What follows belongs to an exercise in optimizing a design on an open flow for small area and a short achievable clock period; a production flow would make more cautious choices.
Function was checked by simulation only, so behaviour that the tests miss may differ from the original.
Not every run is shown, and edits may drop behaviour that the tests do not exercise.
No activity file was given, so power comes from the tool's default toggle rates.

==> flow/design.v, too long to show whole: its modules and the start of the top module <==
// module correlation_32: 1508 lines
// module argmin_16: 320 lines
// module fa_cell: 6 lines
// module xor_cell: 5 lines
// module ha_cell: 6 lines
// module RFCorrelator: 28 lines
module RFCorrelator(bit_stream, clk, reset, Target_Num,
num_1, num_2, num_3, num_4, num_5, num_6, num_7, num_8, num_9, num_10, num_11, num_12, num_13, num_14, num_15, num_16, Out_str);
  // ...
==> flow/flow/run.sh <==
#!/bin/bash
# The standard layout (standard.sh) with two changes:
#  - synthesis maps the logic with ABC scripts of our own (flow/abc_*.script):
#    the argmin module with flow/abc_argmin.script, everything else with
#    flow/abc_main.script. Everything else in synthesis is the standard flow's script
#    (synth_recipe.tcl), so the registers are the standard synthesis's.
#  - the port buffers are the smallest buffer (buf_1).
# Each tool's output goes to the ORFS logs under orfs/logs; make's own
# output goes to flow_make.log.
set -euo pipefail
W=$PWD
export MY_ABC_SCRIPT=$W/flow/abc_main.script
export MY_ABC_SEL_SCRIPT=$W/flow/abc_argmin.script
export BUFFER_PORTS_ARGS="-buffer_cell sky130_fd_sc_hd__buf_1"
cat > $W/my_synth.tcl <<EOF
proc abc {args} {
  set i [lsearch -exact \$args -script]
  if { \$i >= 0 } {
    set a1 \$args
    lset a1 [expr {\$i + 1}] \$::env(MY_ABC_SCRIPT)
    set a2 \$args
    lset a2 [expr {\$i + 1}] \$::env(MY_ABC_SEL_SCRIPT)
    yosys abc {*}\$a2 argmin_16
    yosys abc {*}\$a1
    return
  }
  yosys abc {*}\$args
}
source $W/synth_recipe.tcl
EOF
grep -q 'SYNTH_SCRIPT=[^ ]*synth_recipe.tcl' standard.sh
sed "s#SYNTH_SCRIPT=[^ ]*synth_recipe.tcl#SYNTH_SCRIPT=$W/my_synth.tcl#" standard.sh > my_standard.sh
bash my_standard.sh > flow_make.log 2>&1
==> flow/flow/abc_argmin.script <==
strash; dch; map -D 2000; topo; buffer -c; upsize -c; dnsize -c; stime -c
==> flow/flow/abc_main.script <==
strash; dch; map -a; topo; stime -c
==> flow/standard.sh <==
#!/bin/bash
# synth_recipe.tcl (not shown) runs the flow's synth.tcl, then flattens the netlist and writes it again
# the make line also repeats each setting of config.mk as NAME=value (left out here)
make -C /OpenROAD-flow-scripts/flow DESIGN_CONFIG=/design/flow/config.mk WORK_HOME=/design/flow/orfs CLKGATE_MAP_FILE= SYNTH_SCRIPT=/design/flow/synth_recipe.tcl "${@:-finish}"
==> flow/config.mk <==
export PLATFORM = sky130hd
export DESIGN_NAME = RFCorrelator
export DESIGN_NICKNAME = RFCorrelator
export VERILOG_FILES = /design/flow/design.v
export SDC_FILE = /design/flow/constraint.sdc
export NUM_CORES = 4
export LEC_CHECK = 0
export ABC_AREA = 1
export CAP_MARGIN = 5
export CORE_MARGIN = 2
export CORE_UTILIZATION = 40
export CTS_BUF_LIST = sky130_fd_sc_hd__clkbuf_8
export PLACE_DENSITY = 0.6
export SLEW_MARGIN = 5
export SYNTH_HIERARCHICAL = 1
==> flow/constraint.sdc <==
create_clock -name core_clock -period 55.0 [get_ports {clk}]
set_input_delay 11.0000 -clock core_clock [delete_from_list [all_inputs] [get_ports {clk}]]
set_output_delay 11.0000 -clock core_clock [all_outputs]
set_load 0.01 [all_outputs]
**Run 1: metal 3**

The bar under the picture is 50 um long.
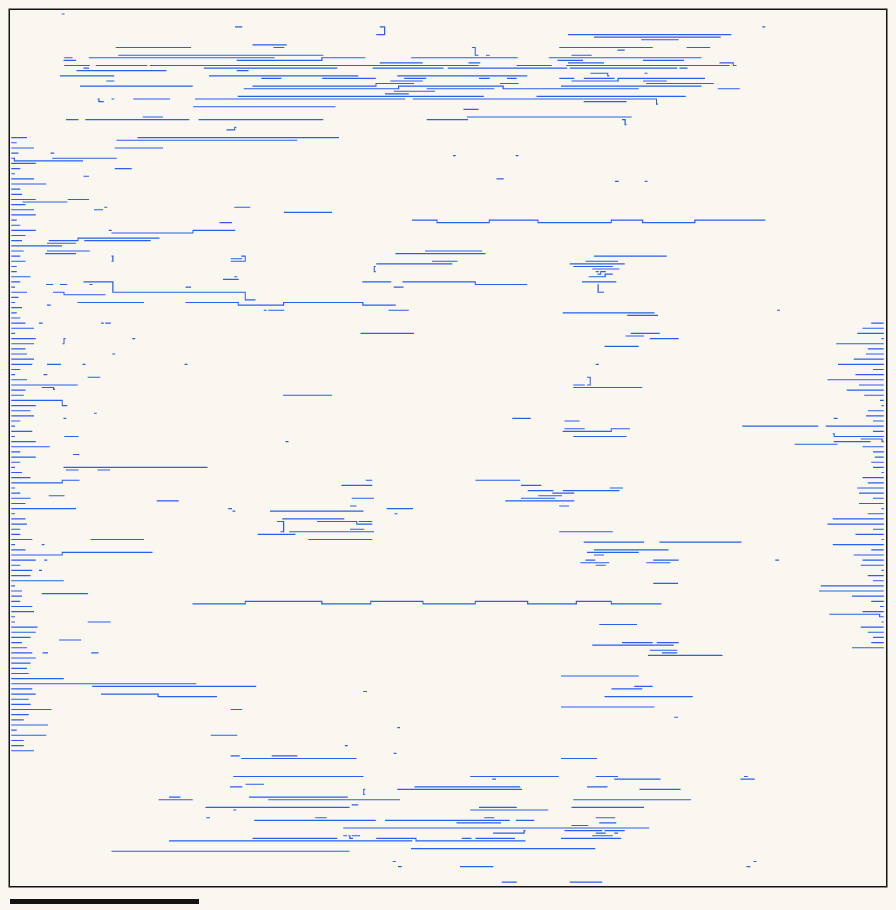
The layer holds 7.0% of the routed length. The longest straight run is 86.5 um. The layer carries 5250 um of wire. The wires run mostly horizontal. 355 nets have wire on it.

**Run 1: wires after detailed routing**

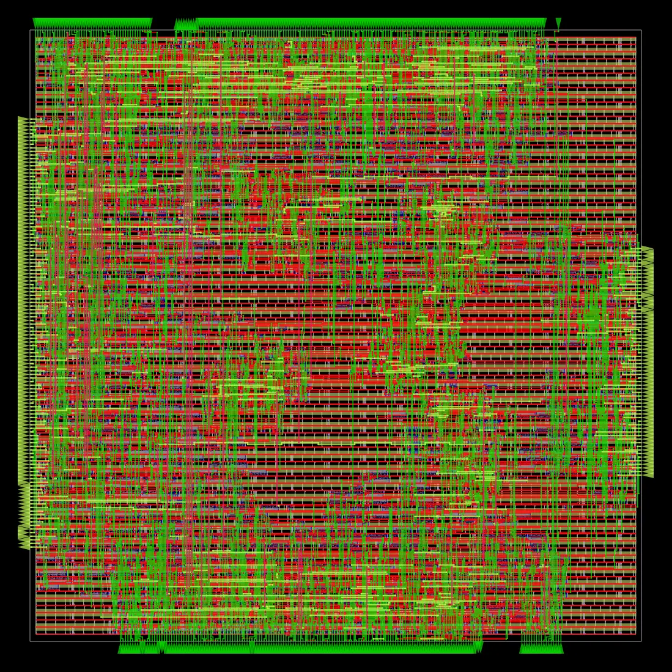
highest metal layer with signal wires: met4
M1 WL: 30.2 mm
via count: 16100
met3 routed wirelength: 5.25 mm
Tot GR Track Use: 28.3%

**Run 1: met1 routing**

The bar under the picture is 50 um long.
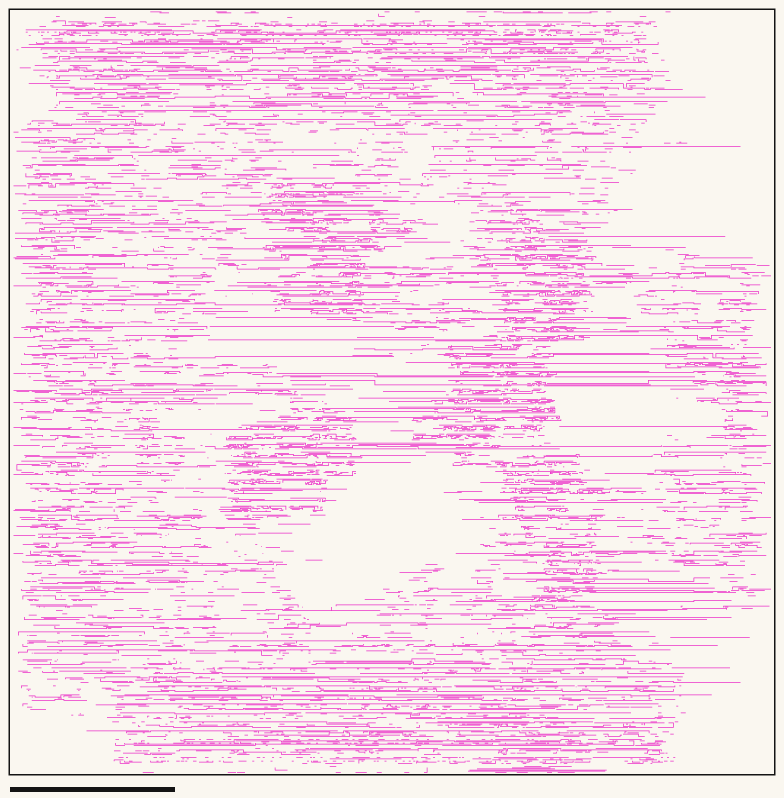
The wires run mostly horizontal. The longest straight run is 139 um.

**Run 1: I/O pins on the die edge**

The bar under the picture is 50 um long. Pins as bars across the die edge, other pins in gray.
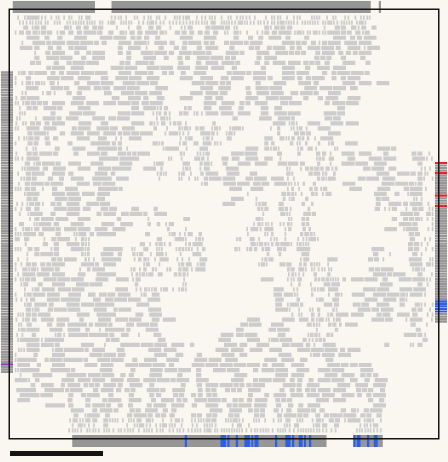
num_9: in blue, pins 32, direction input, edge 27 south, 5 east. bit_stream: in purple, pins 1, direction input, edge west. Out_str: in red, pins 4, direction output, edge east.

==> metrics.csv, run 1 <==
stage;metric;value;unit
status;outcome;timing/DRC/antenna clean;
layout;most frequent cells in the layout;buf_1, xor2_1, fa_1, dfxtp_1, nand2_1;
layout;area of the multi-input gates;16600;um^2
synth;asr flop ratio synth;0;%
setup_path;Setup CP Type;reg2out;
layout;layout cell share with drive strength beyond 1;5.31;%
placement;Port Buffers;550;
setup_path;CP Cell Sequence;o22ai_1, a31oi_1, a221oi_1, a21oi_1, nor2_1, nor2_1, nor2_2, a2111oi_0, o22ai_1, nand3_1, o221ai_1, o211ai_2, a31o_1, o2111ai_1, nand4_1, buf_1;
setup_path;family with the most delay on the worst path;compound AO/OA/AOI/OAI gates;
synth;mean post-synth cell area;11.9;um^2
synth;post-synthesis adder-cell area fraction;45.3;%
layout;dominant kind of cell;multi-input combinational cells;
layout;fraction of area in multi-input gates;68.4;%
synth;post-synthesis xor/xnor area fraction;21.7;%
synth;cell with the most instances after synthesis;xor2_1;
layout;Largest register FFs;96;
synth;syn_nets;2753;
global_route;met2 usage;46.9;%
synth;Synth top area share;40.3;%
setup_path;worst path required time;44000;ps
power;Flop pwr share;18.0;%
layout;ClkCell Share;1.63;%
sta;final period utilization;27.6;%
setup_path;Critical Path AT;4200;ps
power;Power Density;53.8;nW/um^2
synth;Post-synth top cells;xor2_1, fa_1, dfxtp_1;
synth;Distinct cells, synth;58;
layout;sequential share of cell area;15.1;%
global_route;GR peak layer;met2;
power;Int Pwr;0.607;mW
floorplanning;cell row count;83;
global_route;first-pass GRT wire length;108;mm
synth;synthesized area;20700;um^2
floorplanning;initial core utilization;40.3;%
cts;Post-CTS Setup Inserts;0;
global_route;aggregate global routing overflow;0;
min_path;HP Class;reg2reg;
layout;nets;3353;
power;Sequential Power;0.235;mW
synth;Ys Warns;7;
layout;Signal buf overhead;9.55;%
route;WL final;74.7;mm
floorplanning;die span in y;231;um
placement;pre-CTS WS;40000;ps
run;maxcap violations;0;
cts;clk root buf;clkbuf_8;
sta;clock skew;34.1;ps
sta;Pins Over Slew Limit;0;
setup_path;reg2reg path depth;10;
setup_path;crit end category;primary output;
synth;dominant combinational cell family by area after synthesis;adder cells;
placement;Cell Area, Placed;23800;um^2
cts;Longest Clk Path Bufs;2;
placement;DPL Wire Length;59.0;mm
sta;Hold Vio Cnt, Final;0;
setup_path;CP Launch Type;flip-flop;
synth;largest area contributor in the netlist;fa_1;
cts;number of buffers created by CTS;17;
global_route;met3 GRT Util;5.00;%
layout;clock buffers;17;
cts;Hold Buf Count CTS;0;
route;Avg WL per Cell;24.6;um
global_route;vias in the first global route;17700;
power;Clk pwr share;6.8;%
route;1st-iter DRT viols;1140;
floorplanning;Core Box Area;51200;um^2
route;vias per inst;5.31;
synth;number of synthesized flops with an enable pin;32;
synth;Post-Syn Instances;1741;
layout;fillers;4811;
synth;#FFs+latches synth;166;
route;Routed Antenna Nets;0;
synth;mux cell area share after synthesis;0;%
sta;Final Critical Period;15200;ps
power;Static Leak;9.70;nW
setup_path;Levels on crit path;16;
route;# DRC;0;
sta;min setup slack post-route;39800;ps
layout;storage element area;3640;um^2
power;overall power;1.30;mW
global_route;initial antenna violation count;1;
setup_path;crit path max fanout;8;
**Run 1: signal wires by layer**

Only two layers are drawn.
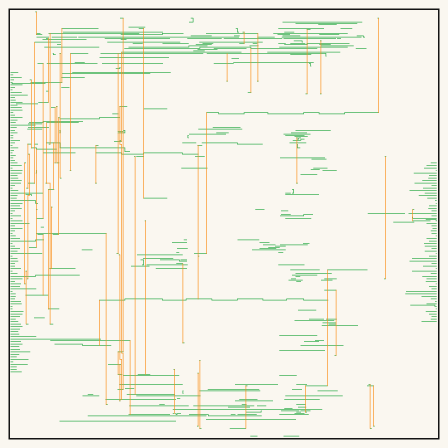

==> run 2, diff against run 1 <==
--- a/flow/config.mk
+++ b/flow/config.mk
@@ -6,10 +6,9 @@
 export NUM_CORES = 4
 export LEC_CHECK = 0
 export ABC_AREA = 1
-export CAP_MARGIN = 5
+export CAP_MARGIN = 20
 export CORE_MARGIN = 2
 export CORE_UTILIZATION = 40
-export CTS_BUF_LIST = sky130_fd_sc_hd__clkbuf_8
 export PLACE_DENSITY = 0.6
-export SLEW_MARGIN = 5
+export SLEW_MARGIN = 20
 export SYNTH_HIERARCHICAL = 1
**Run 2: signal wires by layer**

Only two layers are drawn.
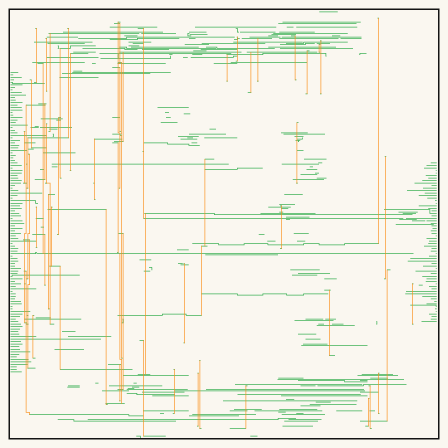
met4: in orange, wire length 3080 um. met3: in green, wire length 6250 um.

**Run 2: wires after detailed routing**

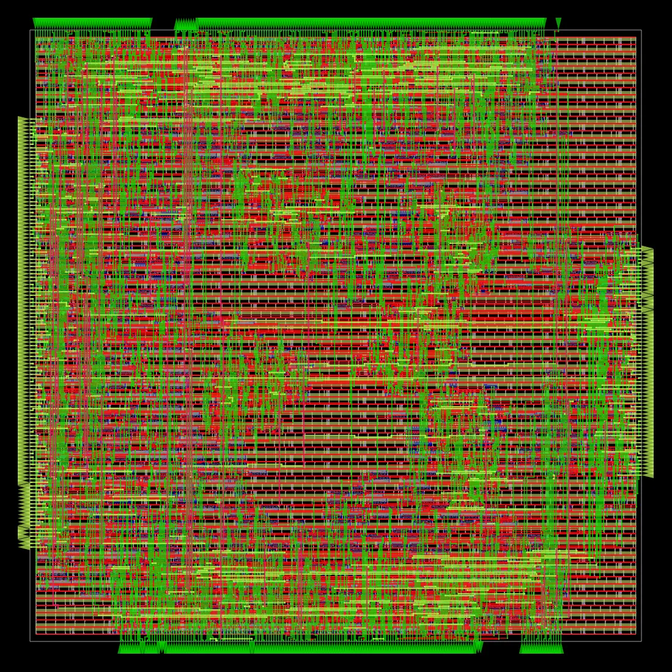
WL final: 74.8 mm
M1 WL: 29.3 mm
Avg WL per Cell: 24.7 um
met3 routed wirelength: 6.25 mm

==> run 2 against run 1 <==
Count of clock-buffer cells in the layout up 1; synthesized cell count unchanged; first-iteration DRC count up 0.79%; non-clock buffer count unchanged; highest routed layer unchanged; sequential share of layout area down 0.12 points; global-route usage about the same; still clean; clock skew down 15 ps; core utilization up 0.37 points.
==> metrics.csv, run 2 <==
stage;metric;value;unit
global_route;Tot GR Track Use;28.2;%
layout;area of the multi-input gates;16600;um^2
synth;mean post-synth cell area;11.9;um^2
layout;fillers;4788;
cts;TritonCTS Sinks;166;
layout;Seq cells;166;
power;Clk pwr share;8.9;%
setup_path;crit end category;primary output;
sta;Fin Setup TNS;0;ps
layout;dominant kind of cell;multi-input combinational cells;
sta;clock skew;19.4;ps
global_route;met2 usage;46.5;%
setup_path;CP Cell Sequence;inv_2, o22ai_1, o221ai_1, o21ai_1, o21ai_0, a31oi_2, nor4_1, a2111oi_0, o22ai_1, nand3_1, o221ai_1, o211ai_2, a31o_1, o2111ai_1, nand4_1, buf_1;
global_route;GR peak layer;met2;
synth;synthesized area;20700;um^2
power;Sequential Power;0.235;mW
power;sw frac;52.4;%
route;vias per inst;5.30;
floorplanning;Core Box Area;51200;um^2
layout;multi-input gate count;1456;
synth;Synth Area in Simple Gates;4.84;%
run;maxcap violations;0;
synth;Synth top area share;40.3;%
floorplanning;initial core utilization;40.3;%
synth;#FFs+latches synth;166;
floorplanning;die area;53500;um^2
cts;Post-CTS Resized;0;
min_path;HP Class;reg2reg;
power;Int Pwr;0.634;mW
sta;RSZ-0062 raised after global routing;false;
global_route;initial antenna violation count;0;
floorplanning;die span in y;231;um
status;outcome;timing/DRC/antenna clean;
layout;sequential share of cell area;14.9;%
synth;Area contributors post-synth;fa_1, xor2_1, dfxtp_1;
layout;storage element area;3640;um^2
floorplanning;I/O Pins;551;
layout;ClkCell Share;2.41;%
layout;fraction of area in multi-input gates;67.9;%
sta;Hold Vio Cnt, Final;0;
min_path;hold path depth;0;
setup_path;reg2reg path depth;10;
layout;layout cell share with drive strength beyond 1;5.31;%
power;worst vdd ir;0.0000485;V
synth;Distinct cells, synth;58;
route;met2 WL post-DR;36.2;mm
cts;Worst-path clk slew;80;ps
synth;asr flop ratio synth;0;%
layout;Signal buf overhead;9.48;%
power;Net Sw Power;0.698;mW
floorplanning;cell row count;83;
placement;placed insts;3002;
setup_path;worst path required time;44000;ps
route;Routed Antenna Nets;0;
synth;post-synthesis xor/xnor area fraction;21.7;%
power;P_comb;0.978;mW
sta;Final Critical Period;15070;ps
setup_path;critical path buffer and inverter count;2;
synth;dominant combinational cell family by area after synthesis;adder cells;
synth;Ys Warns;7;
setup_path;family with the most delay on the worst path;compound AO/OA/AOI/OAI gates;
route;drt pass-1 iters;5;
setup_path;Largest stage delay, worst path;840;ps
sta;hold slack;335;ps
placement;pre-CTS WS;40000;ps
global_route;vias in the first global route;17700;
layout;Cell Count, Final, Fillers Out;3034;
synth;mux cell area share after synthesis;0;%
setup_path;reg2reg setup slack;49980;ps
placement;Port Buffers;550;
power;Gate power share;73.4;%
setup_path;CP Launch Type;flip-flop;
setup_path;Critical Path AT;4070;ps
power;Flop pwr share;17.7;%
placement;DPL Wire Length;59.0;mm
layout;Area Growth Syn to Fin;18.1;%
floorplanning;well tap count;680;
power;Clock group;0.119;mW
sta;endpoints failing setup;0;
sta;Max-slew headroom;36.0;%
global_route;first-pass GRT wire length;108;mm
cts;number of buffers created by CTS;17;
synth;Post-Syn Instances;1741;
layout;final instance area;24400;um^2
placement;routability cong.;0.932;
synth;cell with the most instances after synthesis;xor2_1;
layout;fin util;47.7;%
sta;min setup slack post-route;39930;ps
placement;Cell Area, Placed;23800;um^2
sta;Pins Over Slew Limit;0;
cts;clk latency of the worst-skew pair;450;ps
setup_path;Levels on crit path;16;
cts;Post-CTS Setup Inserts;0;
cts;clk root buf;clkbuf_16;
synth;commonest register cell after synthesis;dfxtp_1;
setup_path;Setup CP Type;reg2out;
synth;Seq/Total Area, Yosys;17.6;%
route;# DRC;0;
route;1st-iter DRT viols;1149;
layout;nets;3353;
global_route;met1 Usage GRT;35.5;%
power;Static Leak;9.79;nW
layout;most common cell after layout, fill and taps aside;buf_1;
power;Power Density;54.6;nW/um^2
cts;Hold Buf Count CTS;0;
layout;inverters;117;
cts;Longest Clk Path Bufs;2;
sta;Slew @ Worst Pin;936;ps
floorplanning;Die X;231;um
cts;Clock H-tree levels;4;
layout;# diodes;0;
global_route;largest net degree at the start of global routing;33;
layout;clock buffers;18;
synth;Compound-Gate Fraction of Synth Area;8.30;%
layout;Non-clock buffers;583;
cts;TritonCTS clock tree;built;
route;highest metal layer with signal wires;met4;
power;Top pwr grp;combinational logic;
global_route;met3 GRT Util;6.88;%
synth;post-synthesis adder-cell area fraction;45.3;%
setup_path;slowest cell on the critical path;a2111oi_0;
synth;number of synthesized flops with an enable pin;32;
route;via count;16100;
layout;most frequent cells in the layout;buf_1, xor2_1, fa_1, dfxtp_1, nand2_1;
layout;Largest register FFs;96;
setup_path;crit path max fanout;5;
synth;syn_nets;2753;
sta;final period utilization;27.4;%
global_route;aggregate global routing overflow;0;
synth;largest area contributor in the netlist;fa_1;
sta;fmax;66.4;MHz
power;overall power;1.33;mW
synth;Post-synth top cells;xor2_1, fa_1, dfxtp_1;
**Run 2: I/O pins on the die edge**

The bar under the picture is 50 um long. Pins as bars across the die edge, other pins in gray.
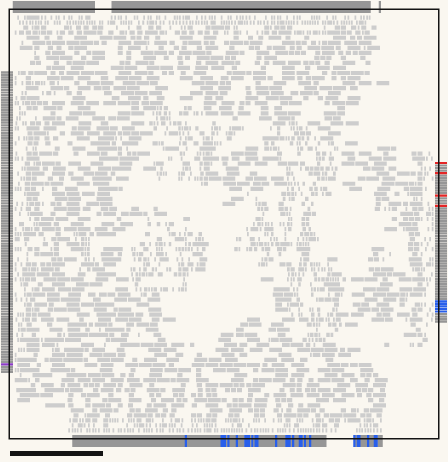

==> run 3, diff against run 2 <==
==> flow/flow/abc_argmin.script (replaced) <==
strash; dch; map; topo; buffer -c; upsize -c; dnsize -c; stime -c
**Run 3: I/O pins on the die edge**

The bar under the picture is 50 um long. Pins as bars across the die edge, other pins in gray.
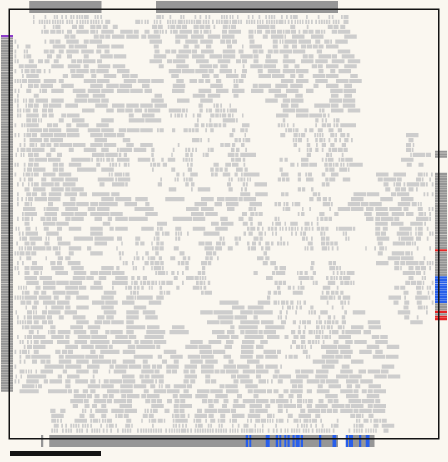
num_9: in blue, pins 32, direction input, edge 21 south, 11 east. bit_stream: in purple, pins 1, direction input, edge west. Out_str: in red, pins 4, direction output, edge east.
All pins by edge: 191 south, 152 north, 145 west, 63 east.

==> run 3 against run 2 <==
Still clean on timing, DRC and antenna; die area increased by 4.5%; non-clock buffer count increased by 1; core utilization decreased by 0.35 points; register-to-register slack got worse by 380 ps; combinational power increased by 12%; clock skew decreased by 5.0 ps; global-route usage increased by 2.0 points; count of clock-buffer cells in the layout increased by 1; maximum frequency increased by 3.1%; critical path depth decreased by 5; power increased by 11%; hold slack improved by 17 ps; largest power group unchanged.
==> metrics.csv, run 3 <==
stage;metric;value;unit
placement;DPL Wire Length;67.1;mm
route;# DRC;0;
synth;mean post-synth cell area;11.5;um^2
route;M1 WL;35.0;mm
route;vias per inst;5.55;
sta;final period utilization;26.6;%
floorplanning;I/O Pins;551;
cts;Worst-path clk slew;70;ps
power;P_comb;1.10;mW
layout;Area Growth Syn to Fin;17.4;%
route;Routed Antenna Nets;0;
setup_path;worst path required time;55340;ps
synth;Seq/Total Area, Yosys;16.9;%
setup_path;most used cell along the critical path;fa_1;
setup_path;CP Launch Type;input port;
global_route;aggregate global routing overflow;0;
power;Top pwr grp;combinational logic;
floorplanning;die area;55900;um^2
synth;post-synthesis adder-cell area fraction;43.2;%
placement;pre-CTS WS;39880;ps
global_route;first-pass GRT wire length;122;mm
sta;RSZ-0062 raised after global routing;false;
synth;number of synthesized flops with an enable pin;32;
route;1st-iter DRT viols;1364;
setup_path;Levels on crit path;11;
global_route;initial antenna violation count;0;
floorplanning;Die X;236;um
placement;routability cong.;0.965;
min_path;HP Class;reg2reg;
setup_path;family with the most delay on the worst path;adder cells;
cts;clk root buf;clkbuf_16;
layout;fillers;5038;
synth;Compound-Gate Fraction of Synth Area;10.4;%
synth;Synth top area share;38.5;%
synth;post-synthesis xor/xnor area fraction;20.8;%
setup_path;reg2reg path depth;11;
layout;dominant kind of cell;multi-input combinational cells;
layout;layout cell share with drive strength beyond 1;6.21;%
global_route;vias in the first global route;19100;
synth;cell with the most instances after synthesis;xor2_1;
route;WL final;84.3;mm
placement;Cell Area, Placed;24700;um^2
synth;largest area contributor in the netlist;fa_1;
setup_path;Setup CP Type;in2reg;
sta;fmax;68.4;MHz
setup_path;slowest cell on the critical path;fa_1;
cts;Post-CTS Resized;0;
layout;ClkCell Share;2.30;%
floorplanning;cell row count;85;
global_route;largest net degree at the start of global routing;33;
layout;final instance area;25400;um^2
setup_path;Critical Path AT;14950;ps
layout;clock buffers;19;
sta;Pins Over Slew Limit;0;
synth;synthesized area;21600;um^2
power;Flop pwr share;17.3;%
floorplanning;Core Box Area;53600;um^2
synth;Post-Syn Instances;1873;
route;drt pass-1 iters;5;
setup_path;crit path max fanout;1;
synth;asr flop ratio synth;0;%
cts;clk latency of the worst-skew pair;470;ps
power;Net Sw Power;0.794;mW
run;maxcap violations;0;
synth;Area contributors post-synth;fa_1, xor2_1, dfxtp_1;
sta;clock skew;14.4;ps
placement;Port Buffers;550;
power;sw frac;53.7;%
layout;fin util;47.3;%
sta;Max-slew headroom;30.3;%
synth;syn_nets;2885;
layout;# diodes;0;
cts;Clock H-tree levels;4;
power;Gate power share;74.6;%
floorplanning;initial core utilization;40.3;%
synth;Ys Warns;7;
layout;storage element area;3640;um^2
floorplanning;well tap count;696;
cts;Post-CTS Setup Inserts;0;
cts;TritonCTS clock tree;built;
global_route;met2 usage;47.4;%
layout;Seq cells;166;
layout;Non-clock buffers;584;
sta;endpoints failing setup;0;
sta;Fin Setup TNS;0;ps
setup_path;Largest stage delay, worst path;580;ps
global_route;GR peak layer;met2;
power;Clock group;0.120;mW
synth;Synth Area in Simple Gates;6.29;%
cts;Hold Buf Count CTS;0;
synth;dominant combinational cell family by area after synthesis;adder cells;
layout;most frequent cells in the layout;buf_1, xor2_1, fa_1, dfxtp_1, nand2_1;
status;outcome;timing/DRC/antenna clean;
sta;Final Critical Period;14610;ps
power;Power Density;58.4;nW/um^2
setup_path;reg2reg setup slack;49600;ps
floorplanning;die span in y;236;um
sta;Slew @ Worst Pin;1050;ps
layout;nets;3479;
power;Sequential Power;0.256;mW
layout;most common cell after layout, fill and taps aside;buf_1;
layout;Cell Count, Final, Fillers Out;3176;
global_route;met1 Usage GRT;40.4;%
power;worst vdd ir;0.0000402;V
setup_path;critical path buffer and inverter count;1;
synth;commonest register cell after synthesis;dfxtp_1;
sta;min setup slack post-route;40390;ps
layout;sequential share of cell area;14.4;%
cts;Longest Clk Path Bufs;2;
layout;Signal buf overhead;9.23;%
layout;Largest register FFs;96;
power;Clk pwr share;8.1;%
cts;number of buffers created by CTS;17;
sta;hold slack;352;ps
sta;Hold Vio Cnt, Final;0;
route;highest metal layer with signal wires;met4;
synth;mux cell area share after synthesis;0;%
synth;Post-synth top cells;xor2_1, fa_1, dfxtp_1;
setup_path;crit end category;flip-flop;
min_path;hold path depth;0;
layout;fraction of area in multi-input gates;68.8;%
placement;placed insts;3143;
power;Int Pwr;0.686;mW
synth;Distinct cells, synth;64;
layout;multi-input gate count;1569;
setup_path;CP Cell Sequence;buf_1, xor2_1, fa_1, fa_1, fa_1, ha_1, fa_1, fa_1, fa_1, ha_1, ha_1;
route;met3 routed wirelength;6.53;mm
global_route;Tot GR Track Use;30.3;%
power;overall power;1.48;mW
route;via count;17600;
cts;TritonCTS Sinks;166;
power;Static Leak;10.2;nW
global_route;met3 GRT Util;6.02;%
layout;area of the multi-input gates;17400;um^2
synth;#FFs+latches synth;166;
layout;inverters;129;
**Run 3: wires after detailed routing**

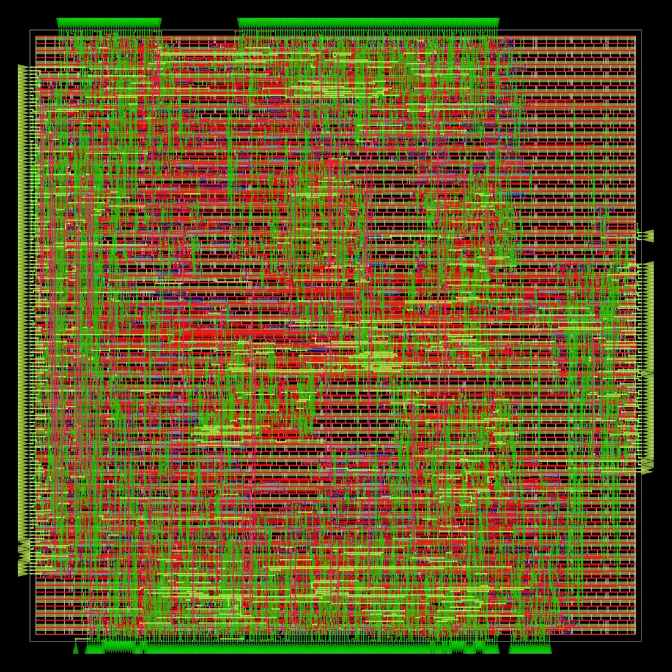
Avg WL per Cell: 26.5 um
met2 WL post-DR: 38.6 mm

**Run 3: metal 3**

The bar under the picture is 50 um long.
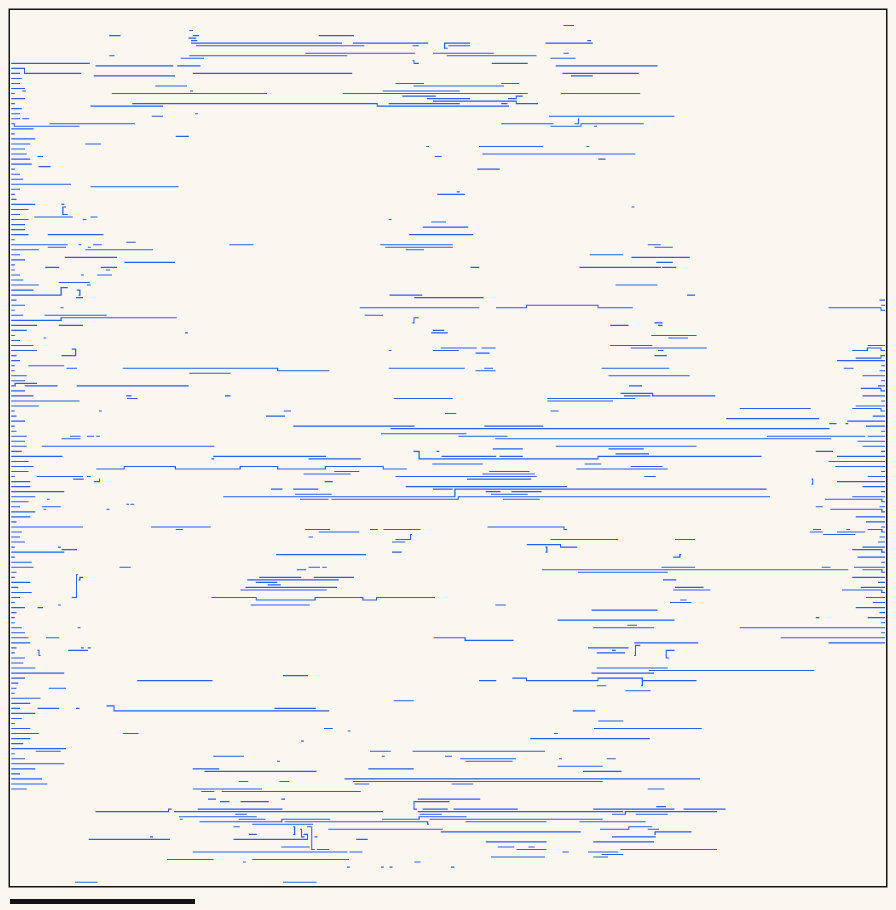

==> run 4: too many edits to list; what changed since run 3 <==
flow/design.v: 1873 -> 1722 lines; modules unchanged: 3
  correlation_32: edited, 1508 -> 1532 lines
  pair_min: new, 13 lines
  argmin_16: edited, 320 -> 132 lines
  RFCorrelator: edited, 28 -> 28 lines
==> module argmin_16 as of run 4 <==
module argmin_16(hpair, best);
  input [55:0] hpair;
  output [3:0] best;
  wire [5:0] v0 = hpair[5:0];
  wire s0 = hpair[6];
  wire [5:0] v1 = hpair[12:7];
  wire s1 = hpair[13];
  wire [5:0] v2 = hpair[19:14];
  wire s2 = hpair[20];
  wire [5:0] v3 = hpair[26:21];
  wire s3 = hpair[27];
  wire [5:0] v4 = hpair[33:28];
  wire s4 = hpair[34];
  wire [5:0] v5 = hpair[40:35];
  wire s5 = hpair[41];
  wire [5:0] v6 = hpair[47:42];
  wire s6 = hpair[48];
  wire [5:0] v7 = hpair[54:49];
  wire s7 = hpair[55];
  wire [6:0] l0g0_L01_c;
  assign l0g0_L01_c[0] = 1'b0;
  assign l0g0_L01_c[1] = (~v1[0] & v0[0]) | (l0g0_L01_c[0] & (~v1[0] | v0[0]));
  assign l0g0_L01_c[2] = (~v1[1] & v0[1]) | (l0g0_L01_c[1] & (~v1[1] | v0[1]));
  assign l0g0_L01_c[3] = (~v1[2] & v0[2]) | (l0g0_L01_c[2] & (~v1[2] | v0[2]));
  assign l0g0_L01_c[4] = (~v1[3] & v0[3]) | (l0g0_L01_c[3] & (~v1[3] | v0[3]));
  assign l0g0_L01_c[5] = (~v1[4] & v0[4]) | (l0g0_L01_c[4] & (~v1[4] | v0[4]));
  assign l0g0_L01_c[6] = (~v1[5] & v0[5]) | (l0g0_L01_c[5] & (~v1[5] | v0[5]));
  wire l0g0_L01 = l0g0_L01_c[6];
  wire l0g0_w0 = ~l0g0_L01;
  wire l0g0_w1 = l0g0_L01;
  wire [5:0] l0g0_v = ({6{l0g0_w0}} & v0) | ({6{l0g0_w1}} & v1);
  wire [1:0] l0g0_i = {(l0g0_w1), (({1{l0g0_w0}} & s0) | ({1{l0g0_w1}} & s1))};
  wire [6:0] l0g1_L01_c;
  assign l0g1_L01_c[0] = 1'b0;
  assign l0g1_L01_c[1] = (~v3[0] & v2[0]) | (l0g1_L01_c[0] & (~v3[0] | v2[0]));
  assign l0g1_L01_c[2] = (~v3[1] & v2[1]) | (l0g1_L01_c[1] & (~v3[1] | v2[1]));
  assign l0g1_L01_c[3] = (~v3[2] & v2[2]) | (l0g1_L01_c[2] & (~v3[2] | v2[2]));
  assign l0g1_L01_c[4] = (~v3[3] & v2[3]) | (l0g1_L01_c[3] & (~v3[3] | v2[3]));
  assign l0g1_L01_c[5] = (~v3[4] & v2[4]) | (l0g1_L01_c[4] & (~v3[4] | v2[4]));
  assign l0g1_L01_c[6] = (~v3[5] & v2[5]) | (l0g1_L01_c[5] & (~v3[5] | v2[5]));
  wire l0g1_L01 = l0g1_L01_c[6];
  wire l0g1_w0 = ~l0g1_L01;
  wire l0g1_w1 = l0g1_L01;
  wire [5:0] l0g1_v = ({6{l0g1_w0}} & v2) | ({6{l0g1_w1}} & v3);
  wire [1:0] l0g1_i = {(l0g1_w1), (({1{l0g1_w0}} & s2) | ({1{l0g1_w1}} & s3))};
  wire [6:0] l0g2_L01_c;
  assign l0g2_L01_c[0] = 1'b0;
  assign l0g2_L01_c[1] = (~v5[0] & v4[0]) | (l0g2_L01_c[0] & (~v5[0] | v4[0]));
  assign l0g2_L01_c[2] = (~v5[1] & v4[1]) | (l0g2_L01_c[1] & (~v5[1] | v4[1]));
  assign l0g2_L01_c[3] = (~v5[2] & v4[2]) | (l0g2_L01_c[2] & (~v5[2] | v4[2]));
  assign l0g2_L01_c[4] = (~v5[3] & v4[3]) | (l0g2_L01_c[3] & (~v5[3] | v4[3]));
  assign l0g2_L01_c[5] = (~v5[4] & v4[4]) | (l0g2_L01_c[4] & (~v5[4] | v4[4]));
  assign l0g2_L01_c[6] = (~v5[5] & v4[5]) | (l0g2_L01_c[5] & (~v5[5] | v4[5]));
  wire l0g2_L01 = l0g2_L01_c[6];
  wire l0g2_w0 = ~l0g2_L01;
  wire l0g2_w1 = l0g2_L01;
  wire [5:0] l0g2_v = ({6{l0g2_w0}} & v4) | ({6{l0g2_w1}} & v5);
  wire [1:0] l0g2_i = {(l0g2_w1), (({1{l0g2_w0}} & s4) | ({1{l0g2_w1}} & s5))};
  wire [6:0] l0g3_L01_c;
  assign l0g3_L01_c[0] = 1'b0;
  assign l0g3_L01_c[1] = (~v7[0] & v6[0]) | (l0g3_L01_c[0] & (~v7[0] | v6[0]));
  assign l0g3_L01_c[2] = (~v7[1] & v6[1]) | (l0g3_L01_c[1] & (~v7[1] | v6[1]));
  assign l0g3_L01_c[3] = (~v7[2] & v6[2]) | (l0g3_L01_c[2] & (~v7[2] | v6[2]));
  assign l0g3_L01_c[4] = (~v7[3] & v6[3]) | (l0g3_L01_c[3] & (~v7[3] | v6[3]));
  assign l0g3_L01_c[5] = (~v7[4] & v6[4]) | (l0g3_L01_c[4] & (~v7[4] | v6[4]));
  assign l0g3_L01_c[6] = (~v7[5] & v6[5]) | (l0g3_L01_c[5] & (~v7[5] | v6[5]));
  wire l0g3_L01 = l0g3_L01_c[6];
  wire l0g3_w0 = ~l0g3_L01;
  wire l0g3_w1 = l0g3_L01;
  wire [5:0] l0g3_v = ({6{l0g3_w0}} & v6) | ({6{l0g3_w1}} & v7);
  wire [1:0] l0g3_i = {(l0g3_w1), (({1{l0g3_w0}} & s6) | ({1{l0g3_w1}} & s7))};
  wire [6:0] l1g0_L01_c;
  assign l1g0_L01_c[0] = 1'b0;
  assign l1g0_L01_c[1] = (~l0g1_v[0] & l0g0_v[0]) | (l1g0_L01_c[0] & (~l0g1_v[0] | l0g0_v[0]));
  assign l1g0_L01_c[2] = (~l0g1_v[1] & l0g0_v[1]) | (l1g0_L01_c[1] & (~l0g1_v[1] | l0g0_v[1]));
  assign l1g0_L01_c[3] = (~l0g1_v[2] & l0g0_v[2]) | (l1g0_L01_c[2] & (~l0g1_v[2] | l0g0_v[2]));
  assign l1g0_L01_c[4] = (~l0g1_v[3] & l0g0_v[3]) | (l1g0_L01_c[3] & (~l0g1_v[3] | l0g0_v[3]));
  assign l1g0_L01_c[5] = (~l0g1_v[4] & l0g0_v[4]) | (l1g0_L01_c[4] & (~l0g1_v[4] | l0g0_v[4]));
  assign l1g0_L01_c[6] = (~l0g1_v[5] & l0g0_v[5]) | (l1g0_L01_c[5] & (~l0g1_v[5] | l0g0_v[5]));
  wire l1g0_L01 = l1g0_L01_c[6];
  wire [6:0] l1g0_L02_c;
  assign l1g0_L02_c[0] = 1'b0;
  assign l1g0_L02_c[1] = (~l0g2_v[0] & l0g0_v[0]) | (l1g0_L02_c[0] & (~l0g2_v[0] | l0g0_v[0]));
  assign l1g0_L02_c[2] = (~l0g2_v[1] & l0g0_v[1]) | (l1g0_L02_c[1] & (~l0g2_v[1] | l0g0_v[1]));
  assign l1g0_L02_c[3] = (~l0g2_v[2] & l0g0_v[2]) | (l1g0_L02_c[2] & (~l0g2_v[2] | l0g0_v[2]));
  assign l1g0_L02_c[4] = (~l0g2_v[3] & l0g0_v[3]) | (l1g0_L02_c[3] & (~l0g2_v[3] | l0g0_v[3]));
  assign l1g0_L02_c[5] = (~l0g2_v[4] & l0g0_v[4]) | (l1g0_L02_c[4] & (~l0g2_v[4] | l0g0_v[4]));
  assign l1g0_L02_c[6] = (~l0g2_v[5] & l0g0_v[5]) | (l1g0_L02_c[5] & (~l0g2_v[5] | l0g0_v[5]));
  wire l1g0_L02 = l1g0_L02_c[6];
  wire [6:0] l1g0_L03_c;
  assign l1g0_L03_c[0] = 1'b0;
  assign l1g0_L03_c[1] = (~l0g3_v[0] & l0g0_v[0]) | (l1g0_L03_c[0] & (~l0g3_v[0] | l0g0_v[0]));
  assign l1g0_L03_c[2] = (~l0g3_v[1] & l0g0_v[1]) | (l1g0_L03_c[1] & (~l0g3_v[1] | l0g0_v[1]));
  assign l1g0_L03_c[3] = (~l0g3_v[2] & l0g0_v[2]) | (l1g0_L03_c[2] & (~l0g3_v[2] | l0g0_v[2]));
  assign l1g0_L03_c[4] = (~l0g3_v[3] & l0g0_v[3]) | (l1g0_L03_c[3] & (~l0g3_v[3] | l0g0_v[3]));
  assign l1g0_L03_c[5] = (~l0g3_v[4] & l0g0_v[4]) | (l1g0_L03_c[4] & (~l0g3_v[4] | l0g0_v[4]));
  assign l1g0_L03_c[6] = (~l0g3_v[5] & l0g0_v[5]) | (l1g0_L03_c[5] & (~l0g3_v[5] | l0g0_v[5]));
  wire l1g0_L03 = l1g0_L03_c[6];
  wire [6:0] l1g0_L12_c;
  assign l1g0_L12_c[0] = 1'b0;
  assign l1g0_L12_c[1] = (~l0g2_v[0] & l0g1_v[0]) | (l1g0_L12_c[0] & (~l0g2_v[0] | l0g1_v[0]));
  assign l1g0_L12_c[2] = (~l0g2_v[1] & l0g1_v[1]) | (l1g0_L12_c[1] & (~l0g2_v[1] | l0g1_v[1]));
  assign l1g0_L12_c[3] = (~l0g2_v[2] & l0g1_v[2]) | (l1g0_L12_c[2] & (~l0g2_v[2] | l0g1_v[2]));
  assign l1g0_L12_c[4] = (~l0g2_v[3] & l0g1_v[3]) | (l1g0_L12_c[3] & (~l0g2_v[3] | l0g1_v[3]));
  assign l1g0_L12_c[5] = (~l0g2_v[4] & l0g1_v[4]) | (l1g0_L12_c[4] & (~l0g2_v[4] | l0g1_v[4]));
  assign l1g0_L12_c[6] = (~l0g2_v[5] & l0g1_v[5]) | (l1g0_L12_c[5] & (~l0g2_v[5] | l0g1_v[5]));
  wire l1g0_L12 = l1g0_L12_c[6];
  wire [6:0] l1g0_L13_c;
  assign l1g0_L13_c[0] = 1'b0;
  assign l1g0_L13_c[1] = (~l0g3_v[0] & l0g1_v[0]) | (l1g0_L13_c[0] & (~l0g3_v[0] | l0g1_v[0]));
  assign l1g0_L13_c[2] = (~l0g3_v[1] & l0g1_v[1]) | (l1g0_L13_c[1] & (~l0g3_v[1] | l0g1_v[1]));
  assign l1g0_L13_c[3] = (~l0g3_v[2] & l0g1_v[2]) | (l1g0_L13_c[2] & (~l0g3_v[2] | l0g1_v[2]));
  assign l1g0_L13_c[4] = (~l0g3_v[3] & l0g1_v[3]) | (l1g0_L13_c[3] & (~l0g3_v[3] | l0g1_v[3]));
  assign l1g0_L13_c[5] = (~l0g3_v[4] & l0g1_v[4]) | (l1g0_L13_c[4] & (~l0g3_v[4] | l0g1_v[4]));
  assign l1g0_L13_c[6] = (~l0g3_v[5] & l0g1_v[5]) | (l1g0_L13_c[5] & (~l0g3_v[5] | l0g1_v[5]));
  wire l1g0_L13 = l1g0_L13_c[6];
  wire [6:0] l1g0_L23_c;
  assign l1g0_L23_c[0] = 1'b0;
  assign l1g0_L23_c[1] = (~l0g3_v[0] & l0g2_v[0]) | (l1g0_L23_c[0] & (~l0g3_v[0] | l0g2_v[0]));
  assign l1g0_L23_c[2] = (~l0g3_v[1] & l0g2_v[1]) | (l1g0_L23_c[1] & (~l0g3_v[1] | l0g2_v[1]));
  assign l1g0_L23_c[3] = (~l0g3_v[2] & l0g2_v[2]) | (l1g0_L23_c[2] & (~l0g3_v[2] | l0g2_v[2]));
  assign l1g0_L23_c[4] = (~l0g3_v[3] & l0g2_v[3]) | (l1g0_L23_c[3] & (~l0g3_v[3] | l0g2_v[3]));
  assign l1g0_L23_c[5] = (~l0g3_v[4] & l0g2_v[4]) | (l1g0_L23_c[4] & (~l0g3_v[4] | l0g2_v[4]));
  assign l1g0_L23_c[6] = (~l0g3_v[5] & l0g2_v[5]) | (l1g0_L23_c[5] & (~l0g3_v[5] | l0g2_v[5]));
  wire l1g0_L23 = l1g0_L23_c[6];
  wire l1g0_w0 = ~l1g0_L01 & ~l1g0_L02 & ~l1g0_L03;
  wire l1g0_w1 = l1g0_L01 & ~l1g0_L12 & ~l1g0_L13;
  wire l1g0_w2 = l1g0_L02 & l1g0_L12 & ~l1g0_L23;
  wire l1g0_w3 = l1g0_L03 & l1g0_L13 & l1g0_L23;
  wire [3:0] l1g0_i = {(l1g0_w2 | l1g0_w3), (l1g0_w1 | l1g0_w3), (({2{l1g0_w0}} & l0g0_i) | ({2{l1g0_w1}} & l0g1_i) | ({2{l1g0_w2}} & l0g2_i) | ({2{l1g0_w3}} & l0g3_i))};
  assign best = l1g0_i;
endmodule
==> module pair_min as of run 4 <==
module pair_min(a, b, m, sel);
  input [5:0] a, b;
  output [5:0] m;
  output sel;
  wire [6:0] c;
  assign c[0] = 1'b0;
  genvar k;
  generate for (k = 0; k < 6; k = k + 1) begin : chain
    assign c[k+1] = (~b[k] & a[k]) | (c[k] & (~b[k] | a[k]));
  end endgenerate
  assign sel = c[6];
  assign m = sel ? b : a;
endmodule
==> module RFCorrelator as of run 4 <==
module RFCorrelator(bit_stream, clk, reset, Target_Num,
num_1, num_2, num_3, num_4, num_5, num_6, num_7, num_8, num_9, num_10, num_11, num_12, num_13, num_14, num_15, num_16, Out_str);
output [31:0] Target_Num;
input clk, reset, bit_stream;
output [3:0] Out_str;
input [31:0] num_1, num_2, num_3, num_4, num_5, num_6, num_7, num_8, num_9, num_10, num_11, num_12, num_13, num_14, num_15, num_16;
reg [31:0] shift_reg;
reg [5:0] current_bit;
reg [31:0] Target_Num;
reg [55:0] hpair_reg;
wire [55:0] hpair;
correlation_32 u(num_1, num_2, num_3, num_4, num_5, num_6, num_7, num_8, num_9, num_10, num_11, num_12, num_13, num_14, num_15, num_16, Target_Num, hpair);
argmin_16 s(hpair_reg, Out_str);
wire load = current_bit[5];
always @(posedge clk)
begin
	shift_reg <= {bit_stream, shift_reg[31:1]};
	hpair_reg <= hpair;
	if (reset)
		current_bit <= 0;
	else if (load)
		current_bit <= 0;
	else
		current_bit <= current_bit + 1;
	if (!reset && load)
		Target_Num <= shift_reg;
end
endmodule
--- a/flow/flow/run.sh
+++ b/flow/flow/run.sh
@@ -2,5 +2,5 @@
 # The standard layout (standard.sh) with two changes:
 #  - synthesis maps the logic with ABC scripts of our own (flow/abc_*.script):
-#    the argmin module with flow/abc_argmin.script, everything else with
+#    the argmin_16 and pair_min modules with flow/abc_argmin.script, the rest with
 #    flow/abc_main.script. Everything else in synthesis is the standard flow's script
 #    (synth_recipe.tcl), so the registers are the standard synthesis's.
@@ -21,5 +21,5 @@
     set a2 \$args
     lset a2 [expr {\$i + 1}] \$::env(MY_ABC_SEL_SCRIPT)
-    yosys abc {*}\$a2 argmin_16
+    yosys abc {*}\$a2 argmin_16 pair_min
     yosys abc {*}\$a1
     return
==> flow/flow/abc_argmin.script (replaced) <==
strash; dch; map -D 2000; topo; buffer -c; upsize -c; dnsize -c; stime -c
**Run 4: metal 3**

The bar under the picture is 50 um long.
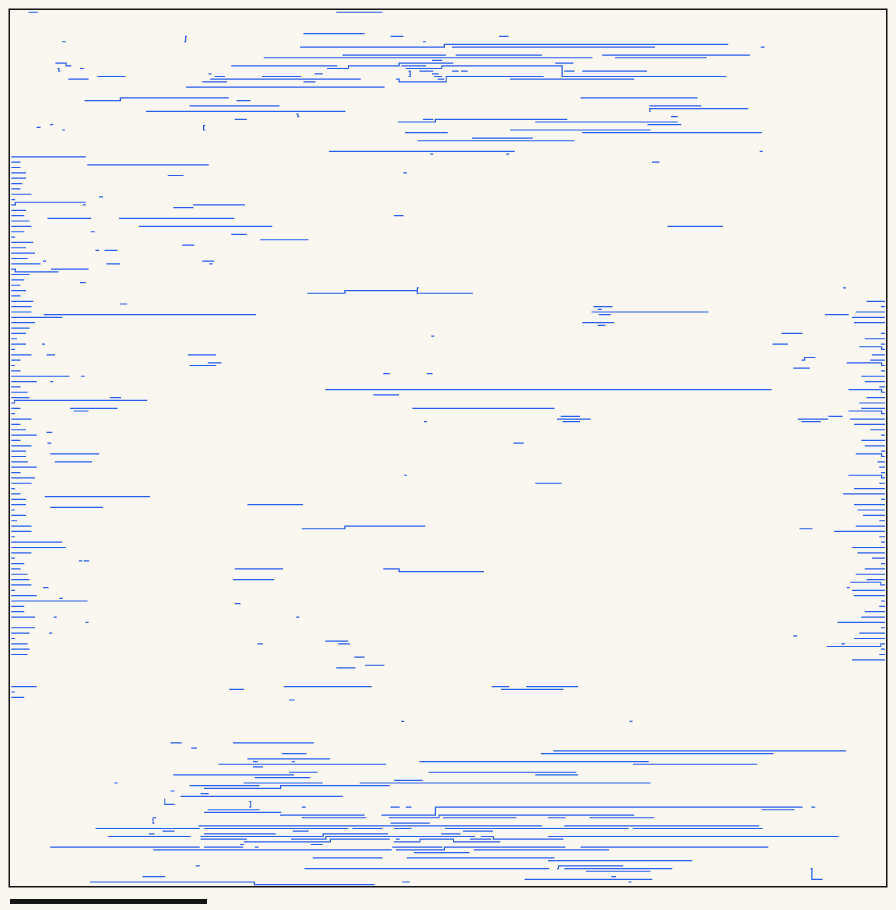
297 nets have wire on it. The wires run mostly horizontal. The layer carries 5040 um of wire. The longest straight run is 113 um.

==> run 4 against run 3 <==
Sequential power fell by about 40%; area after synthesis shrank 12%; power fell by 2.2%; non-clock buffer count is 1 lower; synthesized cell count decreased by 14%; critical path depth increased by 8; register-to-register slack lost 410 ps; count of clock-buffer cells in the layout shrank 2; flip-flop and latch count shrank 40; largest cell class unchanged; highest routed layer unchanged.
==> metrics.csv, run 4 <==
stage;metric;value;unit
status;outcome;timing/DRC/antenna clean;
sta;final period utilization;28.1;%
synth;syn_nets;2617;
synth;mean post-synth cell area;11.9;um^2
route;via count;14400;
layout;Seq cells;126;
setup_path;CP Cell Sequence;buf_1, xor2_1, fa_1, fa_1, fa_1, ha_1, fa_1, fa_1, fa_1, ha_1, inv_1, o22ai_1, a21oi_1, a21oi_1, a21oi_1, o22ai_1, o21ai_1, nand2_1, o21ai_1;
floorplanning;Die X;223;um
route;Avg WL per Cell;24.7;um
setup_path;reg2reg setup slack;49190;ps
route;WL final;69.9;mm
sta;Hold Vio Cnt, Final;0;
cts;number of buffers created by CTS;17;
setup_path;critical path buffer and inverter count;2;
global_route;met2 usage;48.6;%
cts;Hold Buf Count CTS;0;
layout;Signal buf overhead;10.2;%
global_route;largest net degree at the start of global routing;26;
min_path;HP Class;reg2reg;
cts;Post-CTS Setup Inserts;0;
layout;area of the multi-input gates;15700;um^2
layout;Area Growth Syn to Fin;18.6;%
placement;DPL Wire Length;54.3;mm
sta;RSZ-0062 raised after global routing;false;
placement;Port Buffers;550;
synth;number of synthesized flops with an enable pin;32;
power;Power Density;63.8;nW/um^2
setup_path;Critical Path AT;15810;ps
synth;Area contributors post-synth;fa_1, xor2_1, dfxtp_1;
sta;endpoints failing setup;0;
global_route;Tot GR Track Use;28.8;%
global_route;initial antenna violation count;0;
setup_path;Largest stage delay, worst path;710;ps
layout;sequential share of cell area;12.5;%
setup_path;family with the most delay on the worst path;adder cells;
layout;fillers;4412;
global_route;aggregate global routing overflow;0;
sta;fmax;64.6;MHz
power;Flop pwr share;10.6;%
synth;largest area contributor in the netlist;fa_1;
floorplanning;I/O Pins;551;
power;Gate power share;81.6;%
setup_path;crit path max fanout;11;
cts;TritonCTS clock tree;built;
setup_path;worst path required time;55340;ps
synth;Distinct cells, synth;47;
placement;routability cong.;0.919;
synth;commonest register cell after synthesis;dfxtp_1;
cts;Worst-path clk slew;60;ps
sta;Final Critical Period;15470;ps
cts;Post-CTS Resized;0;
power;Sequential Power;0.153;mW
global_route;met3 GRT Util;6.27;%
synth;Synth top area share;43.6;%
sta;min setup slack post-route;39530;ps
global_route;first-pass GRT wire length;102;mm
power;overall power;1.45;mW
floorplanning;well tap count;615;
route;M1 WL;27.9;mm
synth;Post-synth top cells;xor2_1, fa_1, inv_1;
layout;inverters;117;
layout;fin util;47.8;%
cts;Clock H-tree levels;4;
route;highest metal layer with signal wires;met4;
power;Top pwr grp;combinational logic;
setup_path;most used cell along the critical path;fa_1;
synth;synthesized area;19100;um^2
synth;Ys Warns;7;
floorplanning;cell row count;80;
synth;Compound-Gate Fraction of Synth Area;6.69;%
synth;asr flop ratio synth;0;%
route;Routed Antenna Nets;0;
floorplanning;die span in y;223;um
layout;ClkCell Share;2.64;%
layout;Cell Count, Final, Fillers Out;2824;
layout;clock buffers;17;
setup_path;crit end category;flip-flop;
synth;Post-Syn Instances;1605;
sta;clock skew;9.78;ps
layout;most common cell after layout, fill and taps aside;buf_1;
synth;cell with the most instances after synthesis;xor2_1;
floorplanning;initial core utilization;40.3;%
layout;dominant kind of cell;multi-input combinational cells;
route;met3 routed wirelength;5.04;mm
route;drt pass-1 iters;6;
layout;Non-clock buffers;583;
cts;TritonCTS Sinks;126;
power;Clock group;0.113;mW
sta;Max-slew headroom;52.8;%
floorplanning;die area;49600;um^2
route;met2 WL post-DR;34.5;mm
layout;# diodes;0;
cts;clk latency of the worst-skew pair;410;ps
sta;Fin Setup TNS;0;ps
min_path;hold path depth;0;
layout;final instance area;22700;um^2
power;Clk pwr share;7.8;%
setup_path;slowest cell on the critical path;fa_1;
layout;multi-input gate count;1351;
cts;clk root buf;clkbuf_16;
run;maxcap violations;0;
layout;Largest register FFs;56;
placement;pre-CTS WS;39120;ps
power;sw frac;53.0;%
placement;placed insts;2792;
synth;#FFs+latches synth;126;
setup_path;Setup CP Type;in2reg;
sta;Pins Over Slew Limit;0;
power;Net Sw Power;0.768;mW
synth;Seq/Total Area, Yosys;14.9;%
route;1st-iter DRT viols;1037;
cts;Longest Clk Path Bufs;2;
power;worst vdd ir;0.0000488;V
layout;layout cell share with drive strength beyond 1;4.66;%
global_route;GR peak layer;met2;
power;Static Leak;9.19;nW
synth;post-synthesis xor/xnor area fraction;23.5;%
route;vias per inst;5.11;
power;P_comb;1.18;mW
route;# DRC;0;
setup_path;reg2reg path depth;19;
layout;fraction of area in multi-input gates;69.3;%
sta;hold slack;350;ps
global_route;met1 Usage GRT;36.7;%
setup_path;Levels on crit path;19;
synth;post-synthesis adder-cell area fraction;48.9;%
layout;most frequent cells in the layout;buf_1, xor2_1, fa_1, inv_1, dfxtp_1;
layout;storage element area;2840;um^2
global_route;vias in the first global route;16500;
sta;Slew @ Worst Pin;705;ps
layout;nets;3208;
synth;mux cell area share after synthesis;0;%
**Run 4: I/O pins on the die edge**

The bar under the picture is 50 um long. Pins as bars across the die edge, other pins in gray.
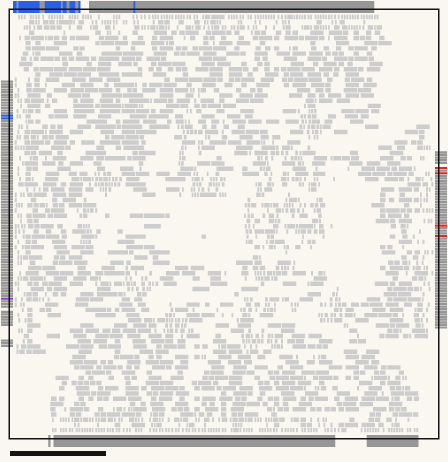
bit_stream: in purple, pins 1, direction input, edge west. Out_str: in red, pins 4, direction output, edge east. num_9: in blue, pins 32, direction input, edge 30 north, 2 west.
All pins by edge: 199 north, 189 south, 96 west, 67 east.

**Run 4: routing congestion**

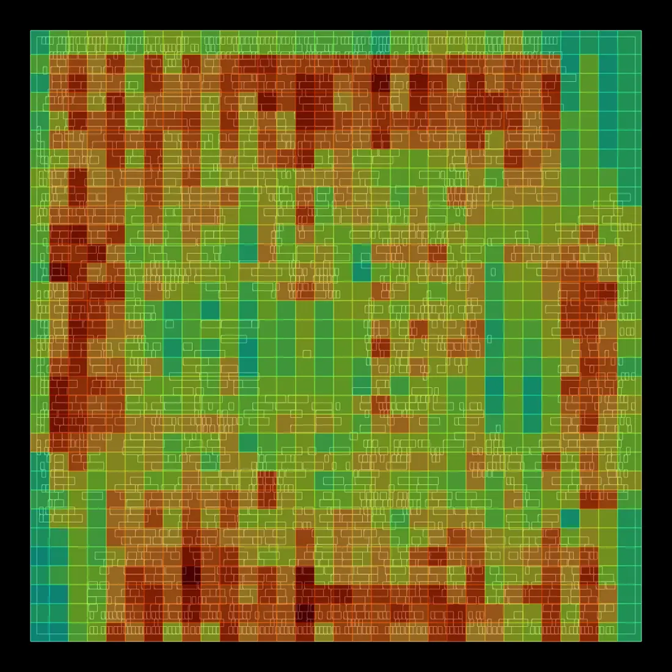

## Run 5: large edit since run 4, in outline
flow/design.v: 1722 -> 1741 lines; modules unchanged: 4
  correlation_32: edited, 1532 -> 1452 lines
  pair_min: edited, 13 -> 24 lines
  argmin_16: edited, 132 -> 220 lines
==> module argmin_16 as of run 5 <==
module argmin_16(hpair, best);
  input [55:0] hpair;
  output [3:0] best;
  wire [5:0] r0 = hpair[5:0];
  wire s0 = hpair[6];
  wire [5:0] v0;
  assign v0[0] = r0[0];
  assign v0[1] = r0[1];
  assign v0[2] = r0[2];
  wire v0_s0 = r0[3] ^ r0[4];
  wire v0_c0 = r0[3] & r0[4];
  assign v0[3] = v0_s0;
  wire v0_s1 = r0[5] ^ v0_c0;
  wire v0_c1 = r0[5] & v0_c0;
  assign v0[4] = v0_s1;
  assign v0[5] = v0_c1;
  wire [5:0] r1 = hpair[12:7];
  wire s1 = hpair[13];
  wire [5:0] v1;
  assign v1[0] = r1[0];
  assign v1[1] = r1[1];
  assign v1[2] = r1[2];
  wire v1_s0 = r1[3] ^ r1[4];
  wire v1_c0 = r1[3] & r1[4];
  assign v1[3] = v1_s0;
  wire v1_s1 = r1[5] ^ v1_c0;
  wire v1_c1 = r1[5] & v1_c0;
  assign v1[4] = v1_s1;
  assign v1[5] = v1_c1;
  wire [5:0] r2 = hpair[19:14];
  wire s2 = hpair[20];
  wire [5:0] v2;
  assign v2[0] = r2[0];
  assign v2[1] = r2[1];
  assign v2[2] = r2[2];
  wire v2_s0 = r2[3] ^ r2[4];
  wire v2_c0 = r2[3] & r2[4];
  assign v2[3] = v2_s0;
  wire v2_s1 = r2[5] ^ v2_c0;
  wire v2_c1 = r2[5] & v2_c0;
  assign v2[4] = v2_s1;
  assign v2[5] = v2_c1;
  wire [5:0] r3 = hpair[26:21];
  wire s3 = hpair[27];
  wire [5:0] v3;
  assign v3[0] = r3[0];
  assign v3[1] = r3[1];
  assign v3[2] = r3[2];
  wire v3_s0 = r3[3] ^ r3[4];
  wire v3_c0 = r3[3] & r3[4];
  assign v3[3] = v3_s0;
  wire v3_s1 = r3[5] ^ v3_c0;
  wire v3_c1 = r3[5] & v3_c0;
  assign v3[4] = v3_s1;
  assign v3[5] = v3_c1;
  wire [5:0] r4 = hpair[33:28];
  wire s4 = hpair[34];
  wire [5:0] v4;
  assign v4[0] = r4[0];
  assign v4[1] = r4[1];
  assign v4[2] = r4[2];
  wire v4_s0 = r4[3] ^ r4[4];
  wire v4_c0 = r4[3] & r4[4];
  assign v4[3] = v4_s0;
  wire v4_s1 = r4[5] ^ v4_c0;
  wire v4_c1 = r4[5] & v4_c0;
  assign v4[4] = v4_s1;
  assign v4[5] = v4_c1;
  wire [5:0] r5 = hpair[40:35];
  wire s5 = hpair[41];
  wire [5:0] v5;
  assign v5[0] = r5[0];
  assign v5[1] = r5[1];
  assign v5[2] = r5[2];
  wire v5_s0 = r5[3] ^ r5[4];
  wire v5_c0 = r5[3] & r5[4];
  assign v5[3] = v5_s0;
  wire v5_s1 = r5[5] ^ v5_c0;
  wire v5_c1 = r5[5] & v5_c0;
  assign v5[4] = v5_s1;
  assign v5[5] = v5_c1;
  wire [5:0] r6 = hpair[47:42];
  wire s6 = hpair[48];
  wire [5:0] v6;
  assign v6[0] = r6[0];
  assign v6[1] = r6[1];
  assign v6[2] = r6[2];
  wire v6_s0 = r6[3] ^ r6[4];
  wire v6_c0 = r6[3] & r6[4];
  assign v6[3] = v6_s0;
  wire v6_s1 = r6[5] ^ v6_c0;
  wire v6_c1 = r6[5] & v6_c0;
  assign v6[4] = v6_s1;
  assign v6[5] = v6_c1;
  wire [5:0] r7 = hpair[54:49];
  wire s7 = hpair[55];
  wire [5:0] v7;
  assign v7[0] = r7[0];
  assign v7[1] = r7[1];
  assign v7[2] = r7[2];
  wire v7_s0 = r7[3] ^ r7[4];
  wire v7_c0 = r7[3] & r7[4];
  assign v7[3] = v7_s0;
  wire v7_s1 = r7[5] ^ v7_c0;
  wire v7_c1 = r7[5] & v7_c0;
  assign v7[4] = v7_s1;
  assign v7[5] = v7_c1;
  wire [6:0] l0g0_L01_c;
  assign l0g0_L01_c[0] = 1'b0;
  assign l0g0_L01_c[1] = (~v1[0] & v0[0]) | (l0g0_L01_c[0] & (~v1[0] | v0[0]));
  assign l0g0_L01_c[2] = (~v1[1] & v0[1]) | (l0g0_L01_c[1] & (~v1[1] | v0[1]));
  assign l0g0_L01_c[3] = (~v1[2] & v0[2]) | (l0g0_L01_c[2] & (~v1[2] | v0[2]));
  assign l0g0_L01_c[4] = (~v1[3] & v0[3]) | (l0g0_L01_c[3] & (~v1[3] | v0[3]));
  assign l0g0_L01_c[5] = (~v1[4] & v0[4]) | (l0g0_L01_c[4] & (~v1[4] | v0[4]));
  assign l0g0_L01_c[6] = (~v1[5] & v0[5]) | (l0g0_L01_c[5] & (~v1[5] | v0[5]));
  wire l0g0_L01 = l0g0_L01_c[6];
  wire l0g0_w0 = ~l0g0_L01;
  wire l0g0_w1 = l0g0_L01;
  wire [5:0] l0g0_v = ({6{l0g0_w0}} & v0) | ({6{l0g0_w1}} & v1);
  wire [1:0] l0g0_i = {(l0g0_w1), (({1{l0g0_w0}} & s0) | ({1{l0g0_w1}} & s1))};
  wire [6:0] l0g1_L01_c;
  assign l0g1_L01_c[0] = 1'b0;
  assign l0g1_L01_c[1] = (~v3[0] & v2[0]) | (l0g1_L01_c[0] & (~v3[0] | v2[0]));
  assign l0g1_L01_c[2] = (~v3[1] & v2[1]) | (l0g1_L01_c[1] & (~v3[1] | v2[1]));
  assign l0g1_L01_c[3] = (~v3[2] & v2[2]) | (l0g1_L01_c[2] & (~v3[2] | v2[2]));
  assign l0g1_L01_c[4] = (~v3[3] & v2[3]) | (l0g1_L01_c[3] & (~v3[3] | v2[3]));
  assign l0g1_L01_c[5] = (~v3[4] & v2[4]) | (l0g1_L01_c[4] & (~v3[4] | v2[4]));
  assign l0g1_L01_c[6] = (~v3[5] & v2[5]) | (l0g1_L01_c[5] & (~v3[5] | v2[5]));
  wire l0g1_L01 = l0g1_L01_c[6];
  wire l0g1_w0 = ~l0g1_L01;
  wire l0g1_w1 = l0g1_L01;
  wire [5:0] l0g1_v = ({6{l0g1_w0}} & v2) | ({6{l0g1_w1}} & v3);
  wire [1:0] l0g1_i = {(l0g1_w1), (({1{l0g1_w0}} & s2) | ({1{l0g1_w1}} & s3))};
  wire [6:0] l0g2_L01_c;
  assign l0g2_L01_c[0] = 1'b0;
  assign l0g2_L01_c[1] = (~v5[0] & v4[0]) | (l0g2_L01_c[0] & (~v5[0] | v4[0]));
  assign l0g2_L01_c[2] = (~v5[1] & v4[1]) | (l0g2_L01_c[1] & (~v5[1] | v4[1]));
  assign l0g2_L01_c[3] = (~v5[2] & v4[2]) | (l0g2_L01_c[2] & (~v5[2] | v4[2]));
  assign l0g2_L01_c[4] = (~v5[3] & v4[3]) | (l0g2_L01_c[3] & (~v5[3] | v4[3]));
  assign l0g2_L01_c[5] = (~v5[4] & v4[4]) | (l0g2_L01_c[4] & (~v5[4] | v4[4]));
  assign l0g2_L01_c[6] = (~v5[5] & v4[5]) | (l0g2_L01_c[5] & (~v5[5] | v4[5]));
  wire l0g2_L01 = l0g2_L01_c[6];
  wire l0g2_w0 = ~l0g2_L01;
  wire l0g2_w1 = l0g2_L01;
  wire [5:0] l0g2_v = ({6{l0g2_w0}} & v4) | ({6{l0g2_w1}} & v5);
  wire [1:0] l0g2_i = {(l0g2_w1), (({1{l0g2_w0}} & s4) | ({1{l0g2_w1}} & s5))};
  wire [6:0] l0g3_L01_c;
  assign l0g3_L01_c[0] = 1'b0;
  assign l0g3_L01_c[1] = (~v7[0] & v6[0]) | (l0g3_L01_c[0] & (~v7[0] | v6[0]));
  assign l0g3_L01_c[2] = (~v7[1] & v6[1]) | (l0g3_L01_c[1] & (~v7[1] | v6[1]));
  assign l0g3_L01_c[3] = (~v7[2] & v6[2]) | (l0g3_L01_c[2] & (~v7[2] | v6[2]));
  assign l0g3_L01_c[4] = (~v7[3] & v6[3]) | (l0g3_L01_c[3] & (~v7[3] | v6[3]));
  assign l0g3_L01_c[5] = (~v7[4] & v6[4]) | (l0g3_L01_c[4] & (~v7[4] | v6[4]));
  assign l0g3_L01_c[6] = (~v7[5] & v6[5]) | (l0g3_L01_c[5] & (~v7[5] | v6[5]));
  wire l0g3_L01 = l0g3_L01_c[6];
  wire l0g3_w0 = ~l0g3_L01;
  wire l0g3_w1 = l0g3_L01;
  wire [5:0] l0g3_v = ({6{l0g3_w0}} & v6) | ({6{l0g3_w1}} & v7);
  wire [1:0] l0g3_i = {(l0g3_w1), (({1{l0g3_w0}} & s6) | ({1{l0g3_w1}} & s7))};
  wire [6:0] l1g0_L01_c;
  assign l1g0_L01_c[0] = 1'b0;
  assign l1g0_L01_c[1] = (~l0g1_v[0] & l0g0_v[0]) | (l1g0_L01_c[0] & (~l0g1_v[0] | l0g0_v[0]));
  assign l1g0_L01_c[2] = (~l0g1_v[1] & l0g0_v[1]) | (l1g0_L01_c[1] & (~l0g1_v[1] | l0g0_v[1]));
  assign l1g0_L01_c[3] = (~l0g1_v[2] & l0g0_v[2]) | (l1g0_L01_c[2] & (~l0g1_v[2] | l0g0_v[2]));
  assign l1g0_L01_c[4] = (~l0g1_v[3] & l0g0_v[3]) | (l1g0_L01_c[3] & (~l0g1_v[3] | l0g0_v[3]));
  assign l1g0_L01_c[5] = (~l0g1_v[4] & l0g0_v[4]) | (l1g0_L01_c[4] & (~l0g1_v[4] | l0g0_v[4]));
  assign l1g0_L01_c[6] = (~l0g1_v[5] & l0g0_v[5]) | (l1g0_L01_c[5] & (~l0g1_v[5] | l0g0_v[5]));
  wire l1g0_L01 = l1g0_L01_c[6];
  wire [6:0] l1g0_L02_c;
  assign l1g0_L02_c[0] = 1'b0;
  assign l1g0_L02_c[1] = (~l0g2_v[0] & l0g0_v[0]) | (l1g0_L02_c[0] & (~l0g2_v[0] | l0g0_v[0]));
  assign l1g0_L02_c[2] = (~l0g2_v[1] & l0g0_v[1]) | (l1g0_L02_c[1] & (~l0g2_v[1] | l0g0_v[1]));
  assign l1g0_L02_c[3] = (~l0g2_v[2] & l0g0_v[2]) | (l1g0_L02_c[2] & (~l0g2_v[2] | l0g0_v[2]));
  assign l1g0_L02_c[4] = (~l0g2_v[3] & l0g0_v[3]) | (l1g0_L02_c[3] & (~l0g2_v[3] | l0g0_v[3]));
  assign l1g0_L02_c[5] = (~l0g2_v[4] & l0g0_v[4]) | (l1g0_L02_c[4] & (~l0g2_v[4] | l0g0_v[4]));
  assign l1g0_L02_c[6] = (~l0g2_v[5] & l0g0_v[5]) | (l1g0_L02_c[5] & (~l0g2_v[5] | l0g0_v[5]));
  wire l1g0_L02 = l1g0_L02_c[6];
  wire [6:0] l1g0_L03_c;
  assign l1g0_L03_c[0] = 1'b0;
  assign l1g0_L03_c[1] = (~l0g3_v[0] & l0g0_v[0]) | (l1g0_L03_c[0] & (~l0g3_v[0] | l0g0_v[0]));
  assign l1g0_L03_c[2] = (~l0g3_v[1] & l0g0_v[1]) | (l1g0_L03_c[1] & (~l0g3_v[1] | l0g0_v[1]));
  assign l1g0_L03_c[3] = (~l0g3_v[2] & l0g0_v[2]) | (l1g0_L03_c[2] & (~l0g3_v[2] | l0g0_v[2]));
  assign l1g0_L03_c[4] = (~l0g3_v[3] & l0g0_v[3]) | (l1g0_L03_c[3] & (~l0g3_v[3] | l0g0_v[3]));
  assign l1g0_L03_c[5] = (~l0g3_v[4] & l0g0_v[4]) | (l1g0_L03_c[4] & (~l0g3_v[4] | l0g0_v[4]));
  assign l1g0_L03_c[6] = (~l0g3_v[5] & l0g0_v[5]) | (l1g0_L03_c[5] & (~l0g3_v[5] | l0g0_v[5]));
  wire l1g0_L03 = l1g0_L03_c[6];
  wire [6:0] l1g0_L12_c;
  assign l1g0_L12_c[0] = 1'b0;
  assign l1g0_L12_c[1] = (~l0g2_v[0] & l0g1_v[0]) | (l1g0_L12_c[0] & (~l0g2_v[0] | l0g1_v[0]));
  assign l1g0_L12_c[2] = (~l0g2_v[1] & l0g1_v[1]) | (l1g0_L12_c[1] & (~l0g2_v[1] | l0g1_v[1]));
  assign l1g0_L12_c[3] = (~l0g2_v[2] & l0g1_v[2]) | (l1g0_L12_c[2] & (~l0g2_v[2] | l0g1_v[2]));
  assign l1g0_L12_c[4] = (~l0g2_v[3] & l0g1_v[3]) | (l1g0_L12_c[3] & (~l0g2_v[3] | l0g1_v[3]));
  assign l1g0_L12_c[5] = (~l0g2_v[4] & l0g1_v[4]) | (l1g0_L12_c[4] & (~l0g2_v[4] | l0g1_v[4]));
  assign l1g0_L12_c[6] = (~l0g2_v[5] & l0g1_v[5]) | (l1g0_L12_c[5] & (~l0g2_v[5] | l0g1_v[5]));
  wire l1g0_L12 = l1g0_L12_c[6];
  wire [6:0] l1g0_L13_c;
  assign l1g0_L13_c[0] = 1'b0;
  assign l1g0_L13_c[1] = (~l0g3_v[0] & l0g1_v[0]) | (l1g0_L13_c[0] & (~l0g3_v[0] | l0g1_v[0]));
  assign l1g0_L13_c[2] = (~l0g3_v[1] & l0g1_v[1]) | (l1g0_L13_c[1] & (~l0g3_v[1] | l0g1_v[1]));
  assign l1g0_L13_c[3] = (~l0g3_v[2] & l0g1_v[2]) | (l1g0_L13_c[2] & (~l0g3_v[2] | l0g1_v[2]));
  assign l1g0_L13_c[4] = (~l0g3_v[3] & l0g1_v[3]) | (l1g0_L13_c[3] & (~l0g3_v[3] | l0g1_v[3]));
  assign l1g0_L13_c[5] = (~l0g3_v[4] & l0g1_v[4]) | (l1g0_L13_c[4] & (~l0g3_v[4] | l0g1_v[4]));
  assign l1g0_L13_c[6] = (~l0g3_v[5] & l0g1_v[5]) | (l1g0_L13_c[5] & (~l0g3_v[5] | l0g1_v[5]));
  wire l1g0_L13 = l1g0_L13_c[6];
  wire [6:0] l1g0_L23_c;
  assign l1g0_L23_c[0] = 1'b0;
  assign l1g0_L23_c[1] = (~l0g3_v[0] & l0g2_v[0]) | (l1g0_L23_c[0] & (~l0g3_v[0] | l0g2_v[0]));
  assign l1g0_L23_c[2] = (~l0g3_v[1] & l0g2_v[1]) | (l1g0_L23_c[1] & (~l0g3_v[1] | l0g2_v[1]));
  assign l1g0_L23_c[3] = (~l0g3_v[2] & l0g2_v[2]) | (l1g0_L23_c[2] & (~l0g3_v[2] | l0g2_v[2]));
  assign l1g0_L23_c[4] = (~l0g3_v[3] & l0g2_v[3]) | (l1g0_L23_c[3] & (~l0g3_v[3] | l0g2_v[3]));
  assign l1g0_L23_c[5] = (~l0g3_v[4] & l0g2_v[4]) | (l1g0_L23_c[4] & (~l0g3_v[4] | l0g2_v[4]));
  assign l1g0_L23_c[6] = (~l0g3_v[5] & l0g2_v[5]) | (l1g0_L23_c[5] & (~l0g3_v[5] | l0g2_v[5]));
  wire l1g0_L23 = l1g0_L23_c[6];
  wire l1g0_w0 = ~l1g0_L01 & ~l1g0_L02 & ~l1g0_L03;
  wire l1g0_w1 = l1g0_L01 & ~l1g0_L12 & ~l1g0_L13;
  wire l1g0_w2 = l1g0_L02 & l1g0_L12 & ~l1g0_L23;
  wire l1g0_w3 = l1g0_L03 & l1g0_L13 & l1g0_L23;
  wire [3:0] l1g0_i = {(l1g0_w2 | l1g0_w3), (l1g0_w1 | l1g0_w3), (({2{l1g0_w0}} & l0g0_i) | ({2{l1g0_w1}} & l0g1_i) | ({2{l1g0_w2}} & l0g2_i) | ({2{l1g0_w3}} & l0g3_i))};
  assign best = l1g0_i;
endmodule
==> module pair_min as of run 5 <==
module pair_min(a, b, m, sel);
  input [5:0] a, b;
  output [5:0] m;
  output sel;
  wire [4:1] ta, tb;
  assign ta[1] = ((a[3]) | (a[4]) | (a[5]));
  assign tb[1] = ((b[3]) | (b[4]) | (b[5]));
  assign ta[2] = ((a[5]) | (a[3] & a[4]));
  assign tb[2] = ((b[5]) | (b[3] & b[4]));
  assign ta[3] = ((a[3] & a[5]) | (a[4] & a[5]));
  assign tb[3] = ((b[3] & b[5]) | (b[4] & b[5]));
  assign ta[4] = ((a[3] & a[4] & a[5]));
  assign tb[4] = ((b[3] & b[4] & b[5]));
  wire top_lt = |(ta & ~tb);
  wire top_gt = |(tb & ~ta);
  wire [3:0] c;
  assign c[0] = 1'b0;
  genvar k;
  generate for (k = 0; k < 3; k = k + 1) begin : chain
    assign c[k+1] = (~b[k] & a[k]) | (c[k] & (~b[k] | a[k]));
  end endgenerate
  assign sel = top_lt | (~top_gt & c[3]);
  assign m = sel ? b : a;
endmodule
--- a/flow/flow/run.sh
+++ b/flow/flow/run.sh
@@ -2,6 +2,7 @@
 # The standard layout (standard.sh) with two changes:
 #  - synthesis maps the logic with ABC scripts of our own (flow/abc_*.script):
-#    the argmin_16 and pair_min modules with flow/abc_argmin.script, the rest with
-#    flow/abc_main.script. Everything else in synthesis is the standard flow's script
+#    the pair_min module with flow/abc_pair.script, the argmin_16 module with
+#    flow/abc_argmin.script, the rest with flow/abc_main.script. Everything
+#    else in synthesis is the standard flow's script
 #    (synth_recipe.tcl), so the registers are the standard synthesis's.
 #  - the port buffers are the smallest buffer (buf_1).
@@ -12,4 +13,5 @@
 export MY_ABC_SCRIPT=$W/flow/abc_main.script
 export MY_ABC_SEL_SCRIPT=$W/flow/abc_argmin.script
+export MY_ABC_PAIR_SCRIPT=$W/flow/abc_pair.script
 export BUFFER_PORTS_ARGS="-buffer_cell sky130_fd_sc_hd__buf_1"
 cat > $W/my_synth.tcl <<EOF
@@ -21,5 +23,8 @@
     set a2 \$args
     lset a2 [expr {\$i + 1}] \$::env(MY_ABC_SEL_SCRIPT)
-    yosys abc {*}\$a2 argmin_16 pair_min
+    set a3 \$args
+    lset a3 [expr {\$i + 1}] \$::env(MY_ABC_PAIR_SCRIPT)
+    yosys abc {*}\$a3 pair_min
+    yosys abc {*}\$a2 argmin_16
     yosys abc {*}\$a1
     return
==> flow/flow/abc_pair.script (new file) <==
strash; dch; map -a; topo; stime -c
**Run 5: routing congestion**

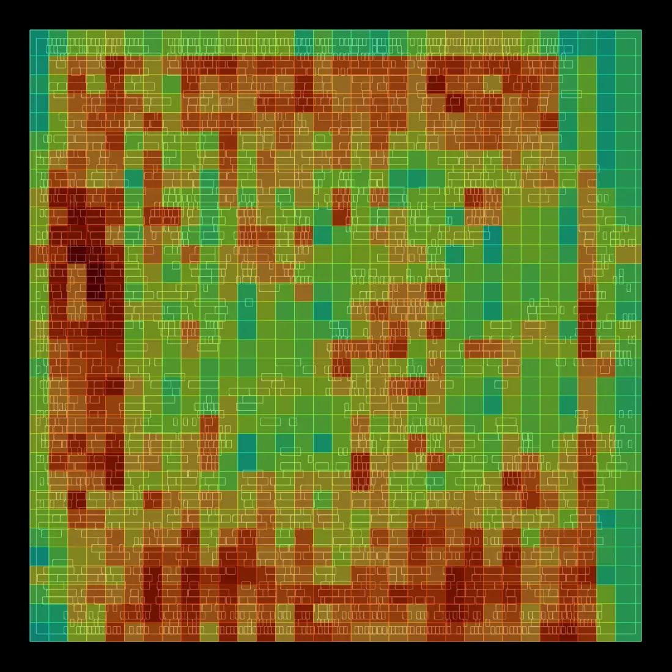
fin util: 48.1%
met2 usage: 49.0%
met3 GRT Util: 6.08%

**Run 5: met1 routing**

The bar under the picture is 50 um long.
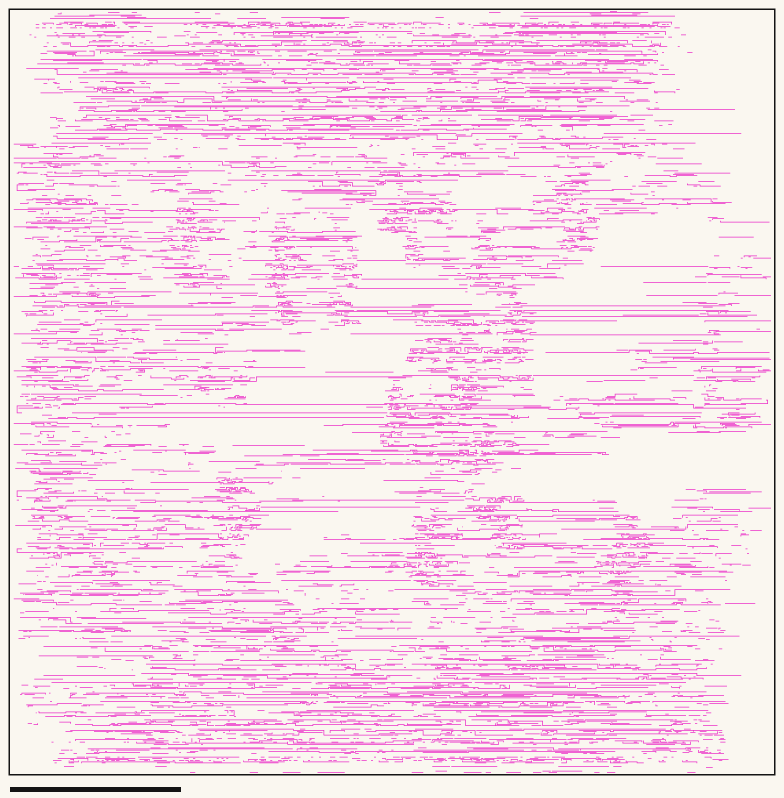
The layer holds 40% of the routed length. The wires run mostly horizontal.

==> run 5 against run 4 <==
Non-clock buffer count increased by 1; synthesized cell count increased by 4.2%; via count increased by 5.0%.
==> metrics.csv, run 5 <==
stage;metric;value;unit
route;Routed Antenna Nets;0;
power;Flop pwr share;9.8;%
sta;hold slack;343;ps
sta;Max-slew headroom;21.6;%
synth;post-synthesis adder-cell area fraction;47.5;%
cts;Longest Clk Path Bufs;2;
setup_path;Critical Path AT;15600;ps
synth;#FFs+latches synth;126;
layout;Seq cells;126;
layout;nets;3267;
floorplanning;die area;49900;um^2
layout;multi-input gate count;1417;
power;Clk pwr share;7.4;%
synth;post-synthesis xor/xnor area fraction;23.3;%
global_route;GR peak layer;met2;
global_route;vias in the first global route;17000;
synth;Distinct cells, synth;45;
sta;Fin Setup TNS;0;ps
layout;fraction of area in multi-input gates;69.4;%
synth;Post-synth top cells;xor2_1, fa_1, dfxtp_1;
cts;Post-CTS Resized;0;
synth;asr flop ratio synth;0;%
synth;Area contributors post-synth;fa_1, xor2_1, dfxtp_1;
setup_path;reg2reg path depth;14;
global_route;Tot GR Track Use;29.2;%
layout;most common cell after layout, fill and taps aside;buf_1;
power;sw frac;54.9;%
sta;min setup slack post-route;39700;ps
route;M1 WL;28.5;mm
route;1st-iter DRT viols;1159;
sta;Hold Vio Cnt, Final;0;
cts;Post-CTS Setup Inserts;0;
placement;pre-CTS WS;39320;ps
power;P_comb;1.27;mW
synth;Ys Warns;7;
synth;mean post-synth cell area;11.5;um^2
synth;mux cell area share after synthesis;0.0520;%
route;# DRC;0;
setup_path;most used cell along the critical path;fa_1;
layout;area of the multi-input gates;15900;um^2
setup_path;Levels on crit path;16;
run;maxcap violations;0;
placement;DPL Wire Length;56.8;mm
setup_path;Setup CP Type;in2reg;
layout;storage element area;2840;um^2
synth;Synth Area in Simple Gates;4.31;%
min_path;HP Class;reg2reg;
synth;synthesized area;19200;um^2
global_route;largest net degree at the start of global routing;33;
layout;inverters;125;
sta;fmax;65.3;MHz
route;met2 WL post-DR;35.2;mm
cts;Clock H-tree levels;4;
synth;Synth top area share;43.3;%
placement;Cell Area, Placed;22300;um^2
min_path;hold path depth;0;
synth;Compound-Gate Fraction of Synth Area;7.44;%
power;Static Leak;9.04;nW
sta;endpoints failing setup;0;
cts;TritonCTS clock tree;built;
synth;largest area contributor in the netlist;fa_1;
floorplanning;I/O Pins;551;
floorplanning;Die X;223;um
power;Gate power share;82.8;%
layout;final instance area;22900;um^2
sta;clock skew;14.2;ps
layout;Area Growth Syn to Fin;19.0;%
placement;routability cong.;0.912;
synth;commonest register cell after synthesis;dfxtp_1;
setup_path;critical path buffer and inverter count;2;
floorplanning;Core Box Area;47600;um^2
route;via count;15200;
setup_path;CP Cell Sequence;buf_1, xor2_1, fa_1, fa_1, fa_1, ha_1, fa_1, fa_1, fa_1, clkinv_1, nor3_1, a22oi_1, o2111ai_1, nand2_1, nor2_1, a21oi_1;
synth;Seq/Total Area, Yosys;14.8;%
placement;Port Buffers;550;
global_route;aggregate global routing overflow;0;
layout;ClkCell Share;2.55;%
power;Net Sw Power;0.841;mW
setup_path;worst path required time;55300;ps
sta;Slew @ Worst Pin;1180;ps
layout;most frequent cells in the layout;buf_1, xor2_1, fa_1, dfxtp_1, nand2_1;
route;highest metal layer with signal wires;met4;
global_route;first-pass GRT wire length;104;mm
sta;Final Critical Period;15300;ps
cts;TritonCTS Sinks;126;
cts;number of buffers created by CTS;17;
setup_path;reg2reg setup slack;49090;ps
synth;cell with the most instances after synthesis;xor2_1;
layout;clock buffers;18;
synth;number of synthesized flops with an enable pin;32;
layout;dominant kind of cell;multi-input combinational cells;
layout;Signal buf overhead;10.2;%
power;Clock group;0.113;mW
sta;Pins Over Slew Limit;0;
route;met3 routed wirelength;5.07;mm
route;drt pass-1 iters;5;
floorplanning;initial core utilization;40.4;%
cts;Hold Buf Count CTS;0;
setup_path;slowest cell on the critical path;fa_1;
layout;Non-clock buffers;584;
setup_path;crit path max fanout;13;
floorplanning;die span in y;223;um
setup_path;crit end category;flip-flop;
cts;Worst-path clk slew;60;ps
route;Avg WL per Cell;24.7;um
layout;Largest register FFs;56;
route;WL final;71.6;mm
layout;fillers;4435;
power;overall power;1.53;mW
setup_path;family with the most delay on the worst path;adder cells;
sta;final period utilization;27.8;%
layout;layout cell share with drive strength beyond 1;4.16;%
cts;clk root buf;clkbuf_16;
floorplanning;well tap count;615;
floorplanning;cell row count;80;
layout;sequential share of cell area;12.4;%
placement;placed insts;2866;
power;Sequential Power;0.150;mW
power;Int Pwr;0.691;mW
synth;Post-Syn Instances;1672;
global_route;initial antenna violation count;0;
status;outcome;timing/DRC/antenna clean;
power;worst vdd ir;0.0000414;V
setup_path;CP Launch Type;input port;
global_route;met1 Usage GRT;36.6;%
setup_path;Largest stage delay, worst path;560;ps
synth;dominant combinational cell family by area after synthesis;adder cells;
layout;Cell Count, Final, Fillers Out;2899;
power;Power Density;66.9;nW/um^2
cts;clk latency of the worst-skew pair;440;ps
sta;RSZ-0062 raised after global routing;false;
route;vias per inst;5.23;
synth;syn_nets;2668;
layout;# diodes;0;
power;Top pwr grp;combinational logic;
**Run 5: metal 3**

The bar under the picture is 50 um long.
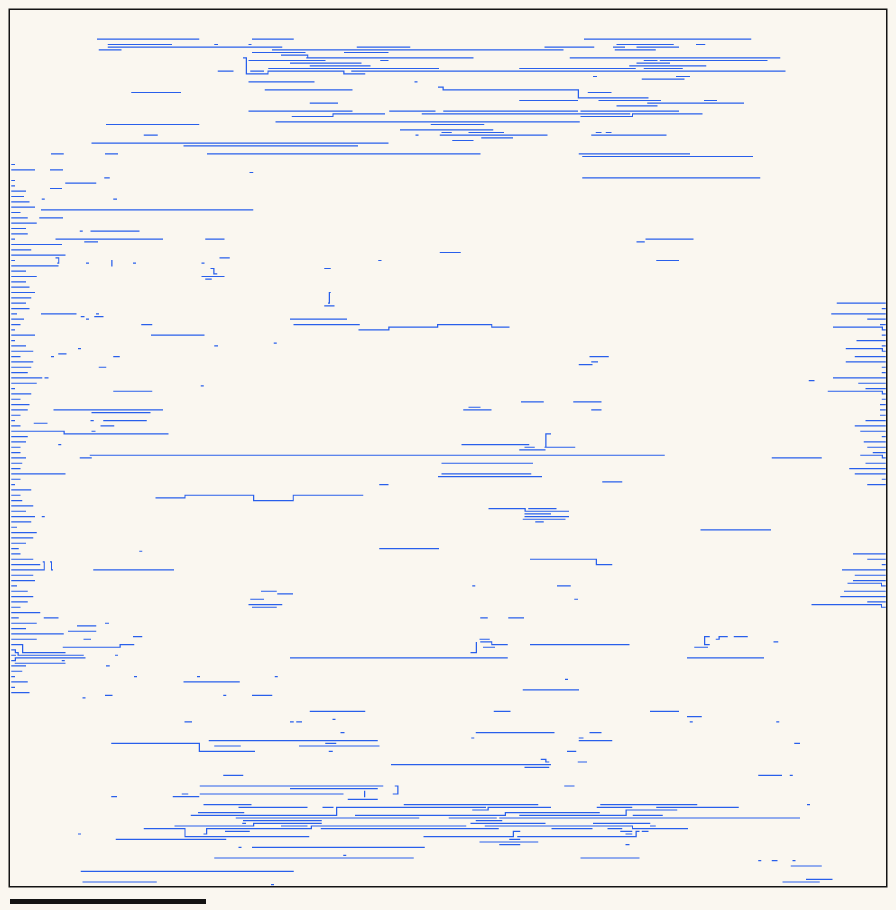

==> run 6, diff against run 5 <==
--- a/flow/config.mk
+++ b/flow/config.mk
@@ -9,6 +9,7 @@
 export CAP_MARGIN = 20
 export CORE_MARGIN = 2
 export CORE_UTILIZATION = 40
+export CTS_BUF_LIST = sky130_fd_sc_hd__clkbuf_8
 export PLACE_DENSITY = 0.6
 export SLEW_MARGIN = 20
 export SYNTH_HIERARCHICAL = 1
**Run 6: metal 3**

The bar under the picture is 50 um long.
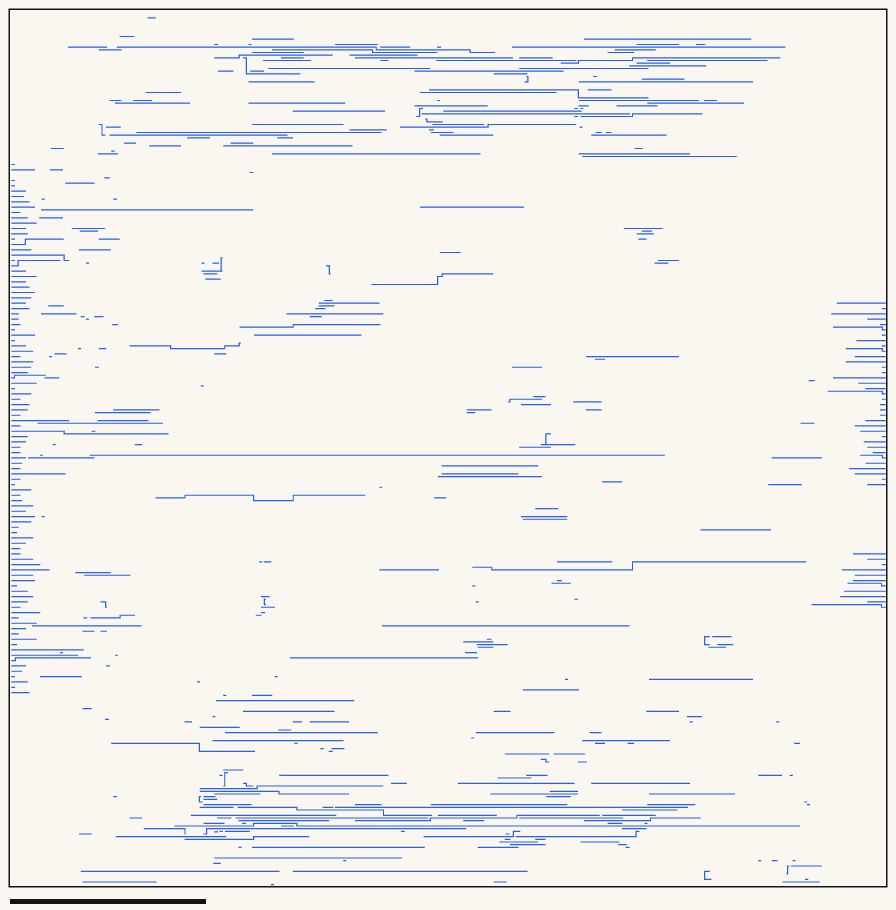
The wires run mostly horizontal. The layer holds 7.7% of the routed length.

**Run 6: wires after detailed routing**

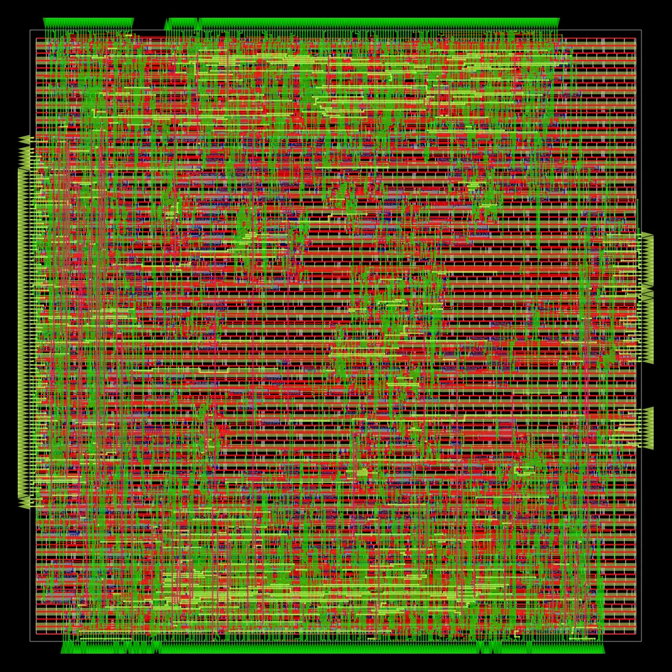
M1 WL: 28.1 mm
met2 WL post-DR: 34.7 mm
WL final: 71.5 mm
Tot GR Track Use: 29.1%
met3 routed wirelength: 5.51 mm

==> run 6 against run 5 <==
Critical endpoint unchanged; core utilization down 0.40 points; first-iteration DRC count down 1.6%; final cell count unchanged; highest routed layer unchanged; sequential share of layout area up 0.10 points; hold slack better by 3.1 ps; combinational power about the same; synthesized cell count unchanged; critical path type unchanged; power down 2.1%; register-to-register slack about the same.
==> metrics.csv, run 6 <==
stage;metric;value;unit
status;outcome;timing/DRC/antenna clean;
placement;placed insts;2866;
setup_path;worst path required time;55330;ps
placement;DPL Wire Length;56.8;mm
power;worst vdd ir;0.0000412;V
layout;clock buffers;18;
layout;Cell Count, Final, Fillers Out;2899;
floorplanning;I/O Pins;551;
power;sw frac;55.7;%
power;Int Pwr;0.665;mW
layout;final instance area;22700;um^2
power;overall power;1.50;mW
global_route;aggregate global routing overflow;0;
placement;pre-CTS WS;39320;ps
global_route;vias in the first global route;17000;
cts;Post-CTS Resized;0;
sta;Fin Setup TNS;0;ps
layout;fin util;47.7;%
layout;# diodes;0;
sta;Max-slew headroom;22.9;%
synth;#FFs+latches synth;126;
layout;most frequent cells in the layout;buf_1, xor2_1, fa_1, dfxtp_1, nand2_1;
layout;inverters;125;
synth;asr flop ratio synth;0;%
cts;clk root buf;clkbuf_8;
synth;Synth top area share;43.3;%
run;maxcap violations;0;
layout;multi-input gate count;1417;
global_route;met1 Usage GRT;36.5;%
sta;hold slack;346;ps
layout;most common cell after layout, fill and taps aside;buf_1;
global_route;met2 usage;48.7;%
synth;mean post-synth cell area;11.5;um^2
setup_path;Critical Path AT;15570;ps
sta;RSZ-0062 raised after global routing;false;
synth;mux cell area share after synthesis;0.0520;%
placement;Port Buffers;550;
setup_path;slowest cell on the critical path;fa_1;
route;Avg WL per Cell;24.7;um
sta;Pins Over Slew Limit;0;
power;Clk pwr share;5.5;%
power;Flop pwr share;10.0;%
power;Sequential Power;0.150;mW
cts;Clock H-tree levels;4;
synth;Compound-Gate Fraction of Synth Area;7.44;%
layout;Non-clock buffers;584;
sta;Slew @ Worst Pin;1160;ps
synth;Post-synth top cells;xor2_1, fa_1, dfxtp_1;
min_path;hold path depth;0;
setup_path;most used cell along the critical path;fa_1;
synth;largest area contributor in the netlist;fa_1;
cts;number of buffers created by CTS;17;
layout;fraction of area in multi-input gates;70.0;%
sta;min setup slack post-route;39760;ps
power;Net Sw Power;0.835;mW
placement;Cell Area, Placed;22300;um^2
global_route;first-pass GRT wire length;103;mm
floorplanning;well tap count;615;
global_route;GR peak layer;met2;
layout;area of the multi-input gates;15900;um^2
power;Power Density;66.0;nW/um^2
synth;Ys Warns;7;
sta;endpoints failing setup;0;
synth;Seq/Total Area, Yosys;14.8;%
route;Routed Antenna Nets;0;
synth;commonest register cell after synthesis;dfxtp_1;
synth;syn_nets;2668;
min_path;HP Class;reg2reg;
synth;number of synthesized flops with an enable pin;32;
layout;sequential share of cell area;12.5;%
power;Top pwr grp;combinational logic;
route;vias per inst;5.23;
synth;cell with the most instances after synthesis;xor2_1;
synth;post-synthesis adder-cell area fraction;47.5;%
layout;Largest register FFs;56;
route;drt pass-1 iters;5;
layout;Seq cells;126;
layout;nets;3267;
**Run 6: met1 routing**

The bar under the picture is 50 um long.
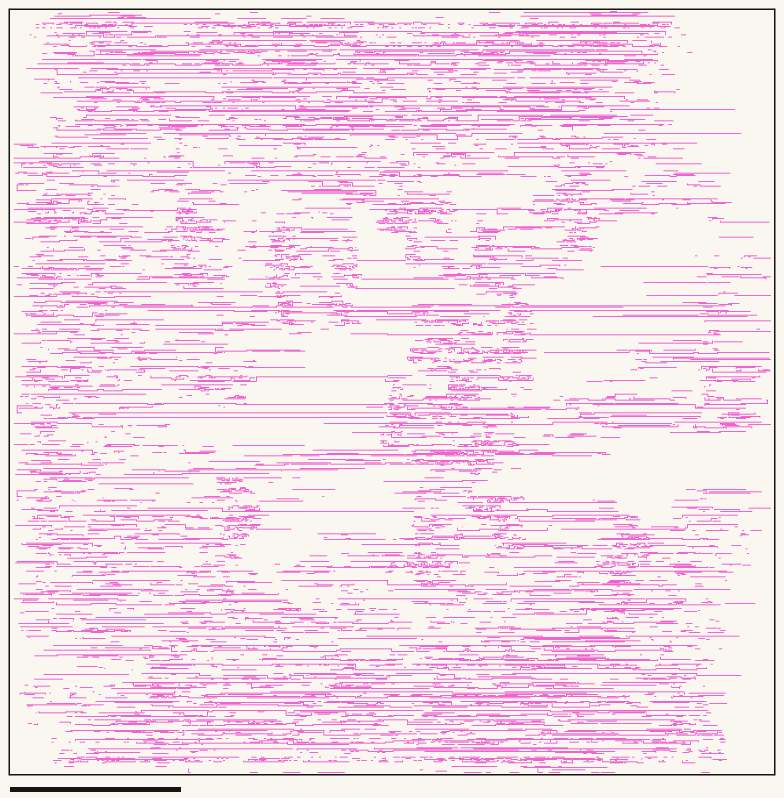

==> run 7, diff against run 6 <==
==> flow/flow/abc_pair.script (replaced) <==
strash; dch; map -a; topo; buffer -c; upsize -c; dnsize -c; stime -c
**Run 7: met1 routing**

The bar under the picture is 50 um long.
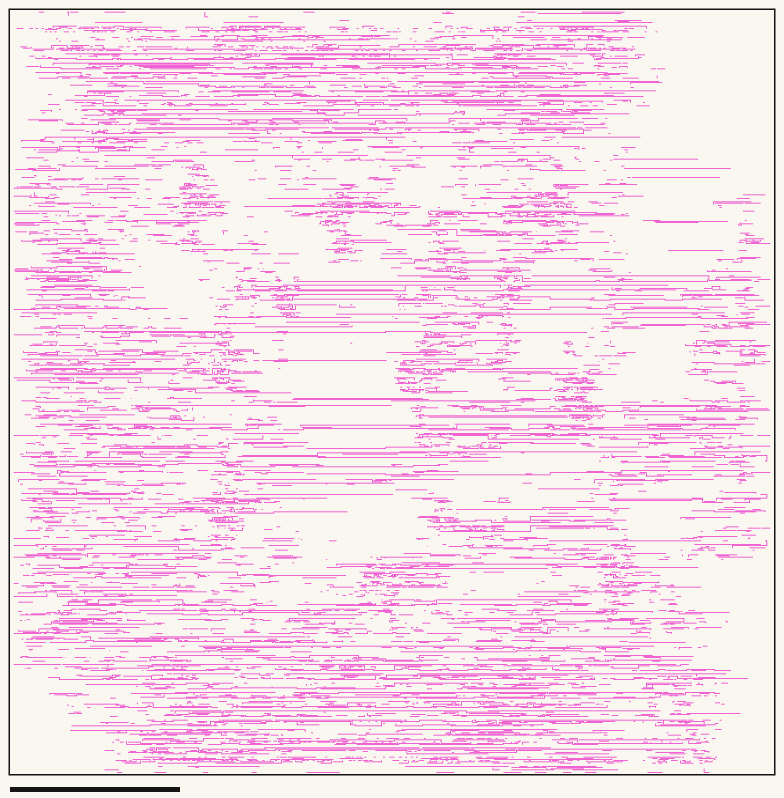
The layer holds 40% of the routed length. The longest straight run is 92.5 um.

**Run 7: routing congestion**

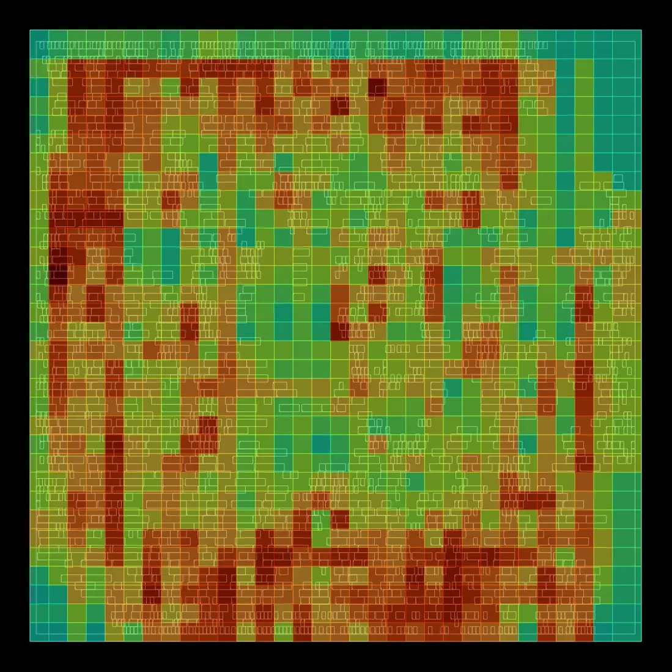
Tot GR Track Use: 28.4%
met3 GRT Util: 7.52%
fin util: 47.7%

==> run 7 against run 6 <==
Still clean; area after synthesis increased by 1.1%; clock skew increased by 2.0 ps; flip-flop and latch count unchanged; sequential power about the same; synthesized cell count increased by 0.48%; first-iteration DRC count decreased by 4.8%; largest cell class unchanged; highest routed layer is now met5.
==> metrics.csv, run 7 <==
stage;metric;value;unit
synth;Post-Syn Instances;1680;
route;via count;15100;
global_route;initial antenna violation count;1;
route;# DRC;0;
layout;layout cell share with drive strength beyond 1;5.52;%
floorplanning;Core Box Area;47800;um^2
sta;endpoints failing setup;0;
layout;fraction of area in multi-input gates;70.2;%
layout;Largest register FFs;56;
route;Routed Antenna Nets;0;
cts;clk root buf;clkbuf_8;
route;drt pass-1 iters;5;
sta;Fin Setup TNS;0;ps
cts;TritonCTS Sinks;126;
placement;Cell Area, Placed;22400;um^2
cts;Worst-path clk slew;100;ps
synth;Seq/Total Area, Yosys;14.6;%
layout;most common cell after layout, fill and taps aside;buf_1;
cts;Hold Buf Count CTS;0;
setup_path;Levels on crit path;15;
synth;post-synthesis adder-cell area fraction;47.0;%
power;Sequential Power;0.150;mW
synth;Synth top area share;42.8;%
layout;Cell Count, Final, Fillers Out;2898;
power;Clk pwr share;5.3;%
synth;#FFs+latches synth;126;
route;highest metal layer with signal wires;met5;
power;Gate power share;85.0;%
cts;Clock H-tree levels;4;
floorplanning;die span in y;225;um
floorplanning;Die X;225;um
layout;final instance area;22800;um^2
synth;Compound-Gate Fraction of Synth Area;7.67;%
setup_path;reg2reg path depth;15;
route;Avg WL per Cell;24.5;um
placement;pre-CTS WS;39440;ps
global_route;first-pass GRT wire length;102;mm
setup_path;reg2reg setup slack;49530;ps
global_route;vias in the first global route;16700;
synth;asr flop ratio synth;0;%
floorplanning;initial core utilization;40.7;%
route;M1 WL;28.1;mm
power;P_comb;1.32;mW
layout;Seq cells;126;
sta;Pins Over Slew Limit;0;
layout;Non-clock buffers;583;
setup_path;most used cell along the critical path;fa_1;
sta;Slew @ Worst Pin;660;ps
global_route;aggregate global routing overflow;0;
global_route;met2 usage;46.4;%
layout;multi-input gate count;1417;
cts;clk latency of the worst-skew pair;470;ps
synth;commonest register cell after synthesis;dfxtp_1;
route;vias per inst;5.20;
synth;cell with the most instances after synthesis;xor2_1;
synth;dominant combinational cell family by area after synthesis;adder cells;
setup_path;Setup CP Type;in2reg;
layout;clock buffers;17;
placement;DPL Wire Length;56.9;mm
synth;synthesized area;19500;um^2
sta;clock skew;20.4;ps
cts;Post-CTS Setup Inserts;0;
sta;fmax;66.1;MHz
placement;Port Buffers;550;
global_route;GR peak layer;met2;
min_path;HP Class;reg2reg;
layout;dominant kind of cell;multi-input combinational cells;
floorplanning;die area;50400;um^2
power;Net Sw Power;0.875;mW
sta;Hold Vio Cnt, Final;0;
synth;Distinct cells, synth;47;
run;maxcap violations;0;
layout;ClkCell Share;1.72;%
sta;Final Critical Period;15130;ps
setup_path;CP Cell Sequence;buf_1, xor2_1, fa_1, fa_1, fa_1, ha_1, fa_1, fa_1, fa_1, o21ai_0, a22oi_1, o2111ai_1, nand2_2, nor2_1, a21oi_1;
min_path;hold path depth;0;
cts;Post-CTS Resized;0;
synth;Post-synth top cells;xor2_1, fa_1, inv_1;
layout;Signal buf overhead;10.1;%
setup_path;Largest stage delay, worst path;660;ps
floorplanning;well tap count;615;
placement;placed insts;2866;
layout;fillers;4462;
setup_path;CP Launch Type;input port;
sta;RSZ-0062 raised after global routing;false;
power;sw frac;56.4;%
setup_path;worst path required time;55390;ps
power;Power Density;68.0;nW/um^2
sta;final period utilization;27.5;%
setup_path;crit path max fanout;13;
synth;number of synthesized flops with an enable pin;32;
power;Clock group;0.0815;mW
power;Int Pwr;0.676;mW
cts;number of buffers created by CTS;17;
power;worst vdd ir;0.0000411;V
layout;# diodes;0;
synth;post-synthesis xor/xnor area fraction;23.1;%
route;WL final;71.0;mm
route;1st-iter DRT viols;1086;
floorplanning;I/O Pins;551;
synth;mux cell area share after synthesis;0.0515;%
synth;syn_nets;2676;
status;outcome;timing/DRC/antenna clean;
layout;most frequent cells in the layout;buf_1, xor2_1, fa_1, inv_1, dfxtp_1;
global_route;met1 Usage GRT;35.7;%
layout;area of the multi-input gates;16000;um^2
cts;TritonCTS clock tree;built;
power;overall power;1.55;mW
synth;Ys Warns;7;
sta;hold slack;351;ps
synth;Synth Area in Simple Gates;4.57;%
power;Top pwr grp;combinational logic;
**Run 7: metal 3**

The bar under the picture is 50 um long.
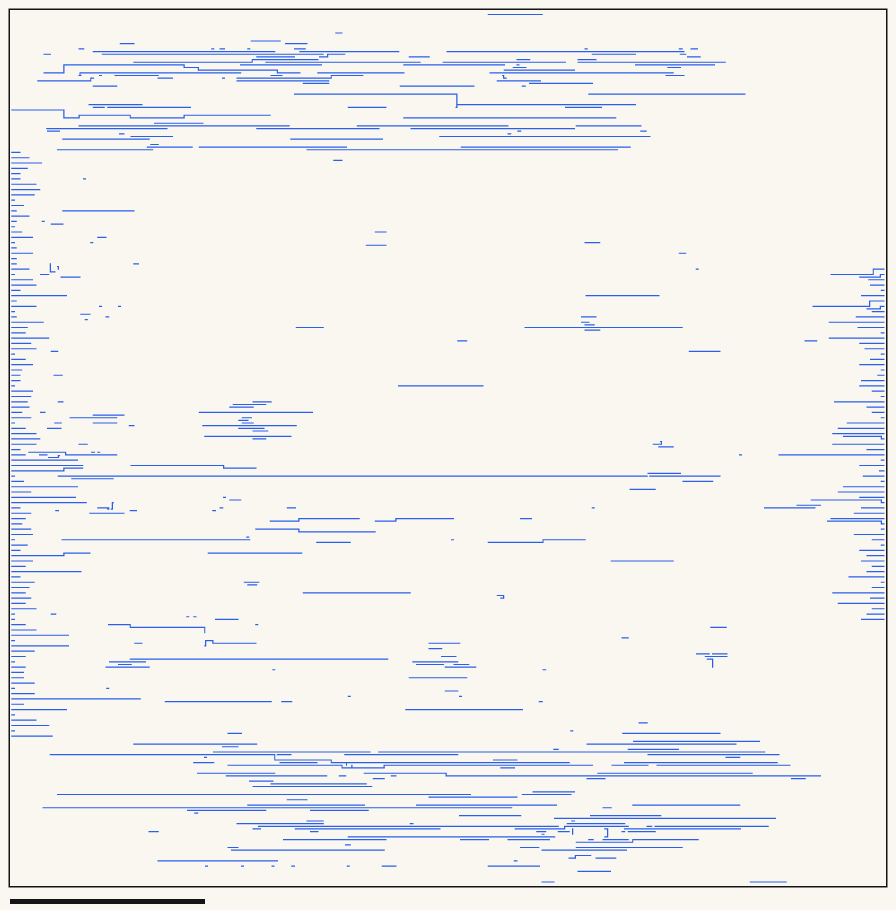

==> run 8, diff against run 7 <==
==> flow/flow/abc_pair.script (replaced) <==
strash; dch; map -a; topo; stime -c
--- a/flow/config.mk
+++ b/flow/config.mk
@@ -6,10 +6,10 @@
 export NUM_CORES = 4
 export LEC_CHECK = 0
 export ABC_AREA = 1
-export CAP_MARGIN = 20
+export CAP_MARGIN = 5
 export CORE_MARGIN = 2
 export CORE_UTILIZATION = 40
 export CTS_BUF_LIST = sky130_fd_sc_hd__clkbuf_8
 export PLACE_DENSITY = 0.6
-export SLEW_MARGIN = 20
+export SLEW_MARGIN = 5
 export SYNTH_HIERARCHICAL = 1
**Run 8: metal 3**

The bar under the picture is 50 um long.
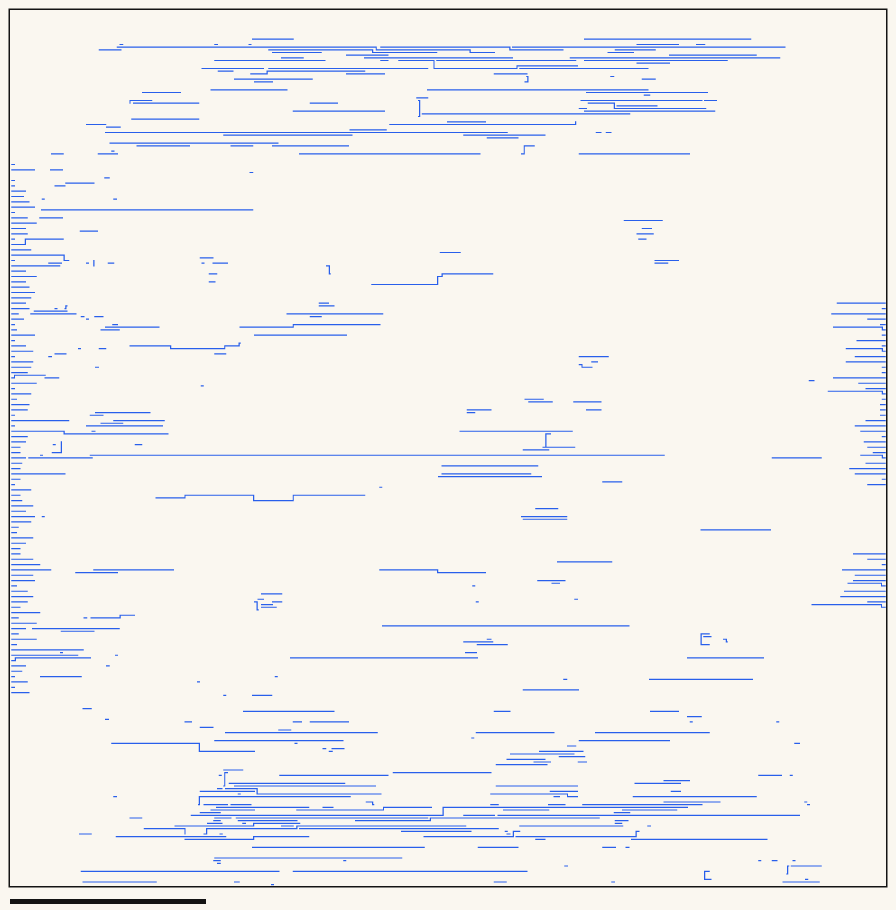
322 nets have wire on it. The longest straight run is 146 um. The wires run mostly horizontal. The layer carries 5380 um of wire.

==> run 8 against run 7 <==
Count of clock-buffer cells in the layout grew 1; area after synthesis decreased by 1.1%; non-clock buffer count is the same; first-iteration DRC count grew 4.4%; flip-flop and latch count unchanged; hold slack got worse by 3.2 ps; synthesized cell count shrank 0.48%; cell area down 0.53%; core utilization fell by 0.052 points; maximum frequency decreased by 0.74%; critical endpoint is now hpair_reg[4]; critical path type unchanged.
==> metrics.csv, run 8 <==
stage;metric;value;unit
status;outcome;timing/DRC/antenna clean;
setup_path;Largest stage delay, worst path;560;ps
synth;number of synthesized flops with an enable pin;32;
synth;synthesized area;19200;um^2
setup_path;worst path required time;55330;ps
sta;endpoints failing setup;0;
global_route;GR peak layer;met2;
global_route;vias in the first global route;17000;
setup_path;Critical Path AT;15580;ps
layout;dominant kind of cell;multi-input combinational cells;
cts;Clock H-tree levels;4;
layout;# diodes;0;
setup_path;critical path buffer and inverter count;2;
cts;Post-CTS Resized;0;
layout;storage element area;2840;um^2
sta;final period utilization;27.7;%
route;met3 routed wirelength;5.38;mm
cts;number of buffers created by CTS;17;
route;WL final;71.4;mm
synth;Seq/Total Area, Yosys;14.8;%
power;Static Leak;8.94;nW
global_route;aggregate global routing overflow;0;
sta;Final Critical Period;15250;ps
layout;area of the multi-input gates;15900;um^2
placement;placed insts;2866;
synth;post-synthesis xor/xnor area fraction;23.3;%
layout;sequential share of cell area;12.5;%
layout;Seq cells;126;
synth;largest area contributor in the netlist;fa_1;
layout;fraction of area in multi-input gates;70.1;%
sta;min setup slack post-route;39750;ps
synth;cell with the most instances after synthesis;xor2_1;
global_route;initial antenna violation count;0;
setup_path;family with the most delay on the worst path;adder cells;
route;1st-iter DRT viols;1134;
route;via count;15200;
sta;Max-slew headroom;20.6;%
synth;Synth top area share;43.3;%
synth;dominant combinational cell family by area after synthesis;adder cells;
min_path;HP Class;reg2reg;
power;Top pwr grp;combinational logic;
synth;Area contributors post-synth;fa_1, xor2_1, dfxtp_1;
cts;clk latency of the worst-skew pair;470;ps
layout;inverters;125;
power;Int Pwr;0.665;mW
route;Routed Antenna Nets;0;
power;Power Density;66.0;nW/um^2
floorplanning;Die X;223;um
setup_path;crit path max fanout;13;
synth;asr flop ratio synth;0;%
power;sw frac;55.6;%
floorplanning;die span in y;223;um
synth;mean post-synth cell area;11.5;um^2
route;M1 WL;28.2;mm
placement;DPL Wire Length;56.8;mm
cts;Longest Clk Path Bufs;2;
synth;Post-synth top cells;xor2_1, fa_1, dfxtp_1;
route;# DRC;0;
setup_path;most used cell along the critical path;fa_1;
sta;RSZ-0062 raised after global routing;false;
synth;syn_nets;2668;
sta;Fin Setup TNS;0;ps
cts;Post-CTS Setup Inserts;0;
layout;layout cell share with drive strength beyond 1;4.12;%
global_route;largest net degree at the start of global routing;33;
power;Flop pwr share;10.0;%
sta;fmax;65.6;MHz
run;maxcap violations;0;
setup_path;CP Cell Sequence;buf_1, xor2_1, fa_1, fa_1, fa_1, ha_1, fa_1, fa_1, fa_1, clkinv_1, nor3_1, a22oi_1, o2111ai_1, nand2_1, nor2_1, a21oi_1;
synth;Compound-Gate Fraction of Synth Area;7.44;%
setup_path;Levels on crit path;16;
floorplanning;well tap count;615;
power;Net Sw Power;0.833;mW
floorplanning;Core Box Area;47600;um^2
layout;most common cell after layout, fill and taps aside;buf_1;
synth;commonest register cell after synthesis;dfxtp_1;
layout;nets;3266;
layout;multi-input gate count;1417;
setup_path;slowest cell on the critical path;fa_1;
placement;Port Buffers;550;
layout;final instance area;22700;um^2
cts;clk root buf;clkbuf_8;
power;Clk pwr share;5.5;%
power;Clock group;0.0822;mW
synth;#FFs+latches synth;126;
cts;TritonCTS clock tree;built;
global_route;first-pass GRT wire length;103;mm
layout;ClkCell Share;1.73;%
power;Gate power share;84.5;%
sta;Hold Vio Cnt, Final;0;
power;worst vdd ir;0.0000414;V
route;vias per inst;5.24;
layout;fillers;4457;
layout;Area Growth Syn to Fin;17.9;%
global_route;met1 Usage GRT;36.5;%
sta;Slew @ Worst Pin;1190;ps
setup_path;reg2reg path depth;14;
layout;Cell Count, Final, Fillers Out;2898;
setup_path;crit end category;flip-flop;
synth;Ys Warns;7;
power;overall power;1.50;mW
synth;Distinct cells, synth;45;
placement;pre-CTS WS;39320;ps
placement;routability cong.;0.912;
floorplanning;die area;49900;um^2
route;met2 WL post-DR;34.7;mm
floorplanning;I/O Pins;551;
floorplanning;cell row count;80;
setup_path;Setup CP Type;in2reg;
cts;Worst-path clk slew;90;ps
sta;clock skew;17.3;ps
floorplanning;initial core utilization;40.4;%
power;P_comb;1.27;mW
layout;clock buffers;18;
synth;Post-Syn Instances;1672;
setup_path;CP Launch Type;input port;
layout;most frequent cells in the layout;buf_1, xor2_1, fa_1, dfxtp_1, nand2_1;
layout;Largest register FFs;56;
synth;mux cell area share after synthesis;0.0520;%
layout;Signal buf overhead;10.2;%
sta;Pins Over Slew Limit;0;
min_path;hold path depth;0;
cts;TritonCTS Sinks;126;
power;Sequential Power;0.150;mW
setup_path;reg2reg setup slack;49090;ps
**Run 8: routing congestion**

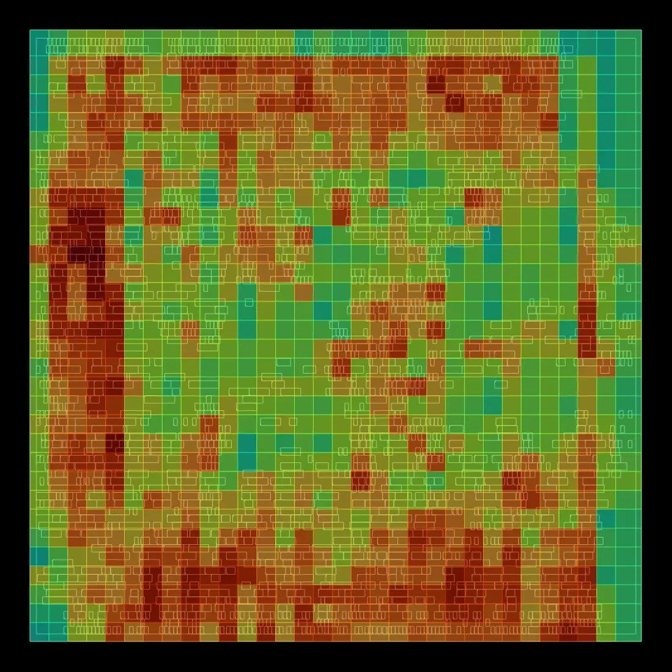
met3 GRT Util: 6.23%
Avg WL per Cell: 24.6 um
fin util: 47.6%

**Run 8: met1 routing**

The bar under the picture is 50 um long.
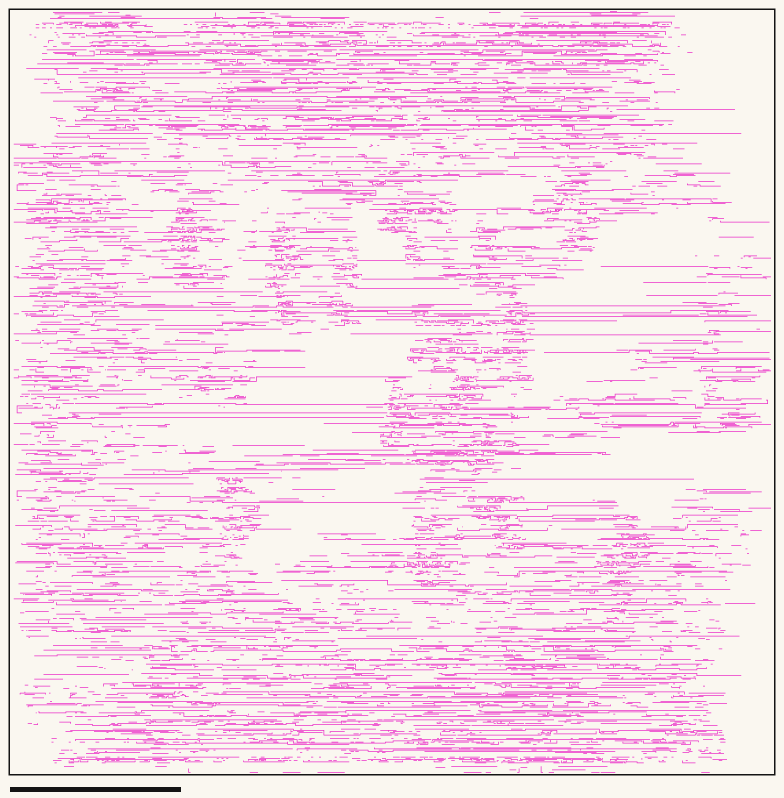

==> run 9, diff against run 8 <==
--- a/flow/config.mk
+++ b/flow/config.mk
@@ -6,10 +6,10 @@
 export NUM_CORES = 4
 export LEC_CHECK = 0
 export ABC_AREA = 1
-export CAP_MARGIN = 5
+export CAP_MARGIN = 20
 export CORE_MARGIN = 2
-export CORE_UTILIZATION = 40
+export CORE_UTILIZATION = 60
 export CTS_BUF_LIST = sky130_fd_sc_hd__clkbuf_8
-export PLACE_DENSITY = 0.6
-export SLEW_MARGIN = 5
+export PLACE_DENSITY = 0.75
+export SLEW_MARGIN = 20
 export SYNTH_HIERARCHICAL = 1
**Run 9: met1 routing**

The bar under the picture is 50 um long.
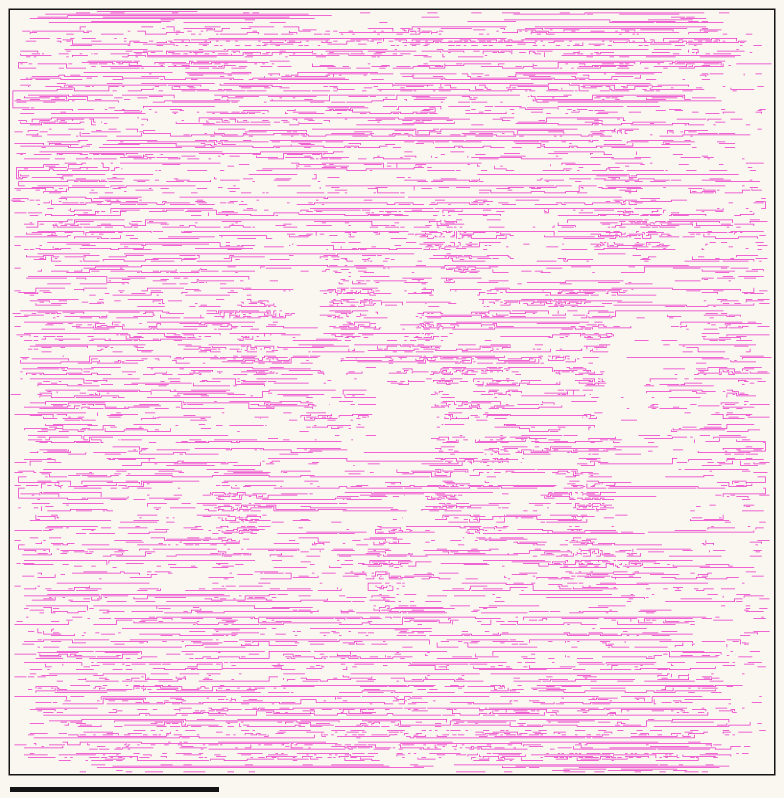
The layer carries 24.6 mm of wire. The longest straight run is 78.2 um.

**Run 9: wires after detailed routing**

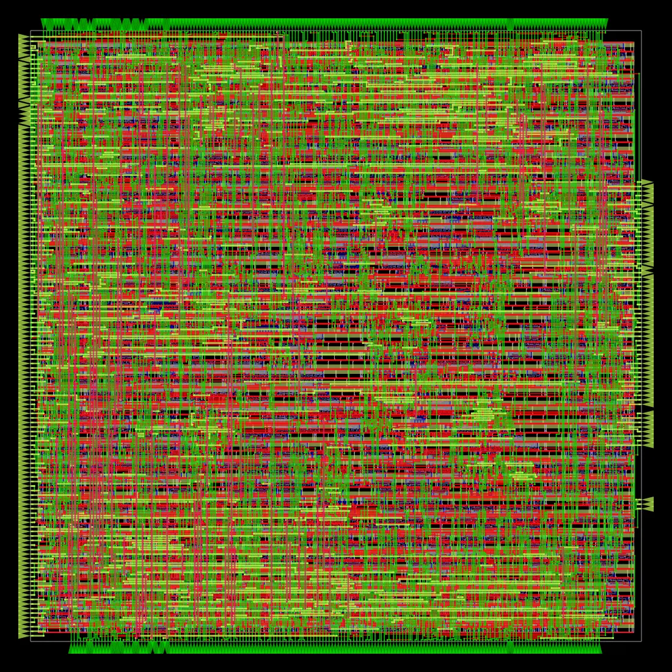
Avg WL per Cell: 24.9 um
WL final: 66.9 mm
via count: 15700
met3 routed wirelength: 7.52 mm
met2 WL post-DR: 31.3 mm

==> run 9 against run 8 <==
Still clean; critical path type unchanged; wire length fell by 6.2%; core utilization rose by 24 points; critical endpoint is now hpair_reg[25]; hold slack barely moved; clock power rose by 8.4%.
==> metrics.csv, run 9 <==
stage;metric;value;unit
status;outcome;timing/DRC/antenna clean;
sta;Slew @ Worst Pin;588;ps
setup_path;family with the most delay on the worst path;adder cells;
sta;hold slack;348;ps
sta;fmax;64.8;MHz
setup_path;crit path max fanout;13;
layout;clock buffers;18;
route;# DRC;0;
power;Static Leak;8.97;nW
power;Power Density;67.1;nW/um^2
layout;multi-input gate count;1417;
sta;final period utilization;28.1;%
synth;mux cell area share after synthesis;0.0520;%
route;1st-iter DRT viols;1411;
synth;Compound-Gate Fraction of Synth Area;7.44;%
sta;Pins Over Slew Limit;0;
floorplanning;cell row count;65;
cts;number of buffers created by CTS;17;
global_route;Tot GR Track Use;40.2;%
layout;Non-clock buffers;583;
layout;sequential share of cell area;12.7;%
global_route;first-pass GRT wire length;96.0;mm
layout;fraction of area in multi-input gates;70.8;%
global_route;aggregate global routing overflow;0;
min_path;HP Class;reg2reg;
sta;clock skew;22.8;ps
setup_path;CP Cell Sequence;buf_1, xor2_1, fa_1, fa_1, fa_1, ha_1, fa_1, fa_1, fa_1, clkinv_1, nor3_1, a22oi_1, o2111ai_1, nand2_1, nor2_1, a21oi_1;
min_path;hold path depth;0;
global_route;vias in the first global route;16600;
setup_path;critical path buffer and inverter count;2;
placement;Cell Area, Placed;22000;um^2
placement;DPL Wire Length;53.0;mm
layout;area of the multi-input gates;15900;um^2
sta;Fin Setup TNS;0;ps
setup_path;CP Launch Type;input port;
power;P_comb;1.27;mW
power;Clock group;0.0891;mW
cts;Post-CTS Setup Inserts;0;
cts;Longest Clk Path Bufs;2;
placement;Port Buffers;550;
power;overall power;1.51;mW
synth;mean post-synth cell area;11.5;um^2
synth;asr flop ratio synth;0;%
synth;number of synthesized flops with an enable pin;32;
setup_path;most used cell along the critical path;fa_1;
cts;clk root buf;clkbuf_8;
power;Gate power share;84.1;%
floorplanning;die area;33500;um^2
placement;pre-CTS WS;39190;ps
power;Sequential Power;0.151;mW
synth;Synth Area in Simple Gates;4.31;%
global_route;met3 GRT Util;11.8;%
route;highest metal layer with signal wires;met4;
synth;Distinct cells, synth;45;
cts;clk latency of the worst-skew pair;450;ps
layout;inverters;125;
global_route;GR peak layer;met2;
route;vias per inst;5.84;
cts;Worst-path clk slew;80;ps
setup_path;reg2reg setup slack;49320;ps
cts;Clock H-tree levels;4;
layout;most common cell after layout, fill and taps aside;buf_1;
placement;routability cong.;0.957;

==> gallery <==
Met1 routing.
The bar under the picture is 50 um long.
(a)
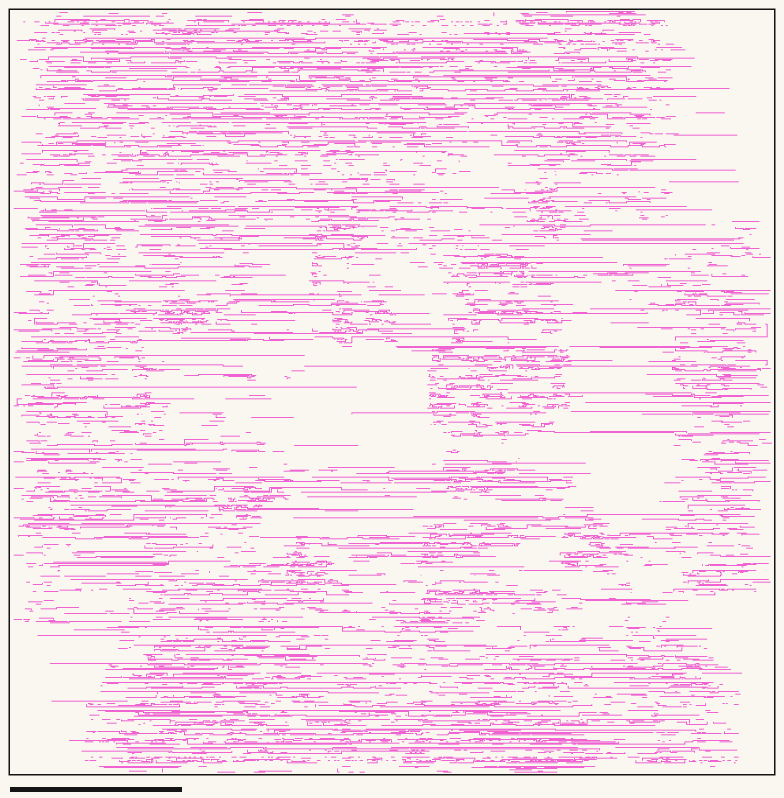
(b)
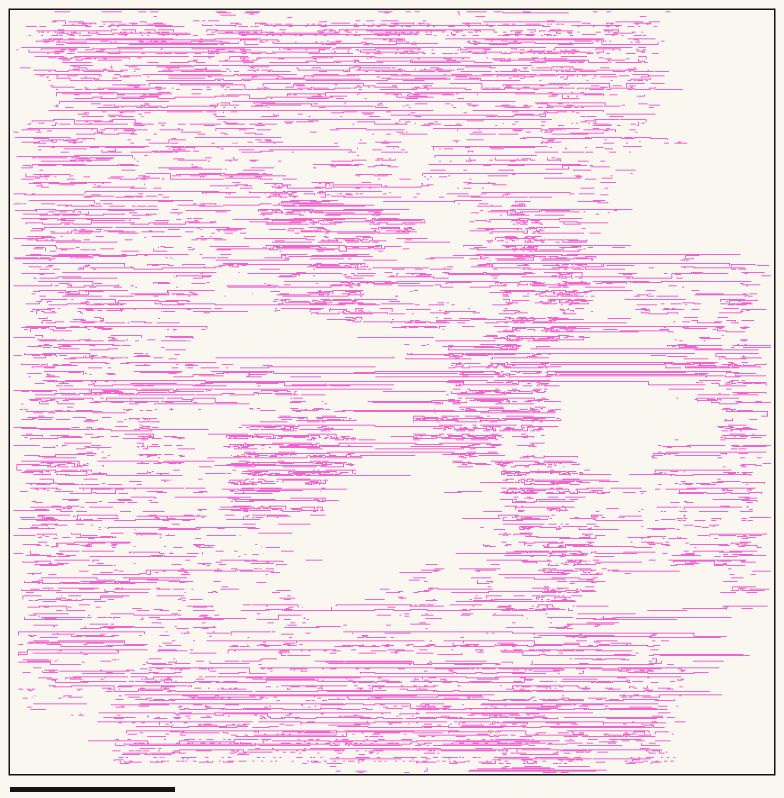
- run 4 = (a)
- run 2 = (b)

Key to (b):
The layer holds 39% of the routed length. The longest straight run is 116 um. 2966 nets have wire on it.

## port drivers added, routing unchanged
The flow's constraints put no driver on any port. The routed layouts listed below were extracted and timed again, unchanged, in two steps.
Step 1 sets driving cells, clkbuf_16 on the clock port and buf_2 on the other inputs (assumed; they add their load-dependent delay and slew).
Step 2 times the ports against the registers' clock, not the clock port: input delays grow and output delays shrink by t, the midpoint of the rising clock arrivals with the driver on.
Slacks: no drivers / after step 1 / after step 2; pairs: no drivers / after step 1.
run	t, ns	setup WS [ns]	latest minus earliest clock arrival (ns)	worst register clock-pin slew, ns
run 1	0.544	39.803 / 39.745 / 39.989	0.034 / 0.034	0.12 / 0.12
run 2	0.502	39.932 / 39.871 / 40.007	0.020 / 0.020	0.08 / 0.08
run 3	0.518	40.389 / 40.372 / 39.899	0.015 / 0.015	0.08 / 0.08
run 4	0.463	39.531 / 39.560 / 39.097	0.010 / 0.010	0.07 / 0.07
run 5	0.481	39.697 / 39.725 / 39.244	0.015 / 0.014	0.07 / 0.07
run 6	0.506	39.760 / 39.783 / 39.277	0.018 / 0.018	0.09 / 0.09
run 7	0.516	39.867 / 39.892 / 39.376	0.020 / 0.020	0.10 / 0.10
run 8	0.506	39.754 / 39.777 / 39.271	0.017 / 0.017	0.09 / 0.09
run 9	0.487	39.557 / 39.582 / 39.094	0.022 / 0.023	0.09 / 0.09
After both steps every run listed still meets setup and hold. The setup slack of run 7, which loses most, moves by +0.025 ns with the drivers and by -0.491 ns with both steps.
